What follows belongs to an exercise in optimizing a design on an open flow for small area; a production flow would make more cautious choices. The RTL was checked by simulation tests, not by an equivalence proof against the original design. Some runs may be left out. An edit can pass the tests and still lose a function that they never use.

**design/flow/run.sh**
```bash
#!/bin/bash
# synth_recipe.tcl (not shown) runs the flow's synth.tcl, then flattens the netlist and writes it again
# the make line also repeats each setting of config.mk as NAME=value (left out here)
make -C /OpenROAD-flow-scripts/flow DESIGN_CONFIG=/design/flow/config.mk WORK_HOME=/design/flow/orfs CLKGATE_MAP_FILE= SYNTH_SCRIPT=/design/flow/synth_recipe.tcl finish
```
**design/flow/config.mk**
```make
export PLATFORM = sky130hd
export DESIGN_NAME = Full_datapath
export DESIGN_NICKNAME = Full_datapath
export VERILOG_FILES = /design/flow/design.v
export SDC_FILE = /design/flow/constraint.sdc
export NUM_CORES = 4
export LEC_CHECK = 0
export CAP_MARGIN = 20
export CORE_MARGIN = 2
export CORE_UTILIZATION = 30
export PLACE_DENSITY = 0.45
export SLEW_MARGIN = 20
```
**design/flow/constraint.sdc**
```tcl
create_clock -name core_clock -period 15.0 [get_ports {clk}]
set_input_delay 3.0000 -clock core_clock [delete_from_list [all_inputs] [get_ports {clk}]]
set_output_delay 3.0000 -clock core_clock [all_outputs]
set_load 0.01 [all_outputs]
```
**design/flow/design.v**
```verilog
`timescale 1ns / 1ps
module DFlipFlop (input clk, input rst, input D, output reg Q);
 always @ (posedge clk or posedge rst)
 if (rst) begin
 Q <= 1'b0;
 end else begin
 Q <= D;
 end
endmodule
module mux(input selector, input a, input b, output y);
assign y=selector?b:a;
endmodule
module multiplexer #(parameter n=32) (input [n-1:0]a ,input [n-1:0]b, input s, output [n-1:0]c );
  genvar i;
  generate
    for (i = 0; i < n; i = i + 1)
    begin : gen
             mux m (s,a[i],b[i],c[i]);
    end
  endgenerate
endmodule
module nbitreg # (parameter n=32) (input clk, input reset,input load, input [n-1:0] d, output [n-1:0] q);
wire [n-1:0] new_d;
genvar i;
generate
for (i=0;i<n;i=i+1)
begin : bits
DFlipFlop f(clk,reset,new_d[i],q[i]);
mux m (load,q[i],d [i],new_d[i]);
end
endgenerate
endmodule
module Full_Adder(a,b,cin, sum, cout);
input wire a, b, cin;
output wire sum, cout;
assign {cout,sum} = a+b+cin;
endmodule
module ripple#( parameter n=32)   (input [n-1:0] a, input [n-1:0] b, output [n-1:0] out);
genvar i;
wire [n:0]carry;
assign carry[0] = 1'b0;
generate
for (i=0; i<n; i=i+1)
begin : fa
Full_Adder inst( .a(a[i]), .b(b[i]), .cin(carry[i]), .sum(out[i]), .cout(carry[i+1]));
end
endgenerate
endmodule
module RegFile #(parameter n=32)(input clk, input rst,input [4:0] rr1, input [4:0]rr2, input [4:0]wr, input [n-1:0] wd,
 input regwrite, output [n-1:0] rd1, output [n-1:0] rd2 );
    reg [31:0]load;
    wire [n-1:0]q[31:0];
    genvar i;
    generate
    for (i=0;i<32;i=i+1)
    begin : regs
        nbitreg  #(.n(n)) registers(clk,rst, load[i],wd,q[i]);
    end
    endgenerate
    assign rd1 = q[rr1];
    assign rd2 = q[rr2];
    integer j;
    always@(*)begin
        for(j = 0; j<32; j = j+1)
            load[j] = regwrite && (wr != 0) && (j == wr);
    end
endmodule
module mux4x1(input [31:0] a, input [31:0] b, input [31:0] c, input [31:0] d, input [1:0] s, output reg [31:0] y);
always @(*)
case (s)
 2'b00: y = a;
 2'b01: y = b;
 2'b10: y = c;
 default: y = d;
endcase
endmodule
module RFMux(input [31:0] sum, input [31:0] PCsum, input [31:0] muxout, input jump, input auipc, output [31:0] out);
assign out = jump ? PCsum : (auipc ? sum : muxout);
endmodule
module rv32_ImmGen (input [31:0] IR, output reg [31:0] Imm);
always @(*) begin
	case (IR[6:2])
		5'b00100 : Imm = { {21{IR[31]}}, IR[30:25], IR[24:21], IR[20] };           
		5'b01000 : Imm = { {21{IR[31]}}, IR[30:25], IR[11:8], IR[7] };             
		5'b01101 : Imm = { IR[31], IR[30:20], IR[19:12], 12'b0 };                  
		5'b00101 : Imm = { IR[31], IR[30:20], IR[19:12], 12'b0 };                  
		5'b11011 : Imm = { {12{IR[31]}}, IR[19:12], IR[20], IR[30:25], IR[24:21], 1'b0 };  
		5'b11001 : Imm = { {21{IR[31]}}, IR[30:25], IR[24:21], IR[20] };           
		5'b11000 : Imm = { {20{IR[31]}}, IR[7], IR[30:25], IR[11:8], 1'b0};        
		default  : Imm = { {21{IR[31]}}, IR[30:25], IR[24:21], IR[20] };           
	endcase
end
endmodule
module ALUcontrolunit(input [3:0] inst, input [1:0] ALUOp, input ALUSrc, output reg [3:0] ALUsel);
always @(*) begin
 if (ALUOp == 2'b00) ALUsel = 4'b0000;
 else if (ALUOp == 2'b01) ALUsel = 4'b0001;
 else case (inst[2:0])
  3'b000: ALUsel = (inst[3] && !ALUSrc) ? 4'b0001 : 4'b0000;  
  3'b001: ALUsel = 4'b1001;                                   
  3'b010: ALUsel = 4'b1101;                                   
  3'b011: ALUsel = 4'b1111;                                   
  3'b100: ALUsel = 4'b0111;                                   
  3'b101: ALUsel = inst[3] ? 4'b1010 : 4'b1000;               
  3'b110: ALUsel = 4'b0100;                                   
  default: ALUsel = 4'b0101;                                  
 endcase
end
endmodule
module branchControl(input cf, input zf, input sf, input vf, input branch, input jump, input isjalr,
 input [2:0] funct3, output reg [1:0] sel);
reg taken;
always @(*) begin
 case (funct3)
  3'b000: taken = zf;           
  3'b001: taken = ~zf;          
  3'b100: taken = (sf != vf);   
  3'b101: taken = (sf == vf);   
  3'b110: taken = ~cf;          
  3'b111: taken = cf;           
  default: taken = 1'b0;
 endcase
 if (jump) sel = isjalr ? 2'b11 : 2'b01;
 else if (branch && taken) sel = 2'b01;
 else sel = 2'b00;
end
endmodule
`timescale 1ns / 1ps
module shifter( input [31:0]a,  input [4:0] shamt, input [1:0] sh_type, output reg [31:0] r);
 always@ (*)
 begin  
 case (sh_type)
2'b00: r = a >> shamt;  
2'b01: r = a << shamt;  
2'b10: r = $signed(a) >>> shamt;  
default: r = a;
 endcase
end
endmodule
module prv32_ALU(
	input   wire [31:0] a, b,
	input   wire [4:0]  shamt,
	output  reg  [31:0] r,
	output  wire        cf, zf, vf, sf,
	input   wire [3:0]  alufn
);
    wire [31:0] add,  op_b;
    wire cfa, cfs;
    assign op_b = (~b);
    assign {cf, add} = alufn[0] ? (a + op_b + 1'b1) : (a + b);
    assign zf = (add == 0);
    assign sf = add[31];
    assign vf = (a[31] ^ (op_b[31]) ^ add[31] ^ cf);
    wire[31:0] sh;
    shifter shifter0(.a(a), .shamt(shamt), .sh_type(alufn[1:0]),  .r(sh));
    always @ * begin
        r = 0;
        (* parallel_case *)
        case (alufn)
            4'b00_00 : r = add;
            4'b00_01 : r = add;
            4'b00_11 : r = b;
            4'b01_00:  r = a | b;
            4'b01_01:  r = a & b;
            4'b01_11:  r = a ^ b;
            4'b10_00:  r=sh;  
            4'b10_01:  r=sh;  
            4'b10_10:  r=sh;  
            4'b11_01:  r = {31'b0,(sf != vf)}; 
            4'b11_11:  r = {31'b0,(~cf)};  
            default: r = 0;          	
        endcase
    end
endmodule
`timescale 1ns / 1ps
module PC(input [31:0] PCsum, input [31:0] sum, input [31:0] ALUresult, input[1:0] branchcontrolsignal, output reg [31:0] PCin);
always@(*)
begin
case(branchcontrolsignal)
2'b00:    PCin= PCsum;
2'b01:    PCin= sum; 
2'b11:    PCin= ALUresult;
default: PCin= PCsum;
endcase
end
endmodule
module controlunit(input [31:0] instruction, output reg[9:0] out );
always@(*)
begin
if (instruction[6:2] == 5'b01100) 
begin  out=10'b0000010001;
end
else if (instruction[6:2] == 5'b00100) 
begin  out=10'b0000010011;
end
else if (instruction[6:2]==5'b00000) 
begin  out=10'b0001100011;
end
else if (instruction[6:2]==5'b01000) 
begin  out=10'b0000000110;
end
else if (instruction[6:2]==5'b11000) 
begin  out=10'b0010001000;
end
else if (instruction[6:2]==5'b11011) 
begin  out=10'b1010000011;   
end
else if (instruction[6:2]==5'b11001) 
begin  out=10'b1010010011;   
end
else if (instruction[6:2]==5'b00101) 
begin  out=10'b0100000011;
end
else out=10'd0;
end
endmodule
`timescale 1ns / 1ps
module forwarding_unit(input[4:0] rs1, input [4:0]rs2, input[4:0] memrd,input [4:0] wbrd, input regwritemem,
 input regwritewb, output reg [1:0] forwardA, output reg [1:0] forwardB);
always@ (*)
begin 
if ((memrd!=0) && (memrd==rs1) && (regwritemem==1))
    forwardA=2'b10;
    else if ((regwritewb==1) && (wbrd!=0) &&(wbrd==rs1))
                forwardA=2'b01; 
                    else forwardA=2'b00;
if ((regwritemem==1) && (memrd!=0) && (memrd==rs2))
                        forwardB=2'b10;   
else if( (regwritewb==1) && (wbrd!=0) &&(wbrd==rs2))
             forwardB=2'b01; 
           else 
             forwardB=2'b00; 
end
endmodule
`timescale 1ns / 1ps
module Full_datapath( input clk, input rst,
 output [11:0] mem_addr, output [2:0] mem_func, output mem_re, output mem_we,
 output [31:0] mem_wdata, input [31:0] mem_rdata,
 output wb_we, output [4:0] wb_rd, output [31:0] wb_data);
wire [31:0] inst;
wire [4:0] readreg1, readreg2, writereg;
wire  branch, memRead, memtoReg;
wire  [1:0] ALUOp;
wire   memWrite, ALUSrc, regWrite;
wire [31:0] PCsum ;
wire [31:0] PCin ;
wire [31:0] PC;
wire [31:0] ALUresult;
wire zero;
wire [31:0] data_out,data_out_1;
wire jalr, AUIPC;
wire [31:0] gen_out;
wire [31:0]sum;
wire [31:0] muxout1;
wire [3:0] ALUsel;
wire [31:0] muxout2;
wire [31:0] readdata1, readdata2;
wire [31:0] IF_ID_PC, IF_ID_Inst;
wire [31:0] outIF_ID_PC, outIF_ID_Inst;
wire stall;
wire [11:0] mem_in;
wire sclk;
wire [3:0] EX_MEM_Func_out; 
wire cf_out,zf_out,vf_out,sf_out;
wire [4:0] EX_MEM_RS2;
wire EX_MEM_AUIPC_out;
wire EX_MEM_Jalr_out;
wire EX_MEM_IsJalr_out;
wire branch1;
wire [31:0] EX_MEM_BranchAddOut;
wire [31:0] EX_MEM_ALU_out;
wire [31:0] EX_MEM_RegR2;
wire [4:0] EX_MEM_Ctrl;
wire [4:0] EX_MEM_Rd;
wire EX_MEM_Zero;
wire [1:0] forwardA;
wire [1:0] forwardB;
wire [31:0] aluinput1;
wire [31:0] aluinput2;
wire [1:0] ALUop1;
wire ALUSrc1;
wire [31:0] ID_EX_PC, ID_EX_RegR1, ID_EX_RegR2, ID_EX_Imm;
wire [9:0] ID_EX_Ctrl;
wire [3:0] ID_EX_Func;
wire [4:0] ID_EX_Rs1, ID_EX_Rs2;
wire [4:0] ID_EX_lastInst;
wire [4:0] out_ID_EX_lastInst;
wire [31:0] ID_EX_PC_out, ID_EX_RegR1_out, ID_EX_RegR2_out, ID_EX_Imm_out;
wire [9:0] ID_EX_Ctrl_out;
wire [3:0] ID_EX_Func_out;
wire [4:0] ID_EX_Rs1_out, ID_EX_Rs2_out;
wire [4:0] ID_EX_shamt;
wire [4:0] ID_EX_shamt_out;
wire [31:0] MEM_WB_sum; 
wire [31:0] MEM_WB_PCsum; 
wire  MEM_WB_AUIPC;
wire  MEM_WB_JALR; 
wire [31:0] EX_MEM_in;
wire [4:0] MEM_WB_Rd;
wire memread1, memwrite1;
wire flush;
nbitreg #(1) clk1 (clk, rst, 1'b1, ~sclk, sclk);
wire [2:0] func;
assign mem_in = (sclk) ? EX_MEM_ALU_out[11:0] : PC[11:0];
assign func = (sclk) ?EX_MEM_Func_out[2:0] : 3'b010 ;
assign mem_addr = mem_in;
assign mem_func = func;
assign mem_re = memread1;
assign mem_we = memwrite1;
assign mem_wdata = EX_MEM_in;
assign data_out = mem_rdata;
assign IF_ID_PC=PC;
assign IF_ID_Inst=(sclk) ? 32'b0000000_00000_00000_000_00000_0110011 : data_out;
wire [1:0] branchcontrolsignal;
PC PCmux(PCsum, EX_MEM_BranchAddOut, EX_MEM_ALU_out, branchcontrolsignal,  PCin);
nbitreg #(32) Pcc (clk, rst, sclk ,PCin,PC);
ripple adderr(32'd4, PC, PCsum);
wire [31:0] out_IF_ID_PCsum;
wire [31:0] rfin;
assign flush = (branchcontrolsignal != 2'b00);
wire[95:0] IF_IDin= (flush) ? 32'b0000000_00000_00000_000_00000_0110011 :
 {IF_ID_PC, IF_ID_Inst, PCsum};  
 nbitreg #(96) IF_ID (clk,rst,1'b1,
 {IF_IDin},
 {outIF_ID_PC, outIF_ID_Inst, out_IF_ID_PCsum}
  );    
RFMux rfmuxx ( MEM_WB_sum, MEM_WB_PCsum,muxout2, MEM_WB_JALR, MEM_WB_AUIPC, rfin);
RegFile RF(clk, rst, readreg1, readreg2,writereg ,rfin, MEM_WB_Ctrl[0] , readdata1, readdata2 );
rv32_ImmGen imminstr ( outIF_ID_Inst, gen_out  );
controlunit CUI (outIF_ID_Inst , {jalr, AUIPC, branch, memRead, memtoReg,  ALUOp,   memWrite, ALUSrc, regWrite} );
assign ID_EX_Ctrl={jalr, AUIPC, branch, memRead, memtoReg,  ALUOp,   memWrite, ALUSrc, regWrite};
assign ID_EX_PC=outIF_ID_PC;
assign ID_EX_Rs1=readreg1;
assign ID_EX_Rs2=readreg2;
assign ID_EX_RegR1=readdata1;
assign ID_EX_RegR2=readdata2;
assign ID_EX_Imm=gen_out;
assign ID_EX_Func={outIF_ID_Inst[30], outIF_ID_Inst[14:12]};
assign ID_EX_lastInst=outIF_ID_Inst[11:7];  
assign ID_EX_shamt = outIF_ID_Inst[24:20];
wire [31:0] ID_EX_PCsum; 
wire[193:0] ID_EXin= (flush) ? 32'b0000000_00000_00000_000_00000_0110011 :
 {ID_EX_Ctrl,ID_EX_PC,ID_EX_RegR1,ID_EX_RegR2,
    ID_EX_Imm, ID_EX_Func,ID_EX_Rs1,ID_EX_Rs2,ID_EX_lastInst,ID_EX_shamt,out_IF_ID_PCsum};  
 nbitreg #(194) ID_EX (clk,rst,1'b1,
 {ID_EXin},
{ID_EX_Ctrl_out,ID_EX_PC_out,ID_EX_RegR1_out,ID_EX_RegR2_out,
    ID_EX_Imm_out, ID_EX_Func_out,ID_EX_Rs1_out,ID_EX_Rs2_out, out_ID_EX_lastInst,
    ID_EX_shamt_out, ID_EX_PCsum});
assign ALUop1=ID_EX_Ctrl_out[4:3];
assign ALUSrc1=ID_EX_Ctrl_out[1];  
wire cf,zf,vf,sf;
wire [4:0] alu_shamt = ALUSrc1 ? ID_EX_shamt_out : aluinput2[4:0];
ripple  add2(ID_EX_Imm_out,ID_EX_PC_out, sum); 
multiplexer muxx1(aluinput2, ID_EX_Imm_out, ALUSrc1,muxout1);
ALUcontrolunit acu(ID_EX_Func_out, ALUop1, ALUSrc1, ALUsel);
prv32_ALU aluu1(aluinput1,muxout1,alu_shamt, ALUresult,cf,zf,vf,sf, ALUsel );
forwarding_unit f1(ID_EX_Rs1_out, ID_EX_Rs2_out, EX_MEM_Rd, MEM_WB_Rd, 
  EX_MEM_Ctrl[0], MEM_WB_Ctrl[0], forwardA,  forwardB);
mux4x1 m1 (ID_EX_RegR1_out, rfin, EX_MEM_ALU_out,32'd0, forwardA, aluinput1);
mux4x1 m2 (ID_EX_RegR2_out, rfin, EX_MEM_ALU_out,32'd0, forwardB, aluinput2);
wire EX_MEM_Jalr = ID_EX_Ctrl_out[9];
wire EX_MEM_AUIPC = ID_EX_Ctrl_out[8];
wire EX_MEM_IsJalr = ID_EX_Ctrl_out[9] & ID_EX_Ctrl_out[4];
wire [4:0]control_new= {ID_EX_Ctrl_out[7:5], ID_EX_Ctrl_out[2], ID_EX_Ctrl_out[0]};
wire [31:0] EX_MEM_PCsum; 
wire[185:0] EX_MEMin= (flush) ? 32'b0000000_00000_00000_000_00000_0110011 :
 {control_new, sum, ALUresult,ID_EX_RegR2_out,out_ID_EX_lastInst,
 ID_EX_Func_out,cf,zf,vf,sf,ID_EX_Rs2_out,EX_MEM_Jalr,EX_MEM_AUIPC, EX_MEM_IsJalr, ID_EX_PCsum,aluinput2};  
 nbitreg #(186) EX_MEM (clk,rst,1'b1,
 {EX_MEMin},
 {EX_MEM_Ctrl, EX_MEM_BranchAddOut,
 EX_MEM_ALU_out, EX_MEM_RegR2, EX_MEM_Rd,EX_MEM_Func_out,cf_out,zf_out,vf_out,sf_out,
 EX_MEM_RS2,EX_MEM_Jalr_out,EX_MEM_AUIPC_out,EX_MEM_IsJalr_out,EX_MEM_PCsum,EX_MEM_in} );
assign branch1= EX_MEM_Ctrl[4];
assign memread1=EX_MEM_Ctrl[3];
assign memwrite1=EX_MEM_Ctrl[1];
branchControl bc(cf_out,zf_out,sf_out,vf_out, branch1,EX_MEM_Jalr_out, EX_MEM_IsJalr_out,
 EX_MEM_Func_out[2:0], branchcontrolsignal);
wire [31:0] MEM_WB_Mem_out, MEM_WB_ALU_out;
wire [1:0] MEM_WB_Ctrl;
 nbitreg #(137) MEM_WB (clk,rst,1'b1,
 {{EX_MEM_Ctrl[2], EX_MEM_Ctrl[0]}, data_out, EX_MEM_ALU_out,EX_MEM_Rd,
 EX_MEM_BranchAddOut,EX_MEM_PCsum,EX_MEM_AUIPC_out,EX_MEM_Jalr_out },
 {MEM_WB_Ctrl,MEM_WB_Mem_out, MEM_WB_ALU_out,
 MEM_WB_Rd, MEM_WB_sum,MEM_WB_PCsum,MEM_WB_AUIPC, MEM_WB_JALR} ); 
assign readreg1=outIF_ID_Inst[19:15];
assign readreg2=outIF_ID_Inst[24:20];
assign writereg= MEM_WB_Rd;
multiplexer muxx3( MEM_WB_ALU_out,MEM_WB_Mem_out , MEM_WB_Ctrl[1],muxout2);
assign wb_we = MEM_WB_Ctrl[0] && (MEM_WB_Rd != 5'd0);
assign wb_rd = MEM_WB_Rd;
assign wb_data = rfin;
endmodule
```
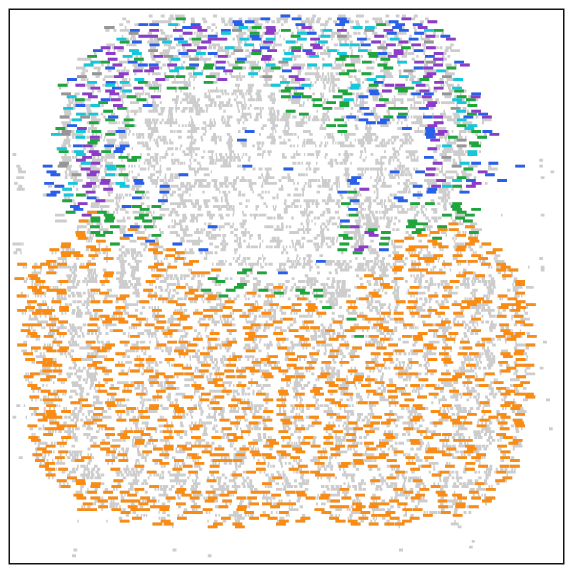
Run 1: sequential cells grouped by signal name
Other sequential cells in the stronger gray, the rest of the logic in the fainter gray.
| color | signal | placed flops |
|---|---|---|
| blue | EX_MEM.bits.f.Q | 147 |
| orange | RF.regs.registers.bits.f.Q | 1024 |
| green | ID_EX.bits.f.Q | 188 |
| cyan | IF_ID.bits.f.Q | 94 |
| purple | MEM_WB.bits.f.Q | 137 |
post-layout util: 34.8%
Seq area share: 44.0%
sequential cell area: 40600 µm²

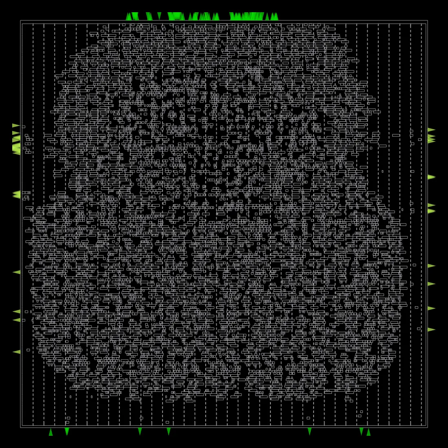
Run 1: placement view
Seq Cell Count: 1623
number of fill cells: 26.8k
# Taps: 3533
# rows: 189

==> summary.txt, run 1 <==
Critical path
  • Most frequent CP cell: fa_1
  • Worst Setup End Kind: flip-flop
  • CP Class: reg2reg
  • Crit path max-delay family: adder cells
  • WP buf/inv: 1
  • Startpoint types: flip-flop
  • Slowest cell delay on critical path: about 500 ps
  • Critical path peak fanout: 2
  • Slowest cell on crit path: fa_2
  • Worst Setup SP: ID_EX.bits[56].f.Q
  • RR Startpoint: ID_EX.bits[56].f.Q
  • Crit path required time: between 15000 and 20000 ps
  • Worst Path Arrival: roughly 15000 ps

Timing
  • Slew @ Worst Pin: ~1300 ps
  • Final period util: 97.1%
  • Endpoints failing hold: 0
  • RSZ-0062 raised after global routing: no
  • Worst Skew: slightly below 70 ps
  • Final Max Tran Viols: 0
  • Final setup viols: 0
  • Slew HR: about 15%
  • FMAX: around 69 MHz
  • Min Clock Period, post-route: between 10000 and 15000 ps

Clock tree
  • CTS Buffer Depth: 3
  • Later-pin clock latency in the skew report: 890 ps
  • Root Buffer Master: clkbuf_16
  • CTS tree: yes
  • CTS H-tree lvls: 4
  • Clock-pin slew on the worst setup and hold paths: approximately 60 ps
  • Resize count post-CTS: 5
  • Hold buffer count at cts: 0
  • CTS Buf Count: ~190
  • Post-CTS setup buffer count: 0
  • Clock sinks: about 1.6k

Die
  • Starting Density: a little under a third
  • Core Footprint: 266000 µm²
  • Die area: around 270000 µm²
  • Chip height: between 500 and 600 µm
  • Ports: between 100 and 150
  • Chip width: 521 µm

Routing
  • Antenna Nets Post-Route: 0
  • DR WL/cell: approximately 36 µm
  • DR DRC count: 0
  • Pre-Repair DR Iteration Count: 8
  • DR vias/cell: a little over 6
  • Vias after detailed routing: around 73k
  • Iteration-0 DRC count of the detailed router: roughly 10k
  • Drt total wl: between 400000 and 500000 µm

Placed design
  • Final HPWL DP: 261000 µm
  • Number of I/O port buffers: 120
  • Inst Count DP: about 12k
  • Gpl congestion: a little under 1

Synth
  • Post-synthesis async set-or-reset flop share: 100%
  • Post-synthesis simple-gate area fraction: 13.5%
  • Top-area cell type share of the netlist area: roughly half
  • Most frequent cell after synthesis: dfrtp_1
  • Ys flop type: dfrtp_1
  • Largest family of logic cells by synthesized area: compound AO/OA/AOI/OAI gates
  • Synth area leaders: dfrtp_1 51%, a21oi_1 4.9%, o21ai_0 4.5%, nor2_1 4.2%, a22oi_1 3.7%
  • Yosys reg bits: around 1.6k
  • Post-synth EDFFs: 0
  • Most frequent cells after synthesis: 1623 x dfrtp_1, 905 x nor2_1, 793 x a21oi_1
  • Synth area leader: dfrtp_1
  • Mapped Avg Cell Area: between 9 and 10 µm²
  • Mux share of post-synthesis cell area: under 10%
  • Number of library cell types mapped by synthesis: 90
  • Post-synthesis xor/xnor area fraction: less than 1%
  • Synth Area in Compound Gates: a little under a quarter
  • Seq/Total Area, Yosys: approximately 51%
  • Post-Synthesis Cell Area: roughly 80000 µm²
  • Post-Synth Adder-Cell Area: ~2.7%
  • Post-Synthesis Cells: approximately 8.5k
  • Synth warn: 11

Cells and area
  • Non-Filler Instances: roughly 12k
  • Buffers excl. clock: ~390
  • # nets final: 8390
  • Layout cells sized above 1: 10.2%
  • #MultiIn Comb: a little under 6k
  • Ant diodes: 9
  • Most common cell after layout, fill and taps aside: dfrtp_1
  • Multi-input gate area: around 37000 µm²
  • Buffer share of cell area: under 10%
  • Syn-to-layout area delta: 15.1%
  • Most frequent cells in the layout: 1619 x dfrtp_1, 827 x nor2_1, 788 x a21oi_1
  • Max reg flops: approximately 1k
  • Top class by area: flip-flops and latches
  • Fraction of area in multi-input gates: between 30% and 40%
  • Top Registers: RF.regs.registers.bits.f.Q: 1024 flops, ID_EX.bits.f.Q: 188 flops, EX_MEM.bits.f.Q: 147 flops
  • Most flops, register: RF.regs.registers.bits.f.Q
  • Inverters: approximately 200
  • Clock-cell share: under 10%
  • Clk_buf instances: between 200 and 300

GRT
  • Grt total ovfl: 0
  • First-pass GRT wire length: approximately 580000 µm
  • Initial antenna violation count: 22
  • Vias in the first global route: 69.6k
  • Largest net degree at the start of global routing: between 150 and 200
  • Aggregate global-route resource usage: 30.5%

Run status
  • Status: complete, no violations

Worst hold path
  • Hold path startpoint: EX_MEM.bits[45].f.Q
  • Hold WC Path Type: reg2reg

Run
  • Max-cap violations: 0
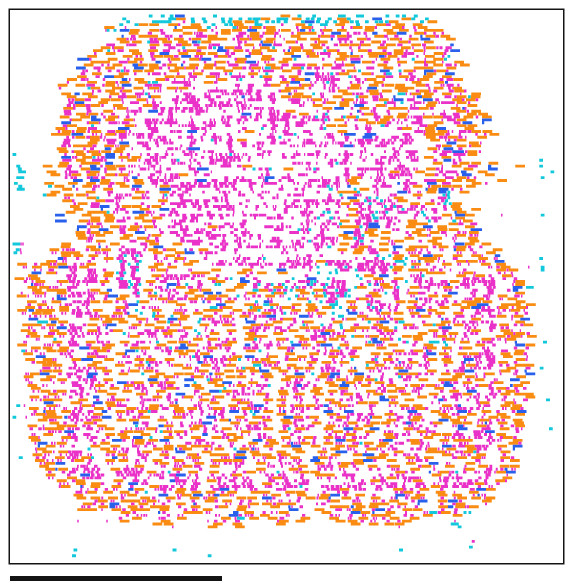
Run 1: cells colored by class
Scale bar: 200 µm.
| color | class | cells |
|---|---|---|
| orange | sequential cells | 1623 |
| blue | clock drivers and dummy loads | 351 |
| cyan | remaining buffers and delay cells | 388 |
| magenta | combinational and other logic | 5999 |

## run 1: path summary, 6_finish.rpt
path / endpoint / slack [ps] / cells past startpoint
max: EX_MEM.bits[180].f.Q / 440 / 35
min: MEM_WB.bits[15].f.Q / 340 / 0
max reg2reg: EX_MEM.bits[180].f.Q / 440 / 35
min reg2reg: MEM_WB.bits[15].f.Q / 340 / 0
max in group asynchronous: MEM_WB.bits[117].f.Q / 9730 / 5
min in group asynchronous: RF.regs[30].registers.bits[28].f.Q / 2400 / 2
## run 1: through the flow
stage	hold slack (ps)	setup WS (ps)	cell area [µm²]	util [%]	setup TNS [ps]
floorplan	331	-10490	80200	-	-
global placement	332	-547	85600	32.2	-761
detailed placement	335	-513	85700	32.3	-760
CTS	343	32.6	92200	34.7	0
global route	346	34.8	92300	34.8	0
finish	338	441	92300	34.8	0
## run 1: layer usage
metal	wire, µm	up-vias	share of wire (%)	GRT usage (%)
li1	-	29900	-	-
met1	177000	36600	42	42.0
met2	176000	4824	41	43.8
met3	44400	1298	10	8.09
met4	26500	13	6.3	15.5
met5	152	-	0.036	0.386
--- run 2 (changed files replaced; the others as in run 1) ---
==> design/flow/design.v <==
`timescale 1ns / 1ps
module Full_datapath( input clk, input rst,
 output [11:0] mem_addr, output [2:0] mem_func, output mem_re, output mem_we,
 output [31:0] mem_wdata, input [31:0] mem_rdata,
 output wb_we, output [4:0] wb_rd, output [31:0] wb_data);
reg        ph;
reg        rdr;
reg        pl;       
reg        wbwe;
reg [31:0] pc;       
reg [31:2] ir1;      
reg [31:2] ir;       
reg [4:0]  wrd;
reg [31:0] r;        
reg [31:1] vld;      
always @(posedge clk or posedge rst)
 if (rst) begin
  ph <= 1'b0; rdr <= 1'b1; pl <= 1'b0; wbwe <= 1'b0; pc <= 32'd0; vld <= 31'd0;
 end else begin
  ph <= ~ph;
  pl <= rdr & ph;
  wbwe <= ph & wen;
  if (ph) begin
   rdr <= taken;
   pc <= pc_next;
   if (wen) vld[ir[11:7]] <= 1'b1;
  end
 end
always @(posedge clk) begin
 ir1 <= mem_rdata[31:2];
 if (ph) ir <= ir1;
 wrd <= ir[11:7];
 r <= ph ? res : rp;
end
wire [4:0] op = ir[6:2];
wire [2:0] f3 = ir[14:12];
wire is_op   = op == 5'b01100;
wire is_opi  = op == 5'b00100;
wire is_ld   = op == 5'b00000;
wire is_st   = op == 5'b01000;
wire is_br   = op == 5'b11000;
wire is_jal  = op == 5'b11011;
wire is_jalr = op == 5'b11001;
wire is_aui  = op == 5'b00101;
wire ok = ph & ~rdr;
wire [4:0] ra = ph ? ir[19:15] : ir[24:20];
wire [30:0] rs;
genvar g, k;
generate for (g = 1; g < 32; g = g + 1) begin : x
 reg [31:0] q;
 always @(posedge clk) if (wen && ir[11:7] == g) q <= res;
 assign rs[g-1] = ra == g && vld[g];
end endgenerate
wire [31:0] rp;
generate for (k = 0; k < 32; k = k + 1) begin : rdb
 wire [30:0] col;
 for (g = 1; g < 32; g = g + 1) begin : c
  assign col[g-1] = x[g].q[k];
 end
 rdbit m(col, rs, rp[k]);
end endgenerate
wire [31:0] imm_i = {{21{ir[31]}}, ir[30:20]};
wire [31:0] imm_s = {{21{ir[31]}}, ir[30:25], ir[11:7]};
wire [31:0] imm_b = {{20{ir[31]}}, ir[7], ir[30:25], ir[11:8], 1'b0};
wire [31:0] imm_j = {{12{ir[31]}}, ir[19:12], ir[20], ir[30:21], 1'b0};
wire [31:0] imm_u = {ir[31:12], 12'b0};
wire alu_f = is_op | is_opi | is_jalr;    
wire [31:0] a = rp;
wire [31:0] b = (is_op | is_br) ? r : (is_st ? imm_s : imm_i);
wire sub = is_br | (alu_f & (f3 == 3'b010 || f3 == 3'b011 || (f3 == 3'b000 && ir[30] && is_op)));
wire [31:0] alu;
wire cf, zf, lt;
alu_unit alu0(.a(a), .b(b), .sub(sub), .alu_f(alu_f), .f3(f3), .i30(ir[30]), .y(alu), .cf(cf), .zf(zf), .lt(lt));
reg cond;
always @*
 case (f3)
  3'b000: cond = zf;
  3'b001: cond = ~zf;
  3'b100: cond = lt;
  3'b101: cond = ~lt;
  3'b110: cond = ~cf;
  3'b111: cond = cf;
  default: cond = 1'b0;
 endcase
wire taken = ok & (is_jal | is_jalr | (is_br & cond));
wire [31:0] pc4 = pc + 32'd4;
wire [31:0] tgt = pc + (is_aui ? imm_u : (is_jal ? imm_j : imm_b));
wire [31:0] pc_next = taken ? (is_jalr ? alu : tgt) : (rdr ? pc : pc4);
wire [31:0] res = (is_jal | is_jalr) ? pc4 : is_aui ? tgt : is_ld ? mem_rdata : alu;
wire wen = ok & (is_op | is_opi | is_ld | is_jal | is_jalr | is_aui) & (ir[11:7] != 5'd0);
assign mem_addr = ph ? alu[11:0] : (rdr ? pc[11:0] : pc4[11:0]);
assign mem_func = ph ? f3 : 3'b010;
assign mem_re = ph ? ok & is_ld : pl;
assign mem_we = ok & is_st;
assign mem_wdata = r;
assign wb_we = wbwe;
assign wb_rd = wrd;
assign wb_data = r;
endmodule
module aoi222(input a1, input a2, input b1, input b2, input c1, input c2, output y);
assign y = ~((a1 & a2) | (b1 & b2) | (c1 & c2));
endmodule
module rdbit(input [30:0] d, input [30:0] s, output y);
wire [10:0] n;
genvar k;
generate for (k = 0; k < 10; k = k + 1) begin : g
 aoi222 c(d[3*k], s[3*k], d[3*k+1], s[3*k+1], d[3*k+2], s[3*k+2], n[k]);
end endgenerate
assign n[10] = ~(d[30] & s[30]);
assign y = ~&n;
endmodule
module alu_unit(input [31:0] a, input [31:0] b, input sub, input alu_f, input [2:0] f3, input i30,
 output reg [31:0] y, output cf, output zf, output lt);
wire [32:0] sum = {1'b0, a} + {1'b0, b ^ {32{sub}}} + {32'd0, sub};
assign cf = sum[32];
assign zf = sum[31:0] == 32'd0;
wire vf = a[31] ^ ~b[31] ^ sum[31] ^ cf;
assign lt = sum[31] ^ vf;
wire sl = f3 == 3'b001;
wire [31:0] sh_in, sh_l;
wire [31:0] sh_r = $signed({i30 & ~sl & a[31], sl ? sh_in : a}) >>> b[4:0];
genvar g;
generate for (g = 0; g < 32; g = g + 1) begin : rev
 assign sh_in[g] = a[31 - g];
 assign sh_l[g] = sh_r[31 - g];
end endgenerate
always @* begin
 if (!alu_f) y = sum[31:0];
 else case (f3)
  3'b000: y = sum[31:0];
  3'b001: y = sh_l;
  3'b010: y = {31'd0, lt};
  3'b011: y = {31'd0, ~cf};
  3'b100: y = a ^ b;
  3'b101: y = sh_r;
  3'b110: y = a | b;
  default: y = a & b;
 endcase
end
endmodule
==> design/flow/config.mk <==
export PLATFORM = sky130hd
export DESIGN_NAME = Full_datapath
export DESIGN_NICKNAME = Full_datapath
export VERILOG_FILES = /design/flow/design.v
export SDC_FILE = /design/flow/constraint.sdc
export NUM_CORES = 4
export LEC_CHECK = 0
export CAP_MARGIN = 20
export CORE_MARGIN = 2
export CORE_UTILIZATION = 30
export PLACE_DENSITY = 0.45
export SLEW_MARGIN = 20
export SYNTH_HIERARCHICAL = 1
export SYNTH_MINIMUM_KEEP_SIZE = 0
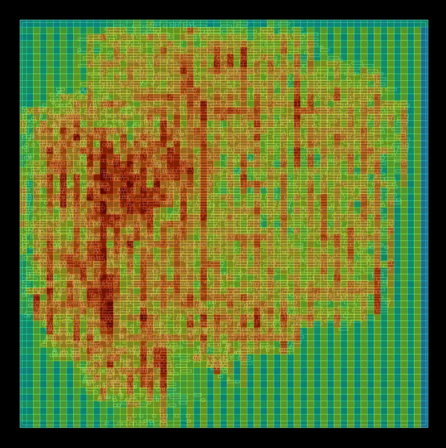
Run 2: routing congestion
met3 Use GR: 2.91%
post-layout util: 35.3%

==> run 2 against run 1 <==
Net effect:
- still clean on timing, DRC and antenna
- clock-buffer cell count decreased by 111
- critical endpoint is now mem_addr[0]
- critical path type is now reg2out
- global-route usage decreased by 9.1 points
- utilization increased by 0.50 points
- flip-flop and latch count decreased by 467
- clock skew decreased by 17 ps
- first-iteration DRC count decreased by 55%
- die area decreased by 35%
- worst setup slack improved by 3000 ps
- largest cell class unchanged
- non-clock buffer count decreased by 157
- synthesized cell count decreased by 56%
==> summary.txt, run 2 <==
Cells and area
  • Finished Cell Area: roughly 61000 µm²
  • Max reg flops: 992
  • Syn-to-layout area delta: 17.0%
  • # nets final: between 4k and 5k
  • Top Registers: x.q: 992 flops, pc: 32 flops, r: 32 flops
  • Layout cells sized above 1: between 10% and 20%
  • Most flops, register: x.q
  • Most common cell after layout, fill and taps aside: edfxtp_1

GRT
  • Vias in the first global route: ~36k
  • Initial antenna violation count: 11
  • Aggregate global-route resource usage: a little over a fifth
  • Grt total ovfl: 0
  • Met2 usage: about a third
  • First-pass GRT wire length: 275000 µm
  • Largest net degree at the start of global routing: 60
  • GRT busiest layer: met2
  • Grt met1 use: between 20 and 30%

Timing
  • Endpoints failing hold: 0
  • Slew HR: between 20% and 30%
  • RSZ-0062 raised after global routing: no
  • Slew @ Worst Pin: around 1100 ps
  • Worst setup margin: between 3000 and 4000 ps
  • Min Clock Period, post-route: around 12000 ps
  • Final Max Tran Viols: 0
  • Tightest hold margin: roughly 400 ps
  • Final period util: 77.1%
  • Worst Skew: about 52 ps
  • Setup TNS: 0 ps
  • FMAX: ~86 MHz

Critical path
  • Slowest cell delay on critical path: a little over 900 ps
  • Worst Setup End Kind: output pin
  • Crit path required time: between 10000 and 15000 ps
  • Flop2flop setup slack: ~5500 ps
  • Worst Setup SP: ph
  • Critical path endpoint: mem_addr[0]
  • Total stage count of the critical path: 23
  • CP Class: reg2out
  • Crit path max-delay family: compound AO/OA/AOI/OAI gates
  • Slowest cell on crit path: dfrtp_4
  • Critical path peak fanout: 59
  • Reg2reg end: pc[22]
  • Worst Path Arrival: between 8000 and 9000 ps
  • Startpoint types: flip-flop
  • Reg2reg path depth: 28
  • Critical path cell sequence: inv_1 > buf_4 > nand2_1 > o32ai_1 > buf_4 > and3_2 > a222oi_1 > nand4_1 > a2111o_1 > mux2i_2 > inv_1 > fa_1 > a21o_1 > a22oi_1 > a211oi_1 > nand3b_1 > a221o_1 > a221o_1 > xnor2_1 > a31oi_1 > a21oi_1 > mux2_2 > clkdlybuf4s50_1

Clock tree
  • CTS tree: yes
  • Clock sinks: ~1.2k
  • Root Buffer Master: clkbuf_16
  • Resize count post-CTS: 0
  • CTS Buffer Depth: 3
  • CTS H-tree lvls: 4
  • Post-CTS setup buffer count: 0
  • Later-pin clock latency in the skew report: 790 ps
  • Hold buffer count at cts: 0

Placed design
  • Post-place setup slack: roughly 4200 ps
  • Final HPWL DP: between 100000 and 150000 µm
  • Inst Count DP: 6133
  • Number of I/O port buffers: 120
  • Gpl congestion: roughly 0.94
  • Post-DP Area: between 50000 and 60000 µm²

Synth
  • Synth area leader: edfxtp_1
  • Top-area cell type share of the netlist area: 58.7%
  • Post-synth EDFFs: roughly 1k
  • Yosys reg bits: 1156
  • Mapped Avg Cell Area: 13.9 µm²
  • Synth area leaders: edfxtp_1 59%, a222oi_1 6.2%, ha_1 3.3%, dfrtp_1 3.2%, dfxtp_1 2.6%
  • Seq/Total Area, Yosys: 64.5%
  • Post-synthesis async set-or-reset flop share: a little under 6%
  • Number of library cell types mapped by synthesis: between 100 and 150
  • Most frequent cells after synthesis: 1022 x edfxtp_1, 322 x a222oi_1, 260 x nand2_1
  • Most frequent cell after synthesis: edfxtp_1
  • Post-Synthesis Cells: roughly 3.7k
  • Synth warn: 8
  • Post-Synthesis Cell Area: between 50000 and 60000 µm²

Run
  • Max-cap violations: 0

Routing
  • Drt total wl: approximately 200000 µm
  • WL met3: approximately 12000 µm
  • Iteration-0 DRC count of the detailed router: approximately 4.7k
  • Vias after detailed routing: approximately 36k
  • DR WL/cell: 30.6 µm
  • Pre-Repair DR Iteration Count: 9
  • Met1 WL: between 80000 and 90000 µm
  • DR vias/cell: around 5.7
  • Antenna Nets Post-Route: 0
  • DR DRC count: 0
  • Highest metal used: met4

Worst hold path
  • Hold WC Path Type: reg2reg
  • Worst hold path stage count: 0
  • Hold-critical path endpoint: ir[22]
  • Hold path startpoint: ir1[22]

Die
  • Chip width: 421 µm
  • Ports: 121
  • Chip height: 421 µm
  • Starting Density: a little under a third
  • Die area: 178000 µm²
  • # rows: ~150

Run status
  • Status: complete, no violations
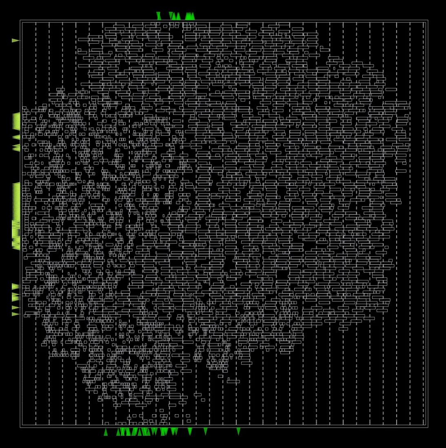
Run 2: placement view
Seq Cell Count: 1156
Non-Filler Instances: 6377
# Taps: 2325
Core Footprint: 173000 µm²
number of fill cells: 16.9k

-- run 2: changes by cell type in the layout (fill, tap and decap cells not counted), sizes merged, moves of 384 or more --
| cell | change |
|---|---|
| dfrtp | -1557 |
| edfxtp | +1022 |
| nor2 | -716 |
| a21oi | -644 |
| o21ai | -561 |
| nand2 | -440 |
| a22oi | -384 |
-- run 2: area by class of cell --
type | instances | area [µm²]
timing repair buffer | 231 | 2070
sequential | 1156 | 33700
clock inverter | 68 | 853
fill | 16900 | 112000
antenna | 7 | 17.5
tap | 2325 | 2910
clock buffer | 169 | 3500
multi-input combinational | 2300 | 17600
inverter | 121 | 454
-- run 2: cells by family after synthesis --
| family | synth area share [%] |
|---|---|
| and+or+nand+nor | 7.85 |
| xor gates and xnor gates | 2.21 |
| DFF | 64.5 |
| AOI/OAI and AO/OA | 15.5 |
| buffers and inverters | 2.41 |
| muxes | 4.13 |
| adders and majority gates | 3.38 |
-- run 2: per-module statistics from Yosys (local to each module, per instance) --
module,cell area [µm²],flops+latches,cells,times used
alu_unit,7120,0,991,1
rdbit,27.5,0,4,32
Full_datapath,41100,1156,2310,1
aoi222,10.0,0,1,320
==> run 3: changes to the inputs <==
--- a/design/flow/config.mk
+++ b/design/flow/config.mk
@@ -9,4 +9,4 @@
 export CORE_MARGIN = 2
-export CORE_UTILIZATION = 30
-export PLACE_DENSITY = 0.45
+export CORE_UTILIZATION = 55
+export PLACE_DENSITY = 0.65
 export SLEW_MARGIN = 20
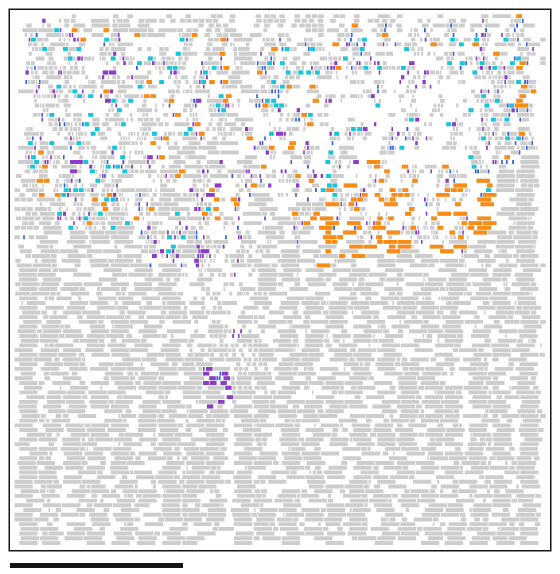
Run 3: gate families picked out
Scale bar: 100 µm.
| color | family | cells |
|---|---|---|
| blue | inv cells | 121 |
| purple | nor cells | 264 |
| cyan | xor and xnor cells | 132 |
| orange | mux cells | 165 |
most common cell after layout, fill and taps aside: edfxtp_1
fraction of area in multi-input gates: 29.8%
Non-Filler Instances: 5281

==> run 3 against run 2 <==
Net effect:
- utilization up 27 points
- worst setup slack worse by 800 ps
- non-clock buffer count down 2
- design area down 3.5%
- global-route usage up 15 points
- largest cell class unchanged
- highest routed layer is now met5
==> summary.txt, run 3 <==
Clock tree
  • Clock sinks: roughly 1.2k
  • Resize count post-CTS: 0
  • Clock-pin slew on the worst setup and hold paths: ~60 ps
  • Later-pin clock latency in the skew report: about 700 ps
  • CTS tree: yes
  • CTS H-tree lvls: 3
  • Hold buffer count at cts: 0
  • Post-CTS setup buffer count: 0
  • CTS Buffer Depth: 3
  • Root Buffer Master: clkbuf_16
  • CTS Buf Count: 112

Cells and area
  • # nets final: around 4.1k
  • Post-layout util: a little over 60%
  • Seq Cell Count: 1156
  • Clock-cell share: 5.97%
  • #MultiIn Comb: around 2.3k
  • Syn-to-layout area delta: 12.9%
  • Layout cells sized above 1: between 10% and 20%
  • Buffers excl. clock: 229
  • Sequential cell area: around 34000 µm²
  • Ant diodes: 4
  • Clk_buf instances: between 100 and 150
  • Most frequent cells in the layout: 1022 x edfxtp_1, 322 x a222oi_1, 259 x nand2_1
  • Buffer share of cell area: 3.61%
  • Top class by area: flip-flops and latches
  • Top Registers: x.q: 992 flops, pc: 32 flops, r: 32 flops
  • Inverters: between 100 and 150
  • Most flops, register: x.q
  • Max reg flops: between 900 and 1k
  • Number of fill cells: roughly 7.0k
  • Multi-input gate area: about 18000 µm²
  • Finished Cell Area: 59000 µm²
  • Seq area share: 57.1%

Synth
  • Top-area cell type share of the netlist area: between 50% and 60%
  • Post-synthesis async set-or-reset flop share: under 10%
  • Post-synthesis xor/xnor area fraction: ~2.2%
  • Most frequent cell after synthesis: edfxtp_1
  • Ys flop type: edfxtp_1
  • Largest family of logic cells by synthesized area: compound AO/OA/AOI/OAI gates
  • Synth Area in Compound Gates: ~16%
  • Post-Synthesis Cells: 3749
  • Synth area leader: edfxtp_1
  • Post-synth EDFFs: just over 1k
  • Yosys reg bits: 1156
  • Synth warn: 8
  • Post-Synth Adder-Cell Area: 3.38%
  • Synth area leaders: edfxtp_1 59%, a222oi_1 6.2%, ha_1 3.3%, dfrtp_1 3.2%, dfxtp_1 2.6%
  • Mux share of post-synthesis cell area: between 4 and 5%
  • Most frequent cells after synthesis: 1022 x edfxtp_1, 322 x a222oi_1, 260 x nand2_1
  • Post-Synthesis Cell Area: roughly 52000 µm²
  • Seq/Total Area, Yosys: 64.5%
  • Number of library cell types mapped by synthesis: ~100
  • Post-synthesis simple-gate area fraction: 7.85%
  • Mapped Avg Cell Area: ~14 µm²

Placed design
  • Gpl congestion: between 1 and 1.5
  • Post-DP Area: 55300 µm²
  • Number of I/O port buffers: 120
  • Final HPWL DP: 118000 µm
  • Inst Count DP: roughly 5k
  • Post-place setup slack: ~3700 ps

Timing
  • Worst setup margin: 2630 ps
  • Setup TNS: 0 ps
  • Final setup viols: 0
  • FMAX: about 80 MHz
  • Endpoints failing hold: 0
  • Tightest hold margin: 404 ps
  • Slew @ Worst Pin: approximately 1200 ps
  • Worst Skew: between 30 and 40 ps
  • Min Clock Period, post-route: between 10000 and 15000 ps
  • RSZ-0062 raised after global routing: no
  • Final Max Tran Viols: 0
  • Slew HR: 18.6%
  • Final period util: between 80 and 90%

Run status
  • Status: complete, no violations

GRT
  • Largest net degree at the start of global routing: 65
  • Vias in the first global route: about 36k
  • Grt total ovfl: 0
  • Grt met1 use: between 50% and 60%
  • First-pass GRT wire length: 258000 µm
  • Met3 Use GR: under 10%
  • Met2 usage: 53.4%
  • Aggregate global-route resource usage: between 30 and 40%
  • Initial antenna violation count: 8
  • GRT busiest layer: met2

Critical path
  • Flop2flop setup slack: roughly 4700 ps
  • Slowest cell on crit path: o32ai_1
  • Critical path peak fanout: between 60 and 70
  • WP buf/inv: 2
  • Reg2reg path depth: 26
  • Most frequent CP cell: a221o_1
  • Crit path required time: 12000 ps
  • Crit path max-delay family: compound AO/OA/AOI/OAI gates
  • Total stage count of the critical path: 18
  • Worst Setup End Kind: output pin
  • Critical path cell sequence: inv_1 > o32ai_1 > and3_2 > a222oi_1 > nand4_1 > a2111o_1 > ha_1 > a21o_1 > a22oi_1 > a211oi_1 > nand3b_1 > a221o_1 > a221o_1 > xnor2_1 > a31oi_1 > a21oi_1 > mux2_2 > clkdlybuf4s50_1
  • CP Class: reg2out
  • Startpoint types: flip-flop
  • Worst Path Arrival: approximately 9400 ps
  • Slowest cell delay on critical path: around 1100 ps

Die
  • Die area: a little under 100000 µm²
  • Chip width: about 310 µm
  • Ports: between 100 and 150
  • Chip height: ~310 µm
  • # rows: approximately 110
  • Starting Density: 55.3%
  • # Taps: about 1.3k
  • Core Footprint: around 95000 µm²

Routing
  • Pre-Repair DR Iteration Count: 10
  • DR WL/cell: around 35 µm
  • Antenna Nets Post-Route: 0
  • DR DRC count: 0
  • Vias after detailed routing: approximately 38k
  • Iteration-0 DRC count of the detailed router: around 7k
  • DR vias/cell: roughly 7
  • Drt total wl: about 180000 µm

Run
  • Max-cap violations: 0

Worst hold path
  • Hold WC Path Type: reg2reg
  • Worst hold path stage count: 0
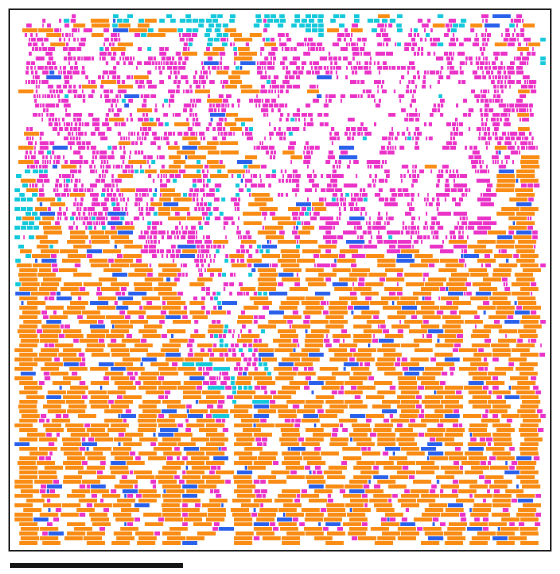
Run 3: cells colored by class
Scale bar: 100 µm.
| color | class | cells |
|---|---|---|
| cyan | remaining buffers and delay cells | 229 |
| magenta | combinational and other logic | 2421 |
| orange | sequential cells | 1156 |
| blue | clock drivers and dummy loads | 206 |

==> run 3: changes by cell type in the layout (fill, tap and decap cells not counted), moves of 4 or more <==
cell / previous run / this run
and3_2: 32 / 13
buf_4: 108 / 103
clkinv_16: 10 / 4
clkbuf_16: 133 / 113
clkinv_2: 11 / 20
buf_16: 0 / 5
and3_1: 33 / 52
clkbuf_8: 4 / 0
==> run 3: per-module statistics from Yosys, one instance, submodules excluded <==
module	cells	copies in the design	flip-flops and latches
aoi222	1	320	0
Full_datapath	2310	1	1156
rdbit	4	32	0
alu_unit	991	1	0
==> run 3: routing by layer <==
layer  vias to the layer above  share of wire, %
li1                      15700                 -
met3                       357                13
met2                      2583                43
met4                         6               4.0
met5                         -             0.029
met1                     19000                39
==> run 3: path summary, 6_finish.rpt <==
path / endpoint / start
setup / recovery: mem_addr[0] / ph
hold / removal: ir[6] / ir1[6]
setup reg to reg: pc[20] / ph
hold reg to reg: ir[6] / ir1[6]
max in group asynchronous: ph / rst
min in group asynchronous: wbwe / rst
--- run 4 (changed files replaced; the others as in run 3) ---
==> design/flow/design.v <==
`timescale 1ns / 1ps
module Full_datapath( input clk, input rst,
 output [11:0] mem_addr, output [2:0] mem_func, output mem_re, output mem_we,
 output [31:0] mem_wdata, input [31:0] mem_rdata,
 output wb_we, output [4:0] wb_rd, output [31:0] wb_data);
reg        ph;
reg        rdr;
reg        pl;
reg        wbwe;
reg [31:0] pc;       
reg [31:2] ir1;      
reg [31:2] ir;       
reg [4:0]  wrd;
reg [31:0] r;        
reg [31:1] vld;      
wire [4:0] op = ir[6:2];
wire [2:0] f3 = ir[14:12];
wire [4:0] rd = ir[11:7];
wire is_op   = op == 5'b01100;
wire is_opi  = op == 5'b00100;
wire is_ld   = op == 5'b00000;
wire is_st   = op == 5'b01000;
wire is_br   = op == 5'b11000;
wire is_jal  = op == 5'b11011;
wire is_jalr = op == 5'b11001;
wire is_aui  = op == 5'b00101;
wire jump    = is_jal | is_jalr;
wire ok      = ph & ~rdr;
wire wen     = ok & (is_op | is_opi | is_ld | jump | is_aui) & (rd != 5'd0);
wire [31:0] w;        
wire [4:0] ra = ph ? ir[19:15] : ir[24:20];
wire [31:1] wsel;
wire [30:0] rsel;
genvar g, k;
generate for (g = 1; g < 32; g = g + 1) begin : x
 reg [31:0] q;
 assign wsel[g] = wen && rd == g;
 assign rsel[g-1] = ra == g && vld[g];
 always @(posedge clk) if (wsel[g]) q <= w;
end endgenerate
wire [31:0] rp;
generate for (k = 0; k < 32; k = k + 1) begin : rdb
 wire [30:0] col;
 for (g = 1; g < 32; g = g + 1) begin : c
  assign col[g-1] = x[g].q[k];
 end
 rdbit m(col, rsel, rp[k]);
end endgenerate
wire use_r = is_op | is_br;
wire alu_f = is_op | is_opi | is_jalr;    
wire sub = is_br | (alu_f & (f3 == 3'b010 || f3 == 3'b011 || (f3 == 3'b000 && ir[30] && is_op)));
wire [31:0] imm = {{21{ir[31]}}, ir[30:25], is_st ? ir[11:7] : ir[24:20]};
wire [31:0] bx;       
generate for (k = 0; k < 32; k = k + 1) begin : bs
 mxx m(imm[k], r[k], use_r, sub, bx[k]);
end endgenerate
wire [31:0] sum;
wire [16:0] cl;
wire [32:16] c0, c1;
wire [31:16] s0, s1;
assign cl[0] = sub;
assign c0[16] = 1'b0;
assign c1[16] = 1'b1;
generate for (k = 0; k < 16; k = k + 1) begin : al
 fa m(rp[k], bx[k], cl[k], sum[k], cl[k+1]);
end
for (k = 16; k < 32; k = k + 1) begin : ah
 fa m0(rp[k], bx[k], c0[k], s0[k], c0[k+1]);
 fa m1(rp[k], bx[k], c1[k], s1[k], c1[k+1]);
 mx2 m(s0[k], s1[k], cl[16], sum[k]);
end endgenerate
wire cf;
mx2 mc(c0[32], c1[32], cl[16], cf);
wire zf = sum == 32'd0;
wire lt = rp[31] ^ bx[31] ^ cf;
wire sl = f3 == 3'b001;
wire fill = ir[30] & ~sl & rp[31];
wire [31:0] s_0, s_1, s_2, s_3, s_4, s_5;
generate for (k = 0; k < 32; k = k + 1) begin : sh
 mx2i m0(rp[k], rp[31-k], sl, s_0[k]);
 mx2i m1(s_0[k], (k + 1 < 32) ? s_0[(k + 1) % 32] : ~fill, bx[0], s_1[k]);
 mx2i m2(s_1[k], (k + 2 < 32) ? s_1[(k + 2) % 32] : fill, bx[1], s_2[k]);
 mx2i m3(s_2[k], (k + 4 < 32) ? s_2[(k + 4) % 32] : ~fill, bx[2], s_3[k]);
 mx2i m4(s_3[k], (k + 8 < 32) ? s_3[(k + 8) % 32] : fill, bx[3], s_4[k]);
 mx2i m5(s_4[k], (k + 16 < 32) ? s_4[(k + 16) % 32] : ~fill, bx[4], s_5[k]);
end endgenerate
wire s_sum = ~alu_f | f3 == 3'b000;
wire s_shr = alu_f & f3 == 3'b101;
wire s_shl = alu_f & sl;
wire k_xo  = alu_f & (f3 == 3'b100 || f3 == 3'b110);
wire k_ao  = alu_f & (f3 == 3'b110 || f3 == 3'b111);
wire s_lt  = alu_f & f3 == 3'b010;
wire s_ltu = alu_f & f3 == 3'b011;
wire [31:0] alu, alu_l;
generate for (k = 0; k < 32; k = k + 1) begin : ao
 alubit m(sum[k], s_sum, s_5[k], s_shr, s_5[31-k], s_shl, rp[k], bx[k], k_xo, k_ao, alu_l[k]);
end endgenerate
assign alu = {alu_l[31:1], alu_l[0] | (s_lt & lt) | (s_ltu & ~cf)};
reg cond;
always @*
 case (f3)
  3'b000: cond = zf;
  3'b001: cond = ~zf;
  3'b100: cond = lt;
  3'b101: cond = ~lt;
  3'b110: cond = ~cf;
  3'b111: cond = cf;
  default: cond = 1'b0;
 endcase
wire taken = ok & (jump | (is_br & cond));
wire [31:0] pinc;
wire [32:2] ci;
assign ci[2] = ~rdr;
assign pinc[1:0] = pc[1:0];
generate for (k = 2; k < 32; k = k + 1) begin : inc
 ha m(pc[k], ci[k], pinc[k], ci[k+1]);
end endgenerate
wire [31:0] timm;
assign timm[0] = 1'b0;
assign timm[4:1] = is_aui ? 4'd0 : is_jal ? ir[24:21] : ir[11:8];
assign timm[10:5] = is_aui ? 6'd0 : ir[30:25];
assign timm[11] = is_aui ? 1'b0 : is_jal ? ir[20] : ir[7];
assign timm[19:12] = (is_aui | is_jal) ? ir[19:12] : {8{ir[31]}};
assign timm[31:20] = is_aui ? ir[31:20] : {12{ir[31]}};
wire [31:0] tgt;
wire [32:1] ct;
assign tgt[0] = pc[0];
assign ct[1] = 1'b0;
generate for (k = 1; k < 32; k = k + 1) begin : ta
 fa m(pc[k], timm[k], ct[k], tgt[k], ct[k+1]);
end endgenerate
wire p_hold = ~ph;
wire p_inc  = ph & ~taken;
wire p_tgt  = taken & ~is_jalr;
wire p_alu  = taken & is_jalr;
wire [31:0] pc_next;
generate for (k = 0; k < 32; k = k + 1) begin : pn
 ao4 m(pc[k], p_hold, pinc[k], p_inc, tgt[k], p_tgt, alu[k], p_alu, pc_next[k]);
end endgenerate
wire w_j   = ph & jump;
wire w_au  = ph & is_aui;
wire w_ld  = ph & is_ld;
wire w_alu = ph & ~(jump | is_aui | is_ld);
generate for (k = 0; k < 32; k = k + 1) begin : wm
 ao5 m(pinc[k], w_j, tgt[k], w_au, mem_rdata[k], w_ld, alu[k], w_alu, rp[k], ~ph, w[k]);
end endgenerate
always @(posedge clk or posedge rst)
 if (rst) begin
  ph <= 1'b0; rdr <= 1'b1; pl <= 1'b0; wbwe <= 1'b0; pc <= 32'd0; vld <= 31'd0;
 end else begin
  ph <= ~ph;
  pl <= rdr & ph;
  wbwe <= wen;
  rdr <= ph ? taken : rdr;
  pc <= pc_next;
  vld <= vld | wsel;
 end
always @(posedge clk) begin
 ir1 <= mem_rdata[31:2];
 if (ph) ir <= ir1;
 wrd <= rd;
 r <= w;
end
generate for (k = 0; k < 12; k = k + 1) begin : ma
 mx2 m(pinc[k], alu[k], ph, mem_addr[k]);
end endgenerate
assign mem_func = ph ? f3 : 3'b010;
assign mem_re = ph ? ok & is_ld : pl;
assign mem_we = ok & is_st;
assign mem_wdata = r;
assign wb_we = wbwe;
assign wb_rd = wrd;
assign wb_data = r;
endmodule
module fa(input a, input b, input ci, output s, output co);
assign {co, s} = a + b + ci;
endmodule
module ha(input a, input b, output s, output co);
assign {co, s} = a + b;
endmodule
module mx2(input a0, input a1, input s, output y);
assign y = s ? a1 : a0;
endmodule
module mx2i(input a0, input a1, input s, output y);
assign y = ~(s ? a1 : a0);
endmodule
module mxx(input a0, input a1, input s, input x, output y);
assign y = (s ? a1 : a0) ^ x;
endmodule
module aoi222(input a1, input a2, input b1, input b2, input c1, input c2, output y);
assign y = ~((a1 & a2) | (b1 & b2) | (c1 & c2));
endmodule
module aoi22(input a1, input a2, input b1, input b2, output y);
assign y = ~((a1 & a2) | (b1 & b2));
endmodule
module ao4(input a1, input a2, input b1, input b2, input c1, input c2, input d1, input d2, output y);
assign y = (a1 & a2) | (b1 & b2) | (c1 & c2) | (d1 & d2);
endmodule
module ao5(input a1, input a2, input b1, input b2, input c1, input c2, input d1, input d2,
 input e1, input e2, output y);
assign y = (a1 & a2) | (b1 & b2) | (c1 & c2) | (d1 & d2) | (e1 & e2);
endmodule
module alubit(input sum, input s_sum, input shr, input s_shr, input shl, input s_shl,
 input a, input b, input k_xo, input k_ao, output y);
assign y = (sum & s_sum) | (shr & s_shr) | (shl & s_shl) | ((a ^ b) & k_xo) | (a & b & k_ao);
endmodule
module lgc(input a, input b, input k_xo, input k_ao, output y);
wire x = a ^ b;
assign y = ~((x & k_xo) | (a & b & k_ao));
endmodule
module rdbit(input [30:0] d, input [30:0] s, output y);
wire [10:0] n;
genvar k;
generate for (k = 0; k < 10; k = k + 1) begin : g
 aoi222 c(d[3*k], s[3*k], d[3*k+1], s[3*k+1], d[3*k+2], s[3*k+2], n[k]);
end endgenerate
assign n[10] = ~(d[30] & s[30]);
assign y = ~&n;
endmodule
==> design/flow/config.mk <==
export PLATFORM = sky130hd
export DESIGN_NAME = Full_datapath
export DESIGN_NICKNAME = Full_datapath
export VERILOG_FILES = /design/flow/design.v
export SDC_FILE = /design/flow/constraint.sdc
export NUM_CORES = 4
export LEC_CHECK = 0
export CAP_MARGIN = 20
export CORE_MARGIN = 2
export CORE_UTILIZATION = 55
export CTS_BUF_LIST = sky130_fd_sc_hd__clkbuf_8
export PLACE_DENSITY = 0.65
export SLEW_MARGIN = 20
export SYNTH_HIERARCHICAL = 1
export SYNTH_MINIMUM_KEEP_SIZE = 0
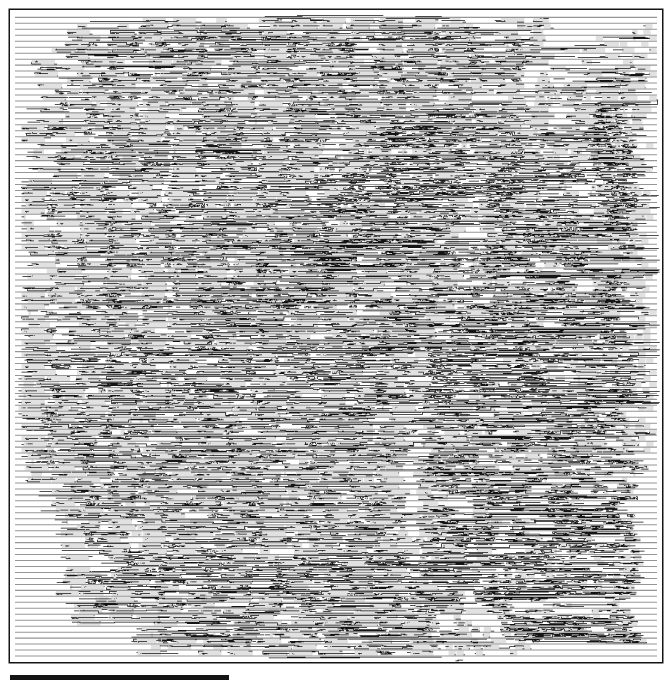
Run 4: signal wires on met1
Scale bar: 100 µm. Supply wires on this layer in gray.
longest straight run: 110 µm
main direction: horizontal
nets with wire on the layer: 3100
share of all routed wire: 37%
wire length on this layer: 56.9 mm
drt total wl: 153000 µm
grt met1 use: 45.9%
vias after detailed routing: 30.8k

==> run 4 against run 3 <==
Net effect:
- still clean on timing, DRC and antenna
- clock skew is 13 ps higher
- design area is 7.5% lower
- fmax is 16% lower
- register-to-register slack worse by 4200 ps
- die area is 9.5% lower
==> summary.txt, run 4 <==
Run status
  • Status: complete, no violations

Timing
  • Tightest hold margin: roughly 400 ps
  • Final setup viols: 0
  • Slew HR: roughly a quarter
  • FMAX: approximately 68 MHz
  • Final Max Tran Viols: 0
  • Worst setup margin: 301 ps
  • Final period util: 98.0%
  • Setup TNS: 0 ps
  • Worst Skew: a little over 50 ps

Synth
  • Post-synthesis async set-or-reset flop share: under 10%
  • Post-synthesis xor/xnor area fraction: 0.686%
  • Number of library cell types mapped by synthesis: a little over 60
  • Ys flop type: edfxtp_1
  • Synth warn: 7
  • Post-Synth Adder-Cell Area: 5.01%
  • Post-Synthesis Cell Area: between 40000 and 50000 µm²
  • Most frequent cell after synthesis: edfxtp_1
  • Synth area leader: edfxtp_1

Die
  • Core Footprint: ~85000 µm²
  • Die area: 88300 µm²
  • # Taps: between 1k and 1.5k
  • Ports: ~120
  • Chip height: 297 µm
  • # rows: roughly 110
  • Starting Density: approximately 55%

Clock tree
  • Later-pin clock latency in the skew report: ~860 ps
  • Clock-pin slew on the worst setup and hold paths: around 60 ps
  • CTS tree: yes
  • Hold buffer count at cts: 0
  • Root Buffer Master: clkbuf_8
  • CTS H-tree lvls: 4
  • Clock sinks: between 1k and 1.5k

GRT
  • First-pass GRT wire length: 215000 µm
  • Largest net degree at the start of global routing: 68
  • Grt total ovfl: 0

Placed design
  • Gpl congestion: around 0.94
  • Post-DP Area: roughly 50000 µm²
  • Post-place setup slack: 254 ps
  • Final HPWL DP: between 90000 and 100000 µm
  • Number of I/O port buffers: 120

Critical path
  • Startpoint types: flip-flop
  • Worst Setup End Kind: output pin
  • Flop2flop setup slack: roughly 470 ps
  • Critical path endpoint: mem_addr[0]
  • Worst Setup SP: ir[24]
  • Critical path peak fanout: 17
  • Crit path required time: approximately 12000 ps
  • RR Startpoint: ir[4]
  • Total stage count of the critical path: 29
  • Worst Path Arrival: approximately 12000 ps
  • Reg2reg end: x[17].q[31]

Cells and area
  • Seq Cell Count: 1156
  • Buffer share of cell area: 4.44%
  • Number of fill cells: a little over 6k
  • Sequential cell area: 33700 µm²
  • Buffers excl. clock: approximately 280
  • Clk_buf instances: 191
  • Multi-input gate area: 13500 µm²
  • Inverters: 16
  • Clock-cell share: 6.31%
  • Max reg flops: between 900 and 1k
  • Seq area share: around 60%
  • Layout cells sized above 1: roughly 16%
  • Syn-to-layout area delta: 15.4%
  • Top class by area: flip-flops and latches

Worst hold path
  • Hold WC Path Type: reg2reg
  • Hold-critical path endpoint: ir[3]
  • Hold path startpoint: ir1[3]

Routing
  • DR DRC count: 0
  • Pre-Repair DR Iteration Count: 13
  • Antenna Nets Post-Route: 0
  • Iteration-0 DRC count of the detailed router: between 5k and 6k

Run
  • Max-cap violations: 0
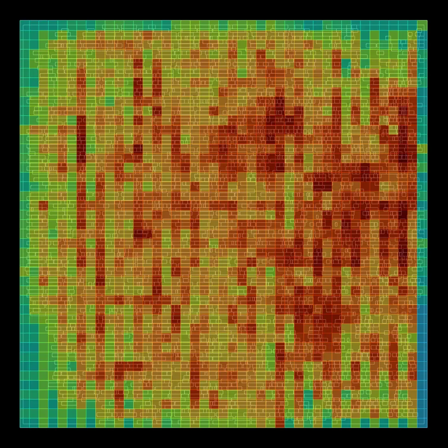
Run 4: routing congestion
post-layout util: 64.1%
DR WL/cell: 35.0 µm
met2 usage: 51.5%

-- run 4: cell types whose count changed after synthesis, moves of 40 or more --
cell / previous run / this run
nand2_1: 260 / 142
a22oi_1: 16 / 128
mux2i_1: 93 / 229
a21oi_1: 148 / 4
a21o_1: 59 / 19
ha_1: 138 / 62
nor2_1: 189 / 37
inv_1: 114 / 15
a222oi_1: 322 / 384
nand3_1: 65 / 3
fa_1: 2 / 79
o21ai_0: 141 / 3
xor2_1: 72 / 3
clkbuf_1: 107 / 12
-- run 4: what timing repair did --
item                                    4_1_cts  5_1_grt
endpoints found under the setup margin        0       65
buffers inserted                              0       14
resized for setup                             0       23
-- run 4: routing by layer --
layer | global-route usage (%) | vias to the layer above | wire, µm
met5 | 0 | - | 16
met4 | 20.3 | 2 | 9690
met3 | 7.19 | 375 | 16700
met2 | 51.5 | 2282 | 69300
met1 | 45.9 | 15600 | 56900
li1 | - | 12500 | -
==> run 5: changes to the inputs <==
--- a/design/flow/config.mk
+++ b/design/flow/config.mk
@@ -10,3 +10,3 @@
 export CORE_UTILIZATION = 55
-export CTS_BUF_LIST = sky130_fd_sc_hd__clkbuf_8
+export CTS_BUF_LIST = sky130_fd_sc_hd__clkbuf_4
 export PLACE_DENSITY = 0.65
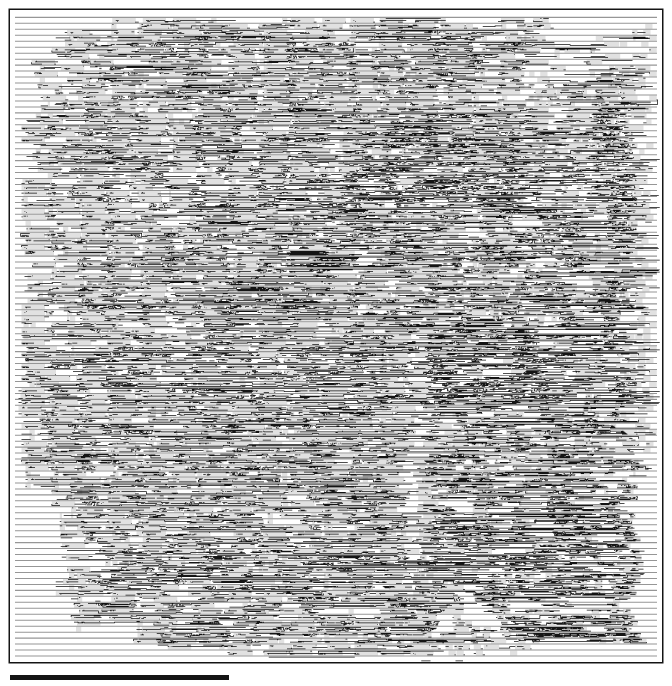
Run 5: signal wires on met1
Scale bar: 100 µm. Supply wires on this layer in gray.
share of all routed wire: 36%
nets with wire on the layer: 3227
longest straight run: 126 µm
wire length on this layer: 55.8 mm

==> run 5 against run 4 <==
Net effect:
- via count increased by 3.1%
- synthesized cell count unchanged
- register-to-register slack barely moved
- die area is the same
- design area rose by 0.72%
- flip-flop and latch count is the same
==> summary.txt, run 5 <==
Clock tree
  • Later-pin clock latency in the skew report: ~1300 ps
  • Root Buffer Master: clkbuf_4
  • Post-CTS setup buffer count: 8
  • CTS H-tree lvls: 5
  • CTS Buf Count: approximately 310
  • Clock-pin slew on the worst setup and hold paths: 60 ps
  • Clock sinks: ~1.2k
  • Hold buffer count at cts: 0
  • CTS Buffer Depth: 4
  • CTS tree: yes

GRT
  • First-pass GRT wire length: 218000 µm
  • Met3 Use GR: under 10%
  • Vias in the first global route: ~31k
  • Initial antenna violation count: 12
  • Aggregate global-route resource usage: 34.5%
  • Grt met1 use: 45.6%
  • Met2 usage: between 50% and 60%
  • Grt total ovfl: 0

Cells and area
  • Most flops, register: x.q
  • Top class by area: flip-flops and latches
  • Clock-cell share: roughly 6.7%
  • Most frequent cells in the layout: 1022 x edfxtp_1, 448 x clkbuf_4, 384 x a222oi_1
  • Inverters: 16
  • Seq Cell Count: ~1.2k
  • Finished Cell Area: between 50000 and 60000 µm²
  • # nets final: 3374
  • Top Registers: x.q: 992 flops, pc: 32 flops, r: 32 flops
  • Sequential cell area: 33700 µm²
  • Layout cells sized above 1: a little under a quarter
  • Buffers excl. clock: roughly 290
  • Multi-input gate area: between 10000 and 15000 µm²
  • Fraction of area in multi-input gates: between 20% and 30%
  • #MultiIn Comb: 1429
  • Most common cell after layout, fill and taps aside: edfxtp_1
  • Ant diodes: 9
  • Number of fill cells: ~6.1k
  • Max reg flops: around 990
  • Syn-to-layout area delta: 16.3%

Timing
  • Tightest hold margin: approximately 310 ps
  • Min Clock Period, post-route: 14810 ps
  • Final period util: between 90% and 100%
  • Final Max Tran Viols: 0
  • Slew @ Worst Pin: approximately 1100 ps
  • Endpoints failing hold: 0
  • Slew HR: 26.4%

Placed design
  • Post-DP Area: around 51000 µm²
  • Gpl congestion: 0.942
  • Final HPWL DP: approximately 97000 µm
  • Number of I/O port buffers: 120

Synth
  • Yosys reg bits: roughly 1.2k
  • Top-area cell type share of the netlist area: between 60% and 70%
  • Most frequent cell after synthesis: edfxtp_1
  • Seq/Total Area, Yosys: 71.3%
  • Post-synthesis async set-or-reset flop share: roughly 5.8%
  • Mapped Avg Cell Area: about 18 µm²
  • Synth area leaders: edfxtp_1 65%, a222oi_1 8.1%, mux2i_1 4.9%, dfrtp_1 3.5%, fa_1 3.3%
  • Ys flop type: edfxtp_1
  • Synth warn: 7
  • Post-synth EDFFs: 1022
  • Most frequent cells after synthesis: 1022 x edfxtp_1, 384 x a222oi_1, 229 x mux2i_1
  • Post-Synthesis Cells: 2664
  • Post-Synthesis Cell Area: ~47000 µm²
  • Synth area leader: edfxtp_1

Die
  • Chip width: around 300 µm
  • # rows: about 110
  • Chip height: between 200 and 300 µm
  • # Taps: 1144
  • Die area: just under 90000 µm²
  • Ports: approximately 120
  • Core Footprint: 85100 µm²
  • Starting Density: 55.5%

Critical path
  • Reg2reg path depth: 38
  • Startpoint types: flip-flop
  • Total stage count of the critical path: 28
  • Most frequent CP cell: fa_1
  • Slowest cell on crit path: a2111o_2
  • Worst Setup End Kind: output pin
  • Critical path peak fanout: 5
  • Slowest cell delay on critical path: 590 ps
  • Crit path max-delay family: adder cells
  • CP Class: reg2out
  • Worst Path Arrival: about 12000 ps
  • Crit path required time: 12000 ps

Routing
  • Antenna Nets Post-Route: 0
  • DR WL/cell: 33.9 µm
  • Met2 WL: approximately 70000 µm
  • Pre-Repair DR Iteration Count: 15
  • Vias after detailed routing: between 30k and 40k
  • Highest metal used: met5
  • DR DRC count: 0
  • DR vias/cell: 6.98
  • Iteration-0 DRC count of the detailed router: about 6k
  • Drt total wl: about 150000 µm
  • Met1 WL: ~56000 µm

Worst hold path
  • Hold WC Path Type: reg2reg
  • Worst hold path stage count: 0

Run
  • Max-cap violations: 0

Run status
  • Status: complete, no violations
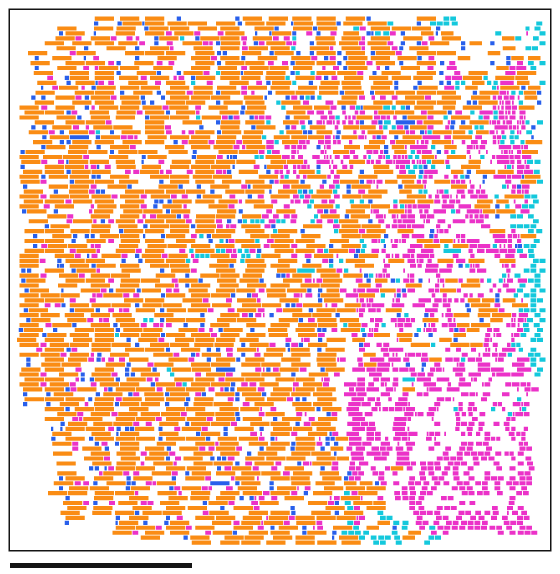
Run 5: cells colored by class
Scale bar: 100 µm.
| color | class | cells |
|---|---|---|
| blue | clock drivers and dummy loads | 497 |
| orange | sequential cells | 1156 |
| cyan | remaining buffers and delay cells | 289 |
| magenta | combinational and other logic | 1445 |

run 5: logic make-up after synthesis:
group / after synthesis / synth area share [%]
flops: 1156 / 71.3
compound gates: 620 / 12.2
simple gates: 364 / 3.87
mux: 263 / 5.89
fa+ha+maj: 142 / 5.01
buf+inv: 80 / 0.980
xor+xnor: 37 / 0.686
other cells: 2 / 0.0159
run 5: metrics by stage:
step | setup WS [ps] | TNS, ps | util, % | instances
floorplan | 455 | 0 | - | 2665
global placement | 464 | 0 | 59.7 | 4006
detailed placement | 254 | 0 | 59.7 | 4007
global route | -3.57 | -5.87 | 64.5 | 4533
finish | 194 | 0 | 64.5 | 4540
CTS | 2.75 | 0 | 64.1 | 4512
run 5: path summary, 6_finish.rpt:
path | from | end | slack, ps
min in group asynchronous | rst | pl | 2130
setup reg to reg | ir[4] | x[8].q[31] | 470
hold reg to reg | ir1[3] | ir[3] | 310
hold / removal | ir1[3] | ir[3] | 310
setup / recovery | ir[24] | mem_addr[0] | 190
max in group asynchronous | rst | vld[31] | 12150
==> run 6: changes to the inputs <==
--- a/design/flow/design.v
+++ b/design/flow/design.v
@@ -23,5 +23,5 @@
 wire is_br   = op == 5'b11000;
-wire is_jal  = op == 5'b11011;
 wire is_jalr = op == 5'b11001;
-wire is_aui  = op == 5'b00101;
+reg  is_aui;    
+reg  is_jal;
 wire jump    = is_jal | is_jalr;
@@ -159,3 +159,7 @@
  ir1 <= mem_rdata[31:2];
- if (ph) ir <= ir1;
+ if (ph) begin
+  ir <= ir1;
+  is_aui <= ir1[6:2] == 5'b00101;
+  is_jal <= ir1[6:2] == 5'b11011;
+ end
  wrd <= rd;
@@ -164,3 +168,3 @@
 generate for (k = 0; k < 12; k = k + 1) begin : ma
- mx2 m(pinc[k], alu[k], ph, mem_addr[k]);
+ mx2 m(pinc[k], sum[k], ph, mem_addr[k]);
 end endgenerate
--- a/design/flow/config.mk
+++ b/design/flow/config.mk
@@ -10,3 +10,5 @@
 export CORE_UTILIZATION = 55
-export CTS_BUF_LIST = sky130_fd_sc_hd__clkbuf_4
+export CTS_BUF_LIST = sky130_fd_sc_hd__clkbuf_8
+export CTS_CLUSTER_DIAMETER = 60
+export CTS_CLUSTER_SIZE = 14
 export PLACE_DENSITY = 0.65
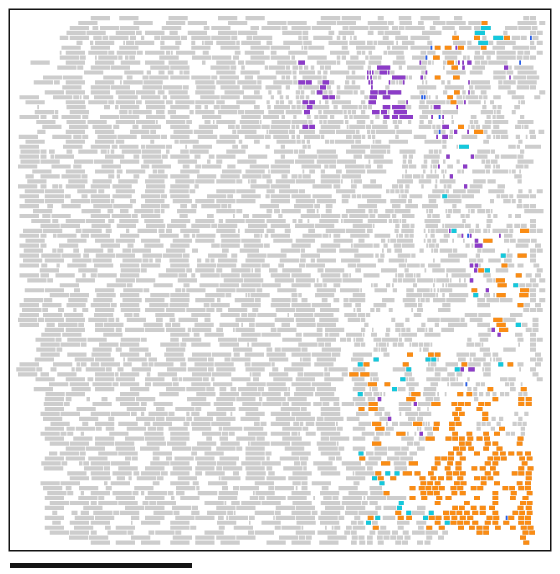
Run 6: gate families picked out
Scale bar: 100 µm.
| color | family | cells |
|---|---|---|
| cyan | xor and xnor cells | 35 |
| orange | mux cells | 265 |
| blue | inv cells | 11 |
| purple | nor cells | 90 |
fraction of area in multi-input gates: 25.3%
Non-Filler Instances: 4154

==> run 6 against run 5 <==
Net effect:
- still clean
- clock-buffer cell count shrank 344
- die area shrank 0.18%
- critical path depth up 7
- largest cell class unchanged
- final cell count decreased by 8.5%
- wire length grew 1.5%
- critical path type is now reg2reg
- synthesized area fell by 0.19%
- worst setup slack better by 270 ps
==> summary.txt, run 6 <==
Run status
  • Status: complete, no violations

Cells and area
  • # nets final: around 3.1k
  • Syn-to-layout area delta: 11.5%
  • Number of fill cells: slightly above 6k
  • Most common cell after layout, fill and taps aside: edfxtp_1
  • Top Registers: x.q: 992 flops, pc: 32 flops, r: 32 flops
  • Most flops, register: x.q
  • Max reg flops: 992
  • Layout cells sized above 1: between 10% and 20%
  • Most frequent cells in the layout: 1024 x edfxtp_1, 384 x a222oi_1, 230 x mux2i_1

Timing
  • Min Clock Period, post-route: approximately 15000 ps
  • Endpoints failing hold: 0
  • FMAX: 68.8 MHz
  • Tightest hold margin: 409 ps
  • RSZ-0062 raised after global routing: no
  • Final setup viols: 0
  • Final period util: ~97%
  • Slew HR: 18.0%
  • Worst setup margin: 462 ps
  • Worst Skew: 81.4 ps
  • Slew @ Worst Pin: 1230 ps
  • Setup TNS: 0 ps
  • Final Max Tran Viols: 0

Routing
  • Drt total wl: ~160000 µm
  • Highest metal used: met4
  • Met2 WL: 72300 µm
  • WL met3: a little under 20000 µm
  • DR DRC count: 0
  • Antenna Nets Post-Route: 0
  • Pre-Repair DR Iteration Count: 13
  • Iteration-0 DRC count of the detailed router: approximately 5.5k
  • Met1 WL: 55500 µm
  • DR vias/cell: approximately 7.3
  • Vias after detailed routing: around 30k

Synth
  • Post-Synthesis Cells: 2653
  • Synth warn: 7
  • Synth area leader: edfxtp_1
  • Post-synthesis async set-or-reset flop share: roughly 5.8%
  • Post-Synthesis Cell Area: between 40000 and 50000 µm²
  • Mapped Avg Cell Area: approximately 18 µm²
  • Top-area cell type share of the netlist area: about two thirds
  • Post-synth EDFFs: between 1k and 1.5k
  • Most frequent cell after synthesis: edfxtp_1
  • Most frequent cells after synthesis: 1024 x edfxtp_1, 384 x a222oi_1, 230 x mux2i_1
  • Synth area leaders: edfxtp_1 65%, a222oi_1 8.1%, mux2i_1 4.9%, dfrtp_1 3.5%, fa_1 3.4%
  • Ys flop type: edfxtp_1
  • Seq/Total Area, Yosys: 71.6%
  • Yosys reg bits: 1158
  • Number of library cell types mapped by synthesis: 60

Die
  • Chip height: roughly 300 µm
  • Core Footprint: 85000 µm²
  • Starting Density: between 50% and 60%
  • Die area: ~88000 µm²
  • Chip width: between 200 and 300 µm
  • Ports: 121
  • # rows: about 110

Placed design
  • Number of I/O port buffers: 120
  • Final HPWL DP: 98200 µm
  • Gpl congestion: slightly above 0.9
  • Post-place setup slack: 627 ps

Critical path
  • Slowest cell on crit path: nand2_1
  • Critical path peak fanout: 32
  • Startpoint types: flip-flop
  • Reg2reg end: x[16].q[31]
  • Slowest cell delay on critical path: just under 600 ps
  • Crit path max-delay family: adder cells
  • RR Startpoint: ir[21]
  • WP buf/inv: 0
  • Worst Path Arrival: approximately 15000 ps
  • CP Class: reg2reg
  • Most frequent CP cell: fa_1
  • Worst Setup End Kind: flip-flop
  • Crit path required time: between 15000 and 20000 ps
  • Reg2reg path depth: 35
  • Total stage count of the critical path: 35
  • Flop2flop setup slack: between 400 and 500 ps

Clock tree
  • Root Buffer Master: clkbuf_8
  • CTS H-tree lvls: 3
  • Clock sinks: around 1.2k
  • CTS tree: yes
  • CTS Buffer Depth: 3
  • CTS Buf Count: 100
  • Resize count post-CTS: 0
  • Later-pin clock latency in the skew report: 790 ps
  • Hold buffer count at cts: 0
  • Post-CTS setup buffer count: 0
  • Clock-pin slew on the worst setup and hold paths: around 90 ps

GRT
  • Met3 Use GR: 7.94%
  • Vias in the first global route: a little under 30k
  • Initial antenna violation count: 3
  • Grt total ovfl: 0
  • Largest net degree at the start of global routing: 68
  • First-pass GRT wire length: 218000 µm
  • Aggregate global-route resource usage: 34.9%

Worst hold path
  • Hold path startpoint: ir1[25]
  • Hold-critical path endpoint: ir[25]
  • Worst hold path stage count: 0
  • Hold WC Path Type: reg2reg

Run
  • Max-cap violations: 0
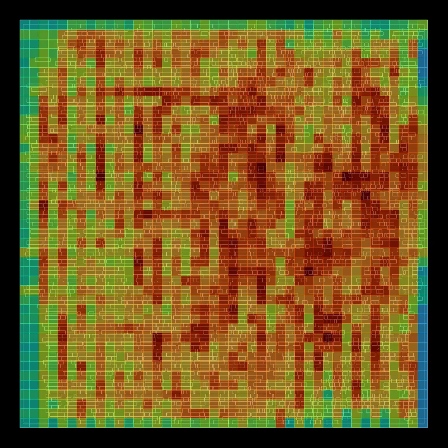
Run 6: routing congestion
met2 usage: 54.1%
DR WL/cell: 37.6 µm
grt met1 use: 46.1%
GRT busiest layer: met2
post-layout util: 61.8%

## run 6: stage by stage
step                std cells  cell area [µm²]
floorplan                2654            47200
global placement         3992            50700
detailed placement       3992            50700
CTS                      4152            52500
global route             4154            52600
finish                   4154            52600
## run 6: logic make-up after synthesis
kind of cell / share of synthesized area, %
flops: 71.6
compound gates: 11.5
simple gates: 4.49
mux: 5.95
fa+ha+maj: 5.00
buf+inv: 0.822
xor+xnor: 0.650
other cells: 0.0159
## run 6: cell type report
cell class	instances	area (µm²)	area share (%)
diodes	1	2.50	0.00476
clock buffers	104	1430	2.72
multi-input cells	1434	13300	25.3
repair buffers	246	2190	4.17
clock inverters	56	380	0.724
flip-flops and latches	1158	33800	64.2
well taps	1144	1430	2.72
inverters	11	41.3	0.0785
## run 6: worst max path at each step
stage          startpoint           to  slack [ps]
3_3_place_gp       ir[21]  x[28].q[31]         870
5_1_grt             ir[8]  x[16].q[31]         180
6_report           ir[21]  x[16].q[31]         460
4_1_cts            ir[21]  x[16].q[31]         560
3_5_place_dp        ir[8]  x[30].q[31]         630
2_1_floorplan          ph        pc[0]         400
==> run 7: changes to the inputs <==
--- a/design/flow/config.mk
+++ b/design/flow/config.mk
@@ -10,5 +10,5 @@
 export CORE_UTILIZATION = 55
-export CTS_BUF_LIST = sky130_fd_sc_hd__clkbuf_8
+export CTS_BUF_LIST = sky130_fd_sc_hd__clkbuf_16
 export CTS_CLUSTER_DIAMETER = 60
-export CTS_CLUSTER_SIZE = 14
+export CTS_CLUSTER_SIZE = 20
 export PLACE_DENSITY = 0.65
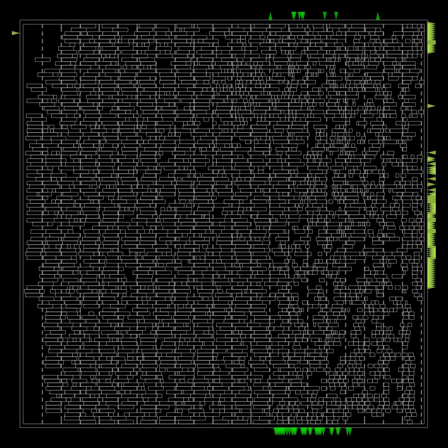
Run 7: placement view
Core Footprint: 85000 µm²
Seq area share: 62.9%
# Taps: 1144
Non-Filler Instances: 4149
post-layout util: 63.1%

==> run 7 against run 6 <==
Net effect:
- still clean
- final cell count down 0.12%
- sequential share of layout area down 1.3 points
- critical path depth unchanged
- die area unchanged
- flip-flop and latch count unchanged
- design area up 2.1%
- via count about the same
- highest routed layer is now met5
==> summary.txt, run 7 <==
Synth
  • Synth warn: 7
  • Synth area leaders: edfxtp_1 65%, a222oi_1 8.1%, mux2i_1 4.9%, dfrtp_1 3.5%, fa_1 3.4%
  • Post-synthesis async set-or-reset flop share: between 5 and 6%
  • Top-area cell type share of the netlist area: 65.2%
  • Post-Synthesis Cells: around 2.7k
  • Synth area leader: edfxtp_1
  • Post-Synth Adder-Cell Area: between 4 and 5%
  • Post-synthesis xor/xnor area fraction: less than 1%
  • Post-Synthesis Cell Area: roughly 47000 µm²
  • Largest family of logic cells by synthesized area: compound AO/OA/AOI/OAI gates
  • Synth Area in Compound Gates: between 10% and 20%
  • Most frequent cells after synthesis: 1024 x edfxtp_1, 384 x a222oi_1, 230 x mux2i_1
  • Mapped Avg Cell Area: around 18 µm²
  • Post-synthesis simple-gate area fraction: between 4 and 5%
  • Ys flop type: edfxtp_1
  • Most frequent cell after synthesis: edfxtp_1
  • Mux share of post-synthesis cell area: between 5 and 6%
  • Yosys reg bits: ~1.2k
  • Seq/Total Area, Yosys: 71.6%
  • Post-synth EDFFs: roughly 1.0k
  • Number of library cell types mapped by synthesis: 60

Timing
  • Setup TNS: 0 ps
  • RSZ-0062 raised after global routing: no
  • Final setup viols: 0
  • Min Clock Period, post-route: between 10000 and 15000 ps
  • Final Max Tran Viols: 0
  • Slew HR: a little under a quarter
  • Final period util: between 90 and 100%
  • Worst Skew: between 40 and 50 ps
  • Endpoints failing hold: 0
  • FMAX: 69.1 MHz
  • Slew @ Worst Pin: 1150 ps

Critical path
  • Reg2reg path depth: 35
  • Flop2flop setup slack: roughly 530 ps
  • Reg2reg end: x[21].q[31]
  • Critical path endpoint: x[21].q[31]
  • Worst Setup End Kind: flip-flop
  • Worst Path Arrival: around 15000 ps
  • Slowest cell on crit path: nand2_1
  • Worst Setup SP: ir[8]
  • Crit path required time: approximately 15000 ps
  • Slowest cell delay on critical path: between 500 and 600 ps
  • Startpoint types: flip-flop
  • Critical path peak fanout: 32
  • RR Startpoint: ir[8]
  • CP Class: reg2reg
  • Most frequent CP cell: fa_1

Clock tree
  • Post-CTS setup buffer count: 0
  • CTS H-tree lvls: 3
  • Later-pin clock latency in the skew report: ~690 ps
  • Resize count post-CTS: 0
  • CTS Buf Count: 86
  • Clock sinks: 1158
  • Hold buffer count at cts: 0
  • CTS Buffer Depth: 3
  • Clock-pin slew on the worst setup and hold paths: 70 ps
  • Root Buffer Master: clkbuf_16
  • CTS tree: yes

Routing
  • Iteration-0 DRC count of the detailed router: between 6k and 7k
  • Drt total wl: roughly 160000 µm
  • Pre-Repair DR Iteration Count: 14
  • DR vias/cell: just over 7
  • Antenna Nets Post-Route: 0
  • DR DRC count: 0
  • DR WL/cell: 37.7 µm

Cells and area
  • Top class by area: flip-flops and latches
  • Seq Cell Count: 1158
  • Most flops, register: x.q
  • Layout cells sized above 1: between 10% and 20%
  • Syn-to-layout area delta: 13.8%
  • Finished Cell Area: around 54000 µm²
  • Ant diodes: 4
  • Max reg flops: 992
  • Inverters: 11
  • #MultiIn Comb: 1434
  • Top Registers: x.q: 992 flops, pc: 32 flops, r: 32 flops
  • Most frequent cells in the layout: 1024 x edfxtp_1, 384 x a222oi_1, 230 x mux2i_1
  • Sequential cell area: ~34000 µm²
  • # nets final: about 3.1k
  • Most common cell after layout, fill and taps aside: edfxtp_1
  • Clock-cell share: under 10%
  • Multi-input gate area: around 13000 µm²
  • Buffers excl. clock: ~250
  • Number of fill cells: 6015
  • Clk_buf instances: 86
  • Buffer share of cell area: roughly 4.1%
  • Fraction of area in multi-input gates: about 25%

Die
  • Starting Density: a little under three fifths
  • Die area: 88100 µm²
  • Ports: approximately 120
  • Chip width: 297 µm
  • Chip height: approximately 300 µm
  • # rows: approximately 110

Placed design
  • Inst Count DP: roughly 4.0k
  • Number of I/O port buffers: 120
  • Final HPWL DP: a little under 100000 µm
  • Gpl congestion: between 0.9 and 1
  • Post-DP Area: around 51000 µm²

GRT
  • First-pass GRT wire length: 218000 µm
  • GRT busiest layer: met2
  • Aggregate global-route resource usage: 35.0%
  • Largest net degree at the start of global routing: between 60 and 70
  • Grt total ovfl: 0
  • Met2 usage: a little over half
  • Met3 Use GR: 7.95%
  • Initial antenna violation count: 2
  • Vias in the first global route: 29.5k

Run
  • Max-cap violations: 0

Run status
  • Status: complete, no violations

Worst hold path
  • Hold WC Path Type: reg2reg
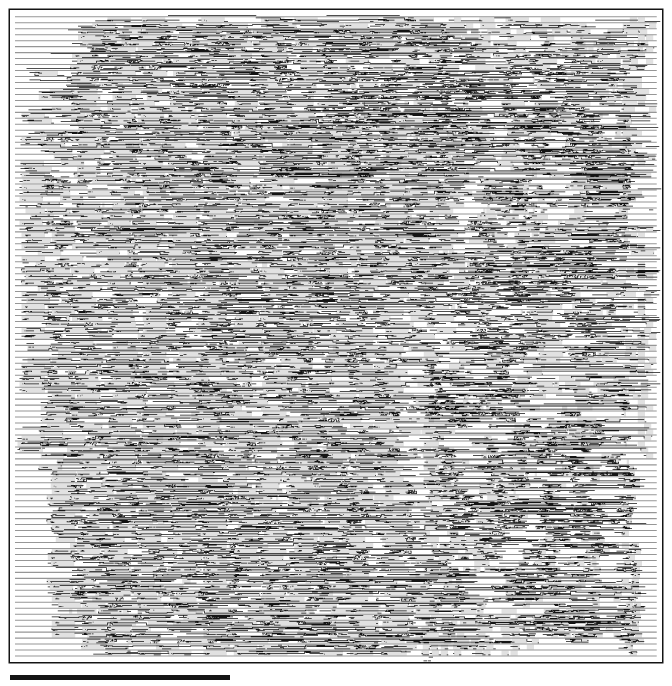
Run 7: signal wires on met1
Scale bar: 100 µm. Supply wires on this layer in gray.
wire length on this layer: 56.2 mm
nets with wire on the layer: 2990
vias after detailed routing: 30.2k
grt met1 use: 46.4%

==> run 7: cell counts after synthesis <==
No cell type changed its count.
==> run 7: how the worst min path moves through the flow <==
stage	startpoint	to	cells after the start
final	ir1[25]	ir[25]	0
after global routing	ir1[31]	ir[31]	0
after CTS	ir1[25]	ir[25]	0
after detailed placement	ir1[11]	ir[11]	0
after global placement	ir1[13]	ir[13]	0
after floorplan	ir1[10]	ir[10]	0
==> run 7: metrics by stage <==
step	worst slack, ps	hold slack, ps	util [%]
floorplan	399	386	-
global placement	874	386	59.6
detailed placement	627	389	59.6
global route	198	410	63.1
finish	526	405	63.1
CTS	586	404	63.0
==> run 7: metal layers <==
layer | share of wire [%] | wire [µm]
met4 | 6.1 | 9540
met3 | 12 | 19000
met1 | 36 | 56200
met2 | 46 | 71800
met5 | 0.0051 | 8
==> run 7: critical path, delay by kind of cell (launching register included) <==
kind                     cells  cell delay [ps]
adder cells (fa/ha/maj)     31            12400
flip-flops                   1              510
AND/OR/NAND/NOR              2              650
multiplexers                 1              220
AO/OA/AOI/OAI                1              190
==> run 8: changes to the inputs <==
--- a/design/flow/config.mk
+++ b/design/flow/config.mk
@@ -9,7 +9,7 @@
 export CORE_MARGIN = 2
-export CORE_UTILIZATION = 55
-export CTS_BUF_LIST = sky130_fd_sc_hd__clkbuf_16
+export CORE_UTILIZATION = 70
+export CTS_BUF_LIST = sky130_fd_sc_hd__clkbuf_8
 export CTS_CLUSTER_DIAMETER = 60
-export CTS_CLUSTER_SIZE = 20
-export PLACE_DENSITY = 0.65
+export CTS_CLUSTER_SIZE = 14
+export PLACE_DENSITY = 0.8
 export SLEW_MARGIN = 20
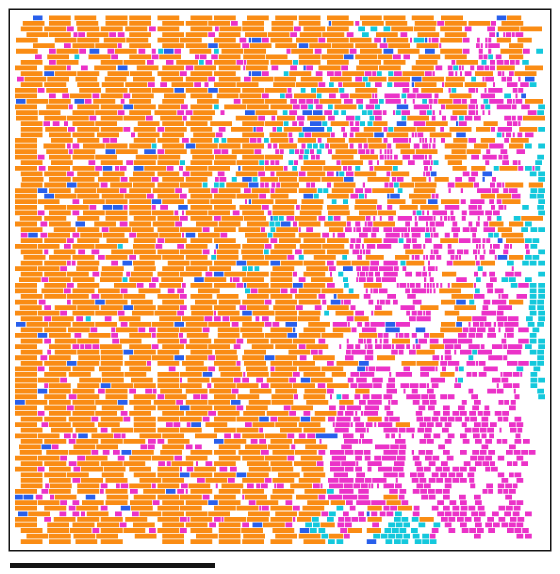
Run 8: cells colored by class
Scale bar: 100 µm.
| color | class | cells |
|---|---|---|
| magenta | combinational and other logic | 1445 |
| blue | clock drivers and dummy loads | 133 |
| cyan | remaining buffers and delay cells | 246 |
| orange | sequential cells | 1158 |

==> run 8 against run 7 <==
Net effect:
- still clean on timing, DRC and antenna
- worst setup slack worse by 25 ps
- critical endpoint is now x[5].q[31]
==> summary.txt, run 8 <==
Run status
  • Status: complete, no violations

Timing
  • Final setup viols: 0
  • FMAX: 69.0 MHz
  • Min Clock Period, post-route: 14500 ps
  • Tightest hold margin: 404 ps
  • Slew @ Worst Pin: roughly 1200 ps
  • Worst setup margin: ~500 ps
  • Final period util: between 90% and 100%
  • Setup TNS: 0 ps
  • Final Max Tran Viols: 0
  • RSZ-0062 raised after global routing: no
  • Slew HR: just over 20%
  • Endpoints failing hold: 0
  • Worst Skew: between 30 and 40 ps

Placed design
  • Number of I/O port buffers: 120
  • Gpl congestion: about 0.99
  • Post-DP Area: ~50000 µm²
  • Post-place setup slack: roughly 710 ps
  • Final HPWL DP: 94700 µm
  • Inst Count DP: 3721

Routing
  • DR vias/cell: around 8
  • Vias after detailed routing: about 32k
  • DR WL/cell: around 40 µm
  • Iteration-0 DRC count of the detailed router: 7826
  • Drt total wl: approximately 160000 µm
  • Met1 WL: approximately 50000 µm
  • Highest metal used: met5
  • WL met3: approximately 26000 µm
  • Pre-Repair DR Iteration Count: 14
  • Antenna Nets Post-Route: 0
  • Met2 WL: approximately 68000 µm
  • DR DRC count: 0

Clock tree
  • Resize count post-CTS: 0
  • Root Buffer Master: clkbuf_8
  • Later-pin clock latency in the skew report: just under 800 ps
  • CTS tree: yes
  • Post-CTS setup buffer count: 0
  • Clock sinks: approximately 1.2k
  • CTS Buf Count: 96
  • CTS H-tree lvls: 3
  • CTS Buffer Depth: 3
  • Clock-pin slew on the worst setup and hold paths: 100 ps
  • Hold buffer count at cts: 0

GRT
  • Largest net degree at the start of global routing: 68
  • Aggregate global-route resource usage: between 40% and 50%
  • Grt total ovfl: 0
  • Grt met1 use: 57.8%
  • Met3 Use GR: between 10% and 20%
  • Initial antenna violation count: 5
  • Met2 usage: between 60% and 70%
  • Vias in the first global route: between 30k and 40k
  • GRT busiest layer: met2
  • First-pass GRT wire length: 218000 µm

Die
  • # rows: 95
  • Chip width: between 200 and 300 µm
  • Chip height: ~260 µm
  • Core Footprint: around 67000 µm²
  • Die area: around 69000 µm²
  • Starting Density: a little over two thirds
  • Ports: about 120

Cells and area
  • # nets final: about 3.1k
  • Multi-input gate area: 13300 µm²
  • Most frequent cells in the layout: 1024 x edfxtp_1, 384 x a222oi_1, 230 x mux2i_1
  • Post-layout util: between 70 and 80%
  • Top Registers: x.q: 992 flops, pc: 32 flops, r: 32 flops
  • Sequential cell area: between 30000 and 40000 µm²
  • Max reg flops: ~990
  • Non-Filler Instances: 3859
  • Syn-to-layout area delta: 10.3%
  • Number of fill cells: about 3.6k
  • Most common cell after layout, fill and taps aside: edfxtp_1
  • Layout cells sized above 1: approximately an eighth
  • Finished Cell Area: between 50000 and 60000 µm²
  • Most flops, register: x.q

Synth
  • Post-Synthesis Cell Area: 47200 µm²
  • Synth area leaders: edfxtp_1 65%, a222oi_1 8.1%, mux2i_1 4.9%, dfrtp_1 3.5%, fa_1 3.4%
  • Post-Synthesis Cells: ~2.7k
  • Most frequent cells after synthesis: 1024 x edfxtp_1, 384 x a222oi_1, 230 x mux2i_1
  • Synth warn: 7
  • Mux share of post-synthesis cell area: between 5 and 6%
  • Largest family of logic cells by synthesized area: compound AO/OA/AOI/OAI gates
  • Number of library cell types mapped by synthesis: 60
  • Seq/Total Area, Yosys: between 70% and 80%
  • Yosys reg bits: approximately 1.2k
  • Ys flop type: edfxtp_1
  • Post-synthesis xor/xnor area fraction: less than 1%
  • Most frequent cell after synthesis: edfxtp_1
  • Post-synthesis simple-gate area fraction: approximately 4.5%
  • Top-area cell type share of the netlist area: 65.2%
  • Post-Synth Adder-Cell Area: ~5%
  • Mapped Avg Cell Area: 17.8 µm²
  • Post-synthesis async set-or-reset flop share: under 10%
  • Post-synth EDFFs: around 1k
  • Synth area leader: edfxtp_1
  • Synth Area in Compound Gates: a little under an eighth

Critical path
  • Crit path required time: about 15000 ps
  • Worst Setup End Kind: flip-flop
  • Flop2flop setup slack: roughly 500 ps
  • Startpoint types: flip-flop
  • Most frequent CP cell: fa_1
  • CP Class: reg2reg
  • Slowest cell delay on critical path: ~600 ps
  • Critical path peak fanout: 32
  • Worst Path Arrival: 14750 ps
  • Slowest cell on crit path: nand2_1

Worst hold path
  • Hold WC Path Type: reg2reg

Run
  • Max-cap violations: 0
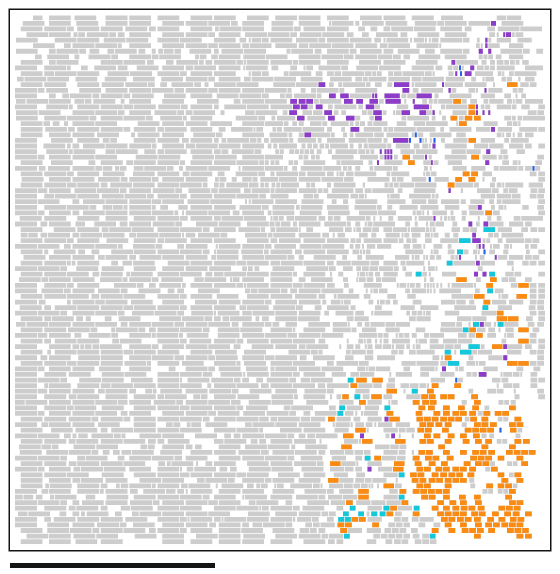
Run 8: gate families picked out
Scale bar: 100 µm.
| color | family | cells |
|---|---|---|
| cyan | xor and xnor cells | 35 |
| orange | mux cells | 265 |
| purple | nor cells | 90 |
| blue | inv cells | 11 |

[run 8: area by class of cell]
cell class | instances | area share (%)
Inverter | 11 | 0.0794
Sequential cell | 1158 | 64.9
Tap cell | 873 | 2.10
Timing Repair Buffer | 246 | 4.14
Antenna cell | 4 | 0.0192
Multi-Input combinational cell | 1434 | 25.6
Clock inverter | 35 | 0.549
Clock buffer | 98 | 2.59
[run 8: critical path, delay by kind of cell, from the launching register on]
kind                     cells  cell delay (ps)
adder cells (fa/ha/maj)     31            12380
AND/OR/NAND/NOR              2              690
flip-flops                   1              510
multiplexers                 1              260
AO/OA/AOI/OAI                1              180
[run 8: path summary, 6_finish.rpt]
kind                          from          to  cells after the start
setup / recovery            ir[21]  x[5].q[31]                     35
hold / removal             ir1[21]      ir[21]                      0
setup reg to reg            ir[21]  x[5].q[31]                     35
hold reg to reg            ir1[21]      ir[21]                      0
max in group asynchronous      rst          ph                      3
min in group asynchronous      rst          pl                      3
==> run 9: changes to the inputs <==
--- a/design/flow/design.v
+++ b/design/flow/design.v
@@ -167,5 +167,3 @@
 end
-generate for (k = 0; k < 12; k = k + 1) begin : ma
- mx2 m(pinc[k], sum[k], ph, mem_addr[k]);
-end endgenerate
+assign mem_addr = ph ? sum[11:0] : pinc[11:0];
 assign mem_func = ph ? f3 : 3'b010;
--- a/design/flow/config.mk
+++ b/design/flow/config.mk
@@ -7,3 +7,3 @@
 export LEC_CHECK = 0
-export CAP_MARGIN = 20
+export CAP_MARGIN = 0
 export CORE_MARGIN = 2
@@ -14,3 +14,3 @@
 export PLACE_DENSITY = 0.8
-export SLEW_MARGIN = 20
+export SLEW_MARGIN = 0
 export SYNTH_HIERARCHICAL = 1
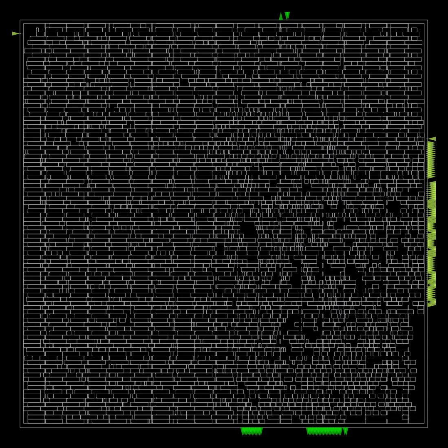
Run 9: placement view
Seq area share: 65.0%
# Taps: 873
Seq Cell Count: 1158
Core Footprint: 66900 µm²

==> run 9 against run 8 <==
Net effect:
- still clean on timing, DRC and antenna
- first-iteration DRC count down 5.7%
- die area is 0.10% lower
- clock skew rose by 13 ps
- design area shrank 0.13%
- wire length shrank 6.1%
- global-route usage fell by 2.7 points
- worst hold slack improved by 8.1 ps
- utilization fell by 0.10 points
- critical endpoint is now x[30].q[31]
- largest cell class unchanged
==> summary.txt, run 9 <==
Synth
  • Largest family of logic cells by synthesized area: compound AO/OA/AOI/OAI gates
  • Most frequent cells after synthesis: 1024 x edfxtp_1, 384 x a222oi_1, 230 x mux2i_1
  • Synth Area in Compound Gates: 11.5%
  • Mapped Avg Cell Area: 17.8 µm²
  • Synth area leaders: edfxtp_1 65%, a222oi_1 8.2%, mux2i_1 4.9%, dfrtp_1 3.5%, fa_1 3.4%
  • Yosys reg bits: 1158
  • Number of library cell types mapped by synthesis: 62
  • Post-synth EDFFs: a little over 1k
  • Post-Synthesis Cell Area: 47100 µm²
  • Mux share of post-synthesis cell area: between 5 and 6%
  • Seq/Total Area, Yosys: 71.7%
  • Synth area leader: edfxtp_1

Timing
  • Endpoints failing hold: 0
  • Final setup viols: 0
  • Final Max Tran Viols: 0
  • Min Clock Period, post-route: ~14000 ps
  • Setup TNS: 0 ps
  • RSZ-0062 raised after global routing: no
  • Slew HR: 5.35%
  • FMAX: between 60 and 70 MHz
  • Worst setup margin: 680 ps

Routing
  • Met1 WL: 49400 µm
  • DR WL/cell: between 30 and 40 µm
  • Drt total wl: roughly 150000 µm
  • DR vias/cell: 7.86
  • DR DRC count: 0
  • Vias after detailed routing: a little over 30k

Cells and area
  • Clock-cell share: between 3 and 4%
  • Most common cell after layout, fill and taps aside: edfxtp_1
  • Syn-to-layout area delta: 10.2%
  • Most flops, register: x.q
  • Sequential cell area: 33800 µm²
  • Number of fill cells: 3682
  • Inverters: 12
  • Buffer share of cell area: under 10%
  • Max reg flops: roughly 1000
  • # nets final: ~3.1k
  • Top Registers: x.q: 992 flops, pc: 32 flops, r: 32 flops

Die
  • Ports: between 100 and 150
  • Die area: between 60000 and 70000 µm²

Clock tree
  • CTS Buffer Depth: 3
  • Hold buffer count at cts: 0
  • Later-pin clock latency in the skew report: between 700 and 800 ps
  • CTS H-tree lvls: 3
  • CTS Buf Count: 95
  • Resize count post-CTS: 0

Run status
  • Status: complete, no violations

Placed design
  • Gpl congestion: approximately 1
  • Number of I/O port buffers: 120
  • Post-DP Area: between 50000 and 60000 µm²
  • Inst Count DP: about 3.7k

Critical path
  • Worst Path Arrival: around 15000 ps
  • Startpoint types: flip-flop
  • Critical path peak fanout: 32
  • Crit path required time: 15450 ps
  • Most frequent CP cell: fa_1
  • Slowest cell on crit path: edfxtp_1
  • Worst Setup End Kind: flip-flop

GRT
  • Aggregate global-route resource usage: approximately 42%
  • Initial antenna violation count: 12
  • Largest net degree at the start of global routing: between 60 and 70

Run
  • Max-cap violations: 0
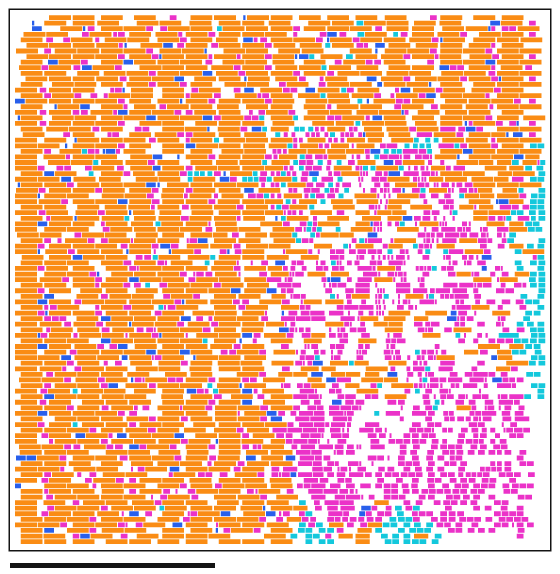
Run 9: cells colored by class
Scale bar: 100 µm.
| color | class | cells |
|---|---|---|
| orange | sequential cells | 1158 |
| magenta | combinational and other logic | 1444 |
| cyan | remaining buffers and delay cells | 242 |
| blue | clock drivers and dummy loads | 167 |
post-layout util: 77.6%
Finished Cell Area: 51900 µm²
# rows: 95

-- run 9: cell count changes after synthesis, sizes merged, moves of 2 or more --
| cell | previous run | this run |
|---|---|---|
| nor4 | 24 | 21 |
| or3 | 5 | 3 |
| nand2 | 171 | 169 |
| clkbuf | 11 | 8 |
| buf | 40 | 43 |
| nor4b | 0 | 2 |
-- run 9: final timing paths --
check | slack [ps] | cells past startpoint | end | start
max | 680 | 36 | x[30].q[31] | is_jal
max in group asynchronous | 11440 | 3 | ph | rst
min in group asynchronous | 2880 | 3 | pc[9] | rst
min | 410 | 0 | ir[12] | ir1[12]
min reg2reg | 410 | 0 | ir[12] | ir1[12]
max reg2reg | 680 | 36 | x[30].q[31] | is_jal
-- run 9: routing by layer --
layer	GRT usage, %	up-vias
li1	-	12100
met1	57.3	15000
met2	61.5	2965
met3	11.3	473
met4	25.2	4
met5	0	-
==> run 10: changes to the inputs <==
==> design/flow/flow/run.sh (new file) <==
#!/bin/bash
# The standard layout, with single-drive buffers (buf_1) on the ports.
# Synthesis is the standard one, unchanged.
set -euo pipefail
bash standard.sh synth > synth.log 2>&1
bash standard.sh 'BUFFER_PORTS_ARGS=-buffer_cell sky130_fd_sc_hd__buf_1' finish > layout.log 2>&1
==> design/flow/standard.sh (new file) <==
#!/bin/bash
# synth_recipe.tcl (not shown) runs the flow's synth.tcl, then flattens the netlist and writes it again
# the make line also repeats each setting of config.mk as NAME=value (left out here)
make -C /OpenROAD-flow-scripts/flow DESIGN_CONFIG=/design/flow/config.mk WORK_HOME=/design/flow/orfs CLKGATE_MAP_FILE= SYNTH_SCRIPT=/design/flow/synth_recipe.tcl "${@:-finish}"
--- a/design/flow/config.mk
+++ b/design/flow/config.mk
@@ -7,3 +7,3 @@
 export LEC_CHECK = 0
-export CAP_MARGIN = 0
+export CAP_MARGIN = 20
 export CORE_MARGIN = 2
@@ -14,3 +14,3 @@
 export PLACE_DENSITY = 0.8
-export SLEW_MARGIN = 0
+export SLEW_MARGIN = 20
 export SYNTH_HIERARCHICAL = 1
removed: design/flow/run.sh
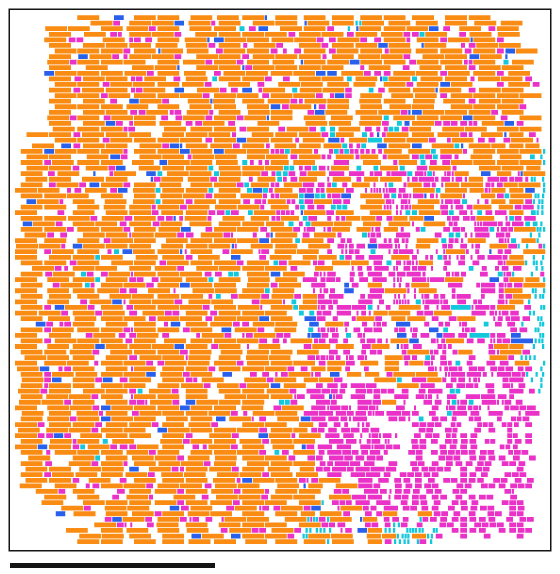
Run 10: cells colored by class
Scale bar: 100 µm.
| color | class | cells |
|---|---|---|
| magenta | combinational and other logic | 1444 |
| blue | clock drivers and dummy loads | 140 |
| cyan | remaining buffers and delay cells | 250 |
| orange | sequential cells | 1158 |

==> run 10 against run 9 <==
Net effect:
- worst setup slack improved by 110 ps
- critical path type unchanged
- still clean on timing, DRC and antenna
- via count grew 0.34%
- synthesized cell count is the same
- fmax is 0.78% higher
==> summary.txt, run 10 <==
Die
  • Die area: ~69000 µm²
  • Chip height: 263 µm
  • # rows: between 90 and 100
  • Starting Density: a little over 70%
  • Core Footprint: ~67000 µm²
  • Chip width: around 260 µm

Synth
  • Post-synthesis xor/xnor area fraction: 0.651%
  • Post-Synth Adder-Cell Area: about 5%
  • Most frequent cell after synthesis: edfxtp_1
  • Synth area leader: edfxtp_1
  • Yosys reg bits: 1158
  • Post-Synthesis Cell Area: around 47000 µm²
  • Synth Area in Compound Gates: 11.5%
  • Post-synthesis async set-or-reset flop share: under 10%
  • Post-synthesis simple-gate area fraction: 4.54%
  • Post-synth EDFFs: 1024
  • Mux share of post-synthesis cell area: approximately 5.9%
  • Number of library cell types mapped by synthesis: 62
  • Most frequent cells after synthesis: 1024 x edfxtp_1, 384 x a222oi_1, 230 x mux2i_1
  • Seq/Total Area, Yosys: a little under three quarters
  • Largest family of logic cells by synthesized area: compound AO/OA/AOI/OAI gates
  • Top-area cell type share of the netlist area: about two thirds
  • Mapped Avg Cell Area: about 18 µm²
  • Synth area leaders: edfxtp_1 65%, a222oi_1 8.2%, mux2i_1 4.9%, dfrtp_1 3.5%, fa_1 3.4%
  • Post-Synthesis Cells: about 2.7k

Timing
  • Min Clock Period, post-route: approximately 14000 ps
  • Slew @ Worst Pin: around 1200 ps
  • Final Max Tran Viols: 0
  • Worst setup margin: roughly 790 ps
  • Slew HR: a little over a fifth
  • Worst Skew: approximately 45 ps
  • Final setup viols: 0
  • FMAX: 70.4 MHz
  • Setup TNS: 0 ps
  • RSZ-0062 raised after global routing: no

Critical path
  • Slowest cell delay on critical path: roughly 520 ps
  • Slowest cell on crit path: edfxtp_1
  • Crit path required time: 15360 ps
  • Worst Path Arrival: around 15000 ps
  • Flop2flop setup slack: 790 ps
  • Reg2reg end: x[18].q[31]
  • CP Class: reg2reg
  • Critical path peak fanout: 32
  • Reg2reg path depth: 35
  • Worst Setup SP: ir[21]
  • Most frequent CP cell: fa_1
  • Worst Setup End Kind: flip-flop
  • Startpoint types: flip-flop

Clock tree
  • Root Buffer Master: clkbuf_8
  • Hold buffer count at cts: 0
  • Post-CTS setup buffer count: 0
  • CTS Buf Count: 94
  • Clock-pin slew on the worst setup and hold paths: about 90 ps
  • Resize count post-CTS: 0
  • Clock sinks: approximately 1.2k
  • CTS Buffer Depth: 3
  • CTS H-tree lvls: 3
  • Later-pin clock latency in the skew report: about 770 ps

GRT
  • Largest net degree at the start of global routing: between 60 and 70
  • Grt total ovfl: 0
  • Initial antenna violation count: 8
  • Met2 usage: around 60%
  • First-pass GRT wire length: 204000 µm
  • Vias in the first global route: approximately 30k
  • GRT busiest layer: met2
  • Grt met1 use: between 50 and 60%
  • Met3 Use GR: roughly 12%

Placed design
  • Post-place setup slack: approximately 700 ps
  • Post-DP Area: slightly below 50000 µm²
  • Final HPWL DP: between 90000 and 100000 µm
  • Gpl congestion: around 1.0
  • Number of I/O port buffers: 120
  • Inst Count DP: approximately 3.7k

Routing
  • Antenna Nets Post-Route: 0
  • Highest metal used: met5
  • Drt total wl: 144000 µm
  • DR vias/cell: just under 8
  • Met1 WL: approximately 47000 µm
  • WL met3: between 20000 and 25000 µm
  • Pre-Repair DR Iteration Count: 11
  • DR WL/cell: between 30 and 40 µm
  • Met2 WL: 62400 µm
  • Iteration-0 DRC count of the detailed router: slightly below 7k
  • Vias after detailed routing: just over 30k

Cells and area
  • Layout cells sized above 1: 11.8%
  • Top Registers: x.q: 992 flops, pc: 32 flops, r: 32 flops
  • Most flops, register: x.q
  • Syn-to-layout area delta: 8.68%
  • Finished Cell Area: about 51000 µm²
  • # nets final: 3123
  • Most common cell after layout, fill and taps aside: edfxtp_1
  • Non-Filler Instances: about 3.9k
  • Max reg flops: approximately 990

Run status
  • Status: complete, no violations

Worst hold path
  • Hold-critical path endpoint: ir[22]
  • Hold path startpoint: ir1[22]
  • Hold WC Path Type: reg2reg

Run
  • Max-cap violations: 0
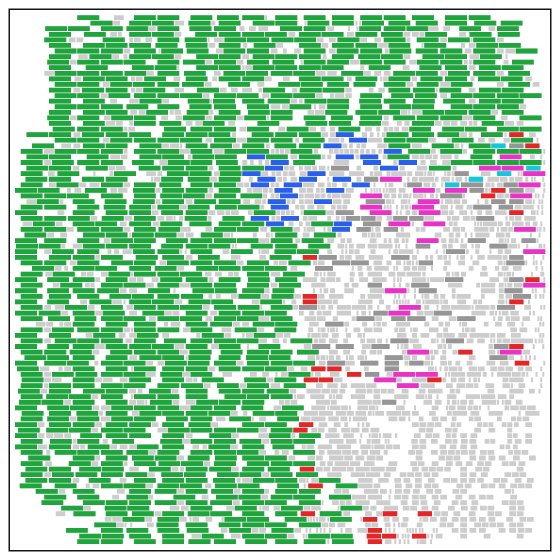
Run 10: sequential cells grouped by signal name
Other sequential cells in the stronger gray, the rest of the logic in the fainter gray.
| color | signal | placed flops |
|---|---|---|
| magenta | ir | 30 |
| green | x.q | 992 |
| blue | vld | 31 |
| cyan | wrd | 5 |
| red | r | 32 |
not colored: 68
Seq area share: 65.9%
sequential cell area: 33800 µm²
post-layout util: 76.5%

run 10: Yosys stat by module (local to each module, per instance), excerpt:
module         cells inside  copies in the design
fa                        1                    79
mxx                       2                    32
ao5                       3                    32
ha                        1                    30
Full_datapath          1502                     1
ao4                       3                    32
run 10: cell type report:
| cell class | count | area, µm² |
|---|---|---|
| sequential | 1158 | 33800 |
| tap | 873 | 1090 |
| fill | 3770 | 15700 |
| inverter | 12 | 45.0 |
| antenna | 4 | 10.0 |
| multi-input combinational | 1432 | 13200 |
| clock inverter | 45 | 262 |
| clock buffer | 95 | 1310 |
| timing repair buffer | 250 | 1480 |
run 10: worst max-delay path, delay by kind of cell (launching register included):
| kind | cells | cell delay, ps |
|---|---|---|
| DFF | 1 | 520 |
| muxes | 1 | 230 |
| AOI/OAI and AO/OA | 1 | 260 |
| adders and majority gates | 31 | 12290 |
| and+or+nand+nor | 2 | 470 |
run 10: metrics by stage:
stage	hold WS [ps]	utilization, %
global route	400	76.5
CTS	385	76.4
detailed placement	389	74.1
global placement	386	74.0
floorplan	343	-
finish	401	76.5
==> run 11: changes to the inputs <==
--- a/design/flow/config.mk
+++ b/design/flow/config.mk
@@ -11,4 +11,4 @@
 export CTS_BUF_LIST = sky130_fd_sc_hd__clkbuf_8
-export CTS_CLUSTER_DIAMETER = 60
-export CTS_CLUSTER_SIZE = 14
+export CTS_CLUSTER_DIAMETER = 80
+export CTS_CLUSTER_SIZE = 16
 export PLACE_DENSITY = 0.8
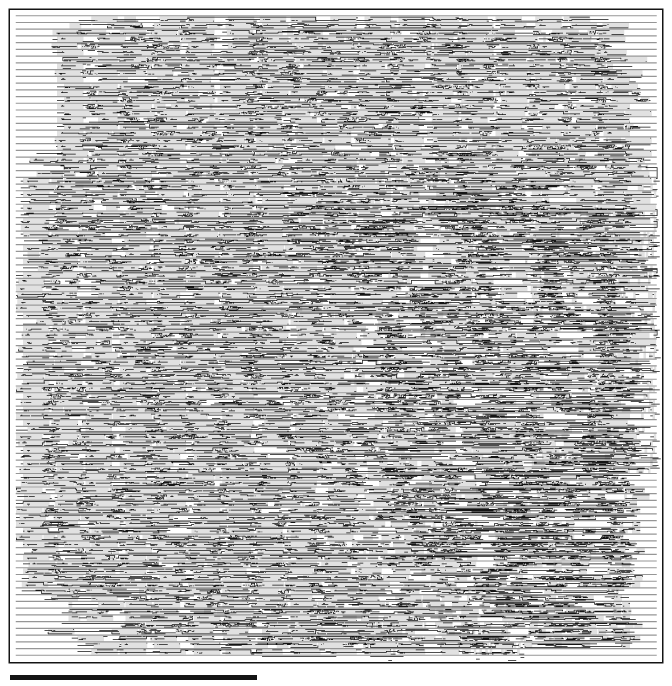
Run 11: signal wires on met1
Scale bar: 100 µm. Supply wires on this layer in gray.
nets with wire on the layer: 2974
share of all routed wire: 33%
wire length on this layer: 46.8 mm

==> run 11 against run 10 <==
Net effect:
- global-route usage about the same
- final cell count decreased by 0.49%
- via count decreased by 0.60%
- highest routed layer unchanged
- flip-flop and latch count unchanged
==> summary.txt, run 11 <==
Routing
  • Iteration-0 DRC count of the detailed router: roughly 7.1k
  • Vias after detailed routing: 30.5k
  • Met2 WL: slightly above 60000 µm
  • DR DRC count: 0
  • Antenna Nets Post-Route: 0
  • DR WL/cell: ~37 µm
  • WL met3: approximately 23000 µm
  • Drt total wl: 143000 µm
  • Highest metal used: met5
  • DR vias/cell: between 7 and 8
  • Pre-Repair DR Iteration Count: 14
  • Met1 WL: 46800 µm

Timing
  • Slew @ Worst Pin: about 1100 ps
  • Final setup viols: 0
  • Final Max Tran Viols: 0
  • FMAX: between 70 and 80 MHz
  • Slew HR: 24.5%
  • Setup TNS: 0 ps
  • Worst setup margin: between 700 and 800 ps
  • Endpoints failing hold: 0
  • Min Clock Period, post-route: ~14000 ps
  • Final period util: between 90% and 100%
  • RSZ-0062 raised after global routing: no
  • Worst Skew: between 50 and 60 ps

Critical path
  • Worst Setup End Kind: flip-flop
  • Crit path required time: ~16000 ps
  • WP buf/inv: 4
  • Most frequent CP cell: fa_1
  • Reg2reg end: pc[22]
  • CP Class: reg2reg
  • Startpoint types: flip-flop
  • Reg2reg path depth: 34
  • Slowest cell delay on critical path: 940 ps
  • Crit path max-delay family: adder cells
  • Critical path peak fanout: 48
  • Total stage count of the critical path: 34
  • Worst Path Arrival: around 15000 ps
  • Worst Setup SP: ph
  • RR Startpoint: ph
  • Flop2flop setup slack: 760 ps
  • Slowest cell on crit path: a21o_1

Cells and area
  • Post-layout util: approximately three quarters
  • Inverters: 12
  • Fraction of area in multi-input gates: 26.0%
  • Sequential cell area: approximately 34000 µm²
  • Most frequent cells in the layout: 1024 x edfxtp_1, 384 x a222oi_1, 230 x mux2i_1
  • Multi-input gate area: between 10000 and 15000 µm²
  • Syn-to-layout area delta: 8.27%
  • Most common cell after layout, fill and taps aside: edfxtp_1
  • #MultiIn Comb: roughly 1.4k
  • Seq Cell Count: around 1.2k
  • Ant diodes: 2
  • Buffer share of cell area: 2.93%
  • Seq area share: between 60% and 70%
  • Layout cells sized above 1: between 10% and 20%
  • Max reg flops: approximately 990
  • Most flops, register: x.q
  • Clk_buf instances: between 80 and 90
  • # nets final: slightly above 3k
  • Buffers excl. clock: ~250
  • Top class by area: flip-flops and latches
  • Clock-cell share: under 10%
  • Non-Filler Instances: approximately 3.9k
  • Number of fill cells: between 3k and 4k
  • Top Registers: x.q: 992 flops, pc: 32 flops, r: 32 flops

Worst hold path
  • Hold-critical path endpoint: ir[22]
  • Hold path startpoint: ir1[22]
  • Worst hold path stage count: 0
  • Hold WC Path Type: reg2reg

Die
  • Chip width: around 260 µm
  • Starting Density: 70.4%
  • # rows: between 90 and 100
  • Ports: ~120
  • Die area: 69400 µm²
  • Core Footprint: between 60000 and 70000 µm²
  • # Taps: 873
  • Chip height: roughly 260 µm

Clock tree
  • CTS Buffer Depth: 3
  • CTS tree: yes
  • Resize count post-CTS: 0
  • CTS Buf Count: 82
  • Hold buffer count at cts: 0
  • Root Buffer Master: clkbuf_8
  • Clock-pin slew on the worst setup and hold paths: between 100 and 150 ps
  • Post-CTS setup buffer count: 0
  • Clock sinks: around 1.2k
  • Later-pin clock latency in the skew report: about 750 ps
  • CTS H-tree lvls: 3

Synth
  • Number of library cell types mapped by synthesis: between 60 and 70
  • Synth warn: 7
  • Mapped Avg Cell Area: about 18 µm²
  • Top-area cell type share of the netlist area: about 65%
  • Post-synth EDFFs: 1024
  • Post-Synthesis Cells: 2652
  • Most frequent cell after synthesis: edfxtp_1
  • Post-synthesis async set-or-reset flop share: under 10%
  • Synth area leaders: edfxtp_1 65%, a222oi_1 8.2%, mux2i_1 4.9%, dfrtp_1 3.5%, fa_1 3.4%
  • Seq/Total Area, Yosys: a little under three quarters
  • Yosys reg bits: about 1.2k
  • Most frequent cells after synthesis: 1024 x edfxtp_1, 384 x a222oi_1, 230 x mux2i_1
  • Post-Synthesis Cell Area: between 40000 and 50000 µm²
  • Ys flop type: edfxtp_1
  • Synth area leader: edfxtp_1

GRT
  • Largest net degree at the start of global routing: 68
  • Met2 usage: slightly below 60%
  • Grt total ovfl: 0
  • GRT busiest layer: met2
  • Vias in the first global route: between 20k and 30k
  • Aggregate global-route resource usage: around 41%
  • First-pass GRT wire length: 205000 µm
  • Met3 Use GR: around 13%
  • Initial antenna violation count: 7
  • Grt met1 use: 55.6%

Placed design
  • Post-place setup slack: 698 ps
  • Inst Count DP: ~3.7k
  • Number of I/O port buffers: between 100 and 150
  • Gpl congestion: between 1 and 1.5
  • Final HPWL DP: slightly above 90000 µm

Run
  • Max-cap violations: 0

Run status
  • Status: complete, no violations
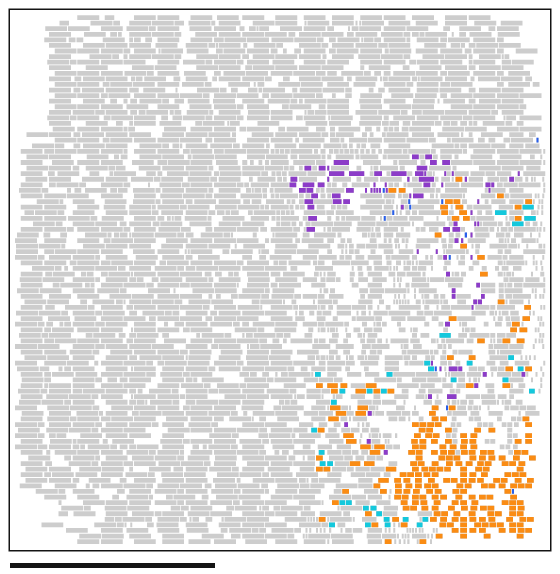
Run 11: gate families picked out
Scale bar: 100 µm.
| color | family | cells |
|---|---|---|
| purple | nor cells | 90 |
| orange | mux cells | 265 |
| blue | inv cells | 12 |
| cyan | xor and xnor cells | 35 |

==> run 11: cell types whose count changed in the layout (fill, tap and decap cells not counted), moves of 2 or more <==
| cell | change |
|---|---|
| inv_1 | -2 |
| clkinv_1 | -2 |
| clkbuf_8 | -12 |
| diode_2 | -2 |
| o32ai_2 | +2 |
| o32ai_1 | -2 |
==> run 11: kinds of logic after synthesis <==
| family | share of synthesized area [%] |
|---|---|
| flops | 71.7 |
| compound gates | 11.5 |
| simple gates | 4.54 |
| mux | 5.86 |
| fa+ha+maj | 5.00 |
| buf+inv | 0.807 |
| xor+xnor | 0.651 |
| other cells | 0.0159 |
==> run 11: how the worst max path moves through the flow <==
stage                        endpoint  slack, ps
after floorplan                 pc[0]        880
after global placement    x[16].q[31]        890
after detailed placement  x[16].q[31]        700
after CTS                 x[14].q[31]        660
after global routing      x[14].q[31]        260
final                          pc[22]        760
==> run 11: per-stage QoR <==
| step | hold WS [ps] | instance area, µm² |
|---|---|---|
| global placement | 386 | 49500 |
| CTS | 399 | 50900 |
| detailed placement | 389 | 49600 |
| global route | 404 | 51000 |
| floorplan | 343 | 47100 |
| finish | 404 | 51000 |

[static timing again, ports no longer ideal]
In the flow no input, the clock included, has a driving cell. The finished layouts below were timed again as built, in two steps. Step 1: set_driving_cell puts a clkbuf_16 on clk and a buf_2 on each other input, an assumption about the parent block. Step 2 also shifts input and output timing later by t, the mid clock arrival at the registers, as if the neighbouring blocks saw the same clock. Three values: ideal, step 1, step 2; two values: the first two.
run | t, ns | slack for setup (ns) | cell pins on the clock port's net
run 1 | 0.947 | 0.441 / 0.441 / 0.441 | 1
run 2 | 0.843 | 3.437 / 3.354 / 4.197 | 1
run 3 | 0.781 | 2.635 / 2.557 / 3.338 | 1
run 4 | 0.897 | 0.301 / 0.241 / 0.474 | 1
run 5 | 1.229 | 0.194 / 0.134 / 0.468 | 1
run 6 | 0.816 | 0.462 / 0.462 / 0.462 | 1
run 7 | 0.734 | 0.526 / 0.526 / 0.526 | 1
run 8 | 0.818 | 0.501 / 0.501 / 0.501 | 1
run 9 | 0.798 | 0.680 / 0.680 / 0.680 | 1
run 10 | 0.814 | 0.791 / 0.791 / 0.791 | 1
run 11 | 0.784 | 0.759 / 0.759 / 0.759 | 1
After both steps setup and hold are still met in every run listed.
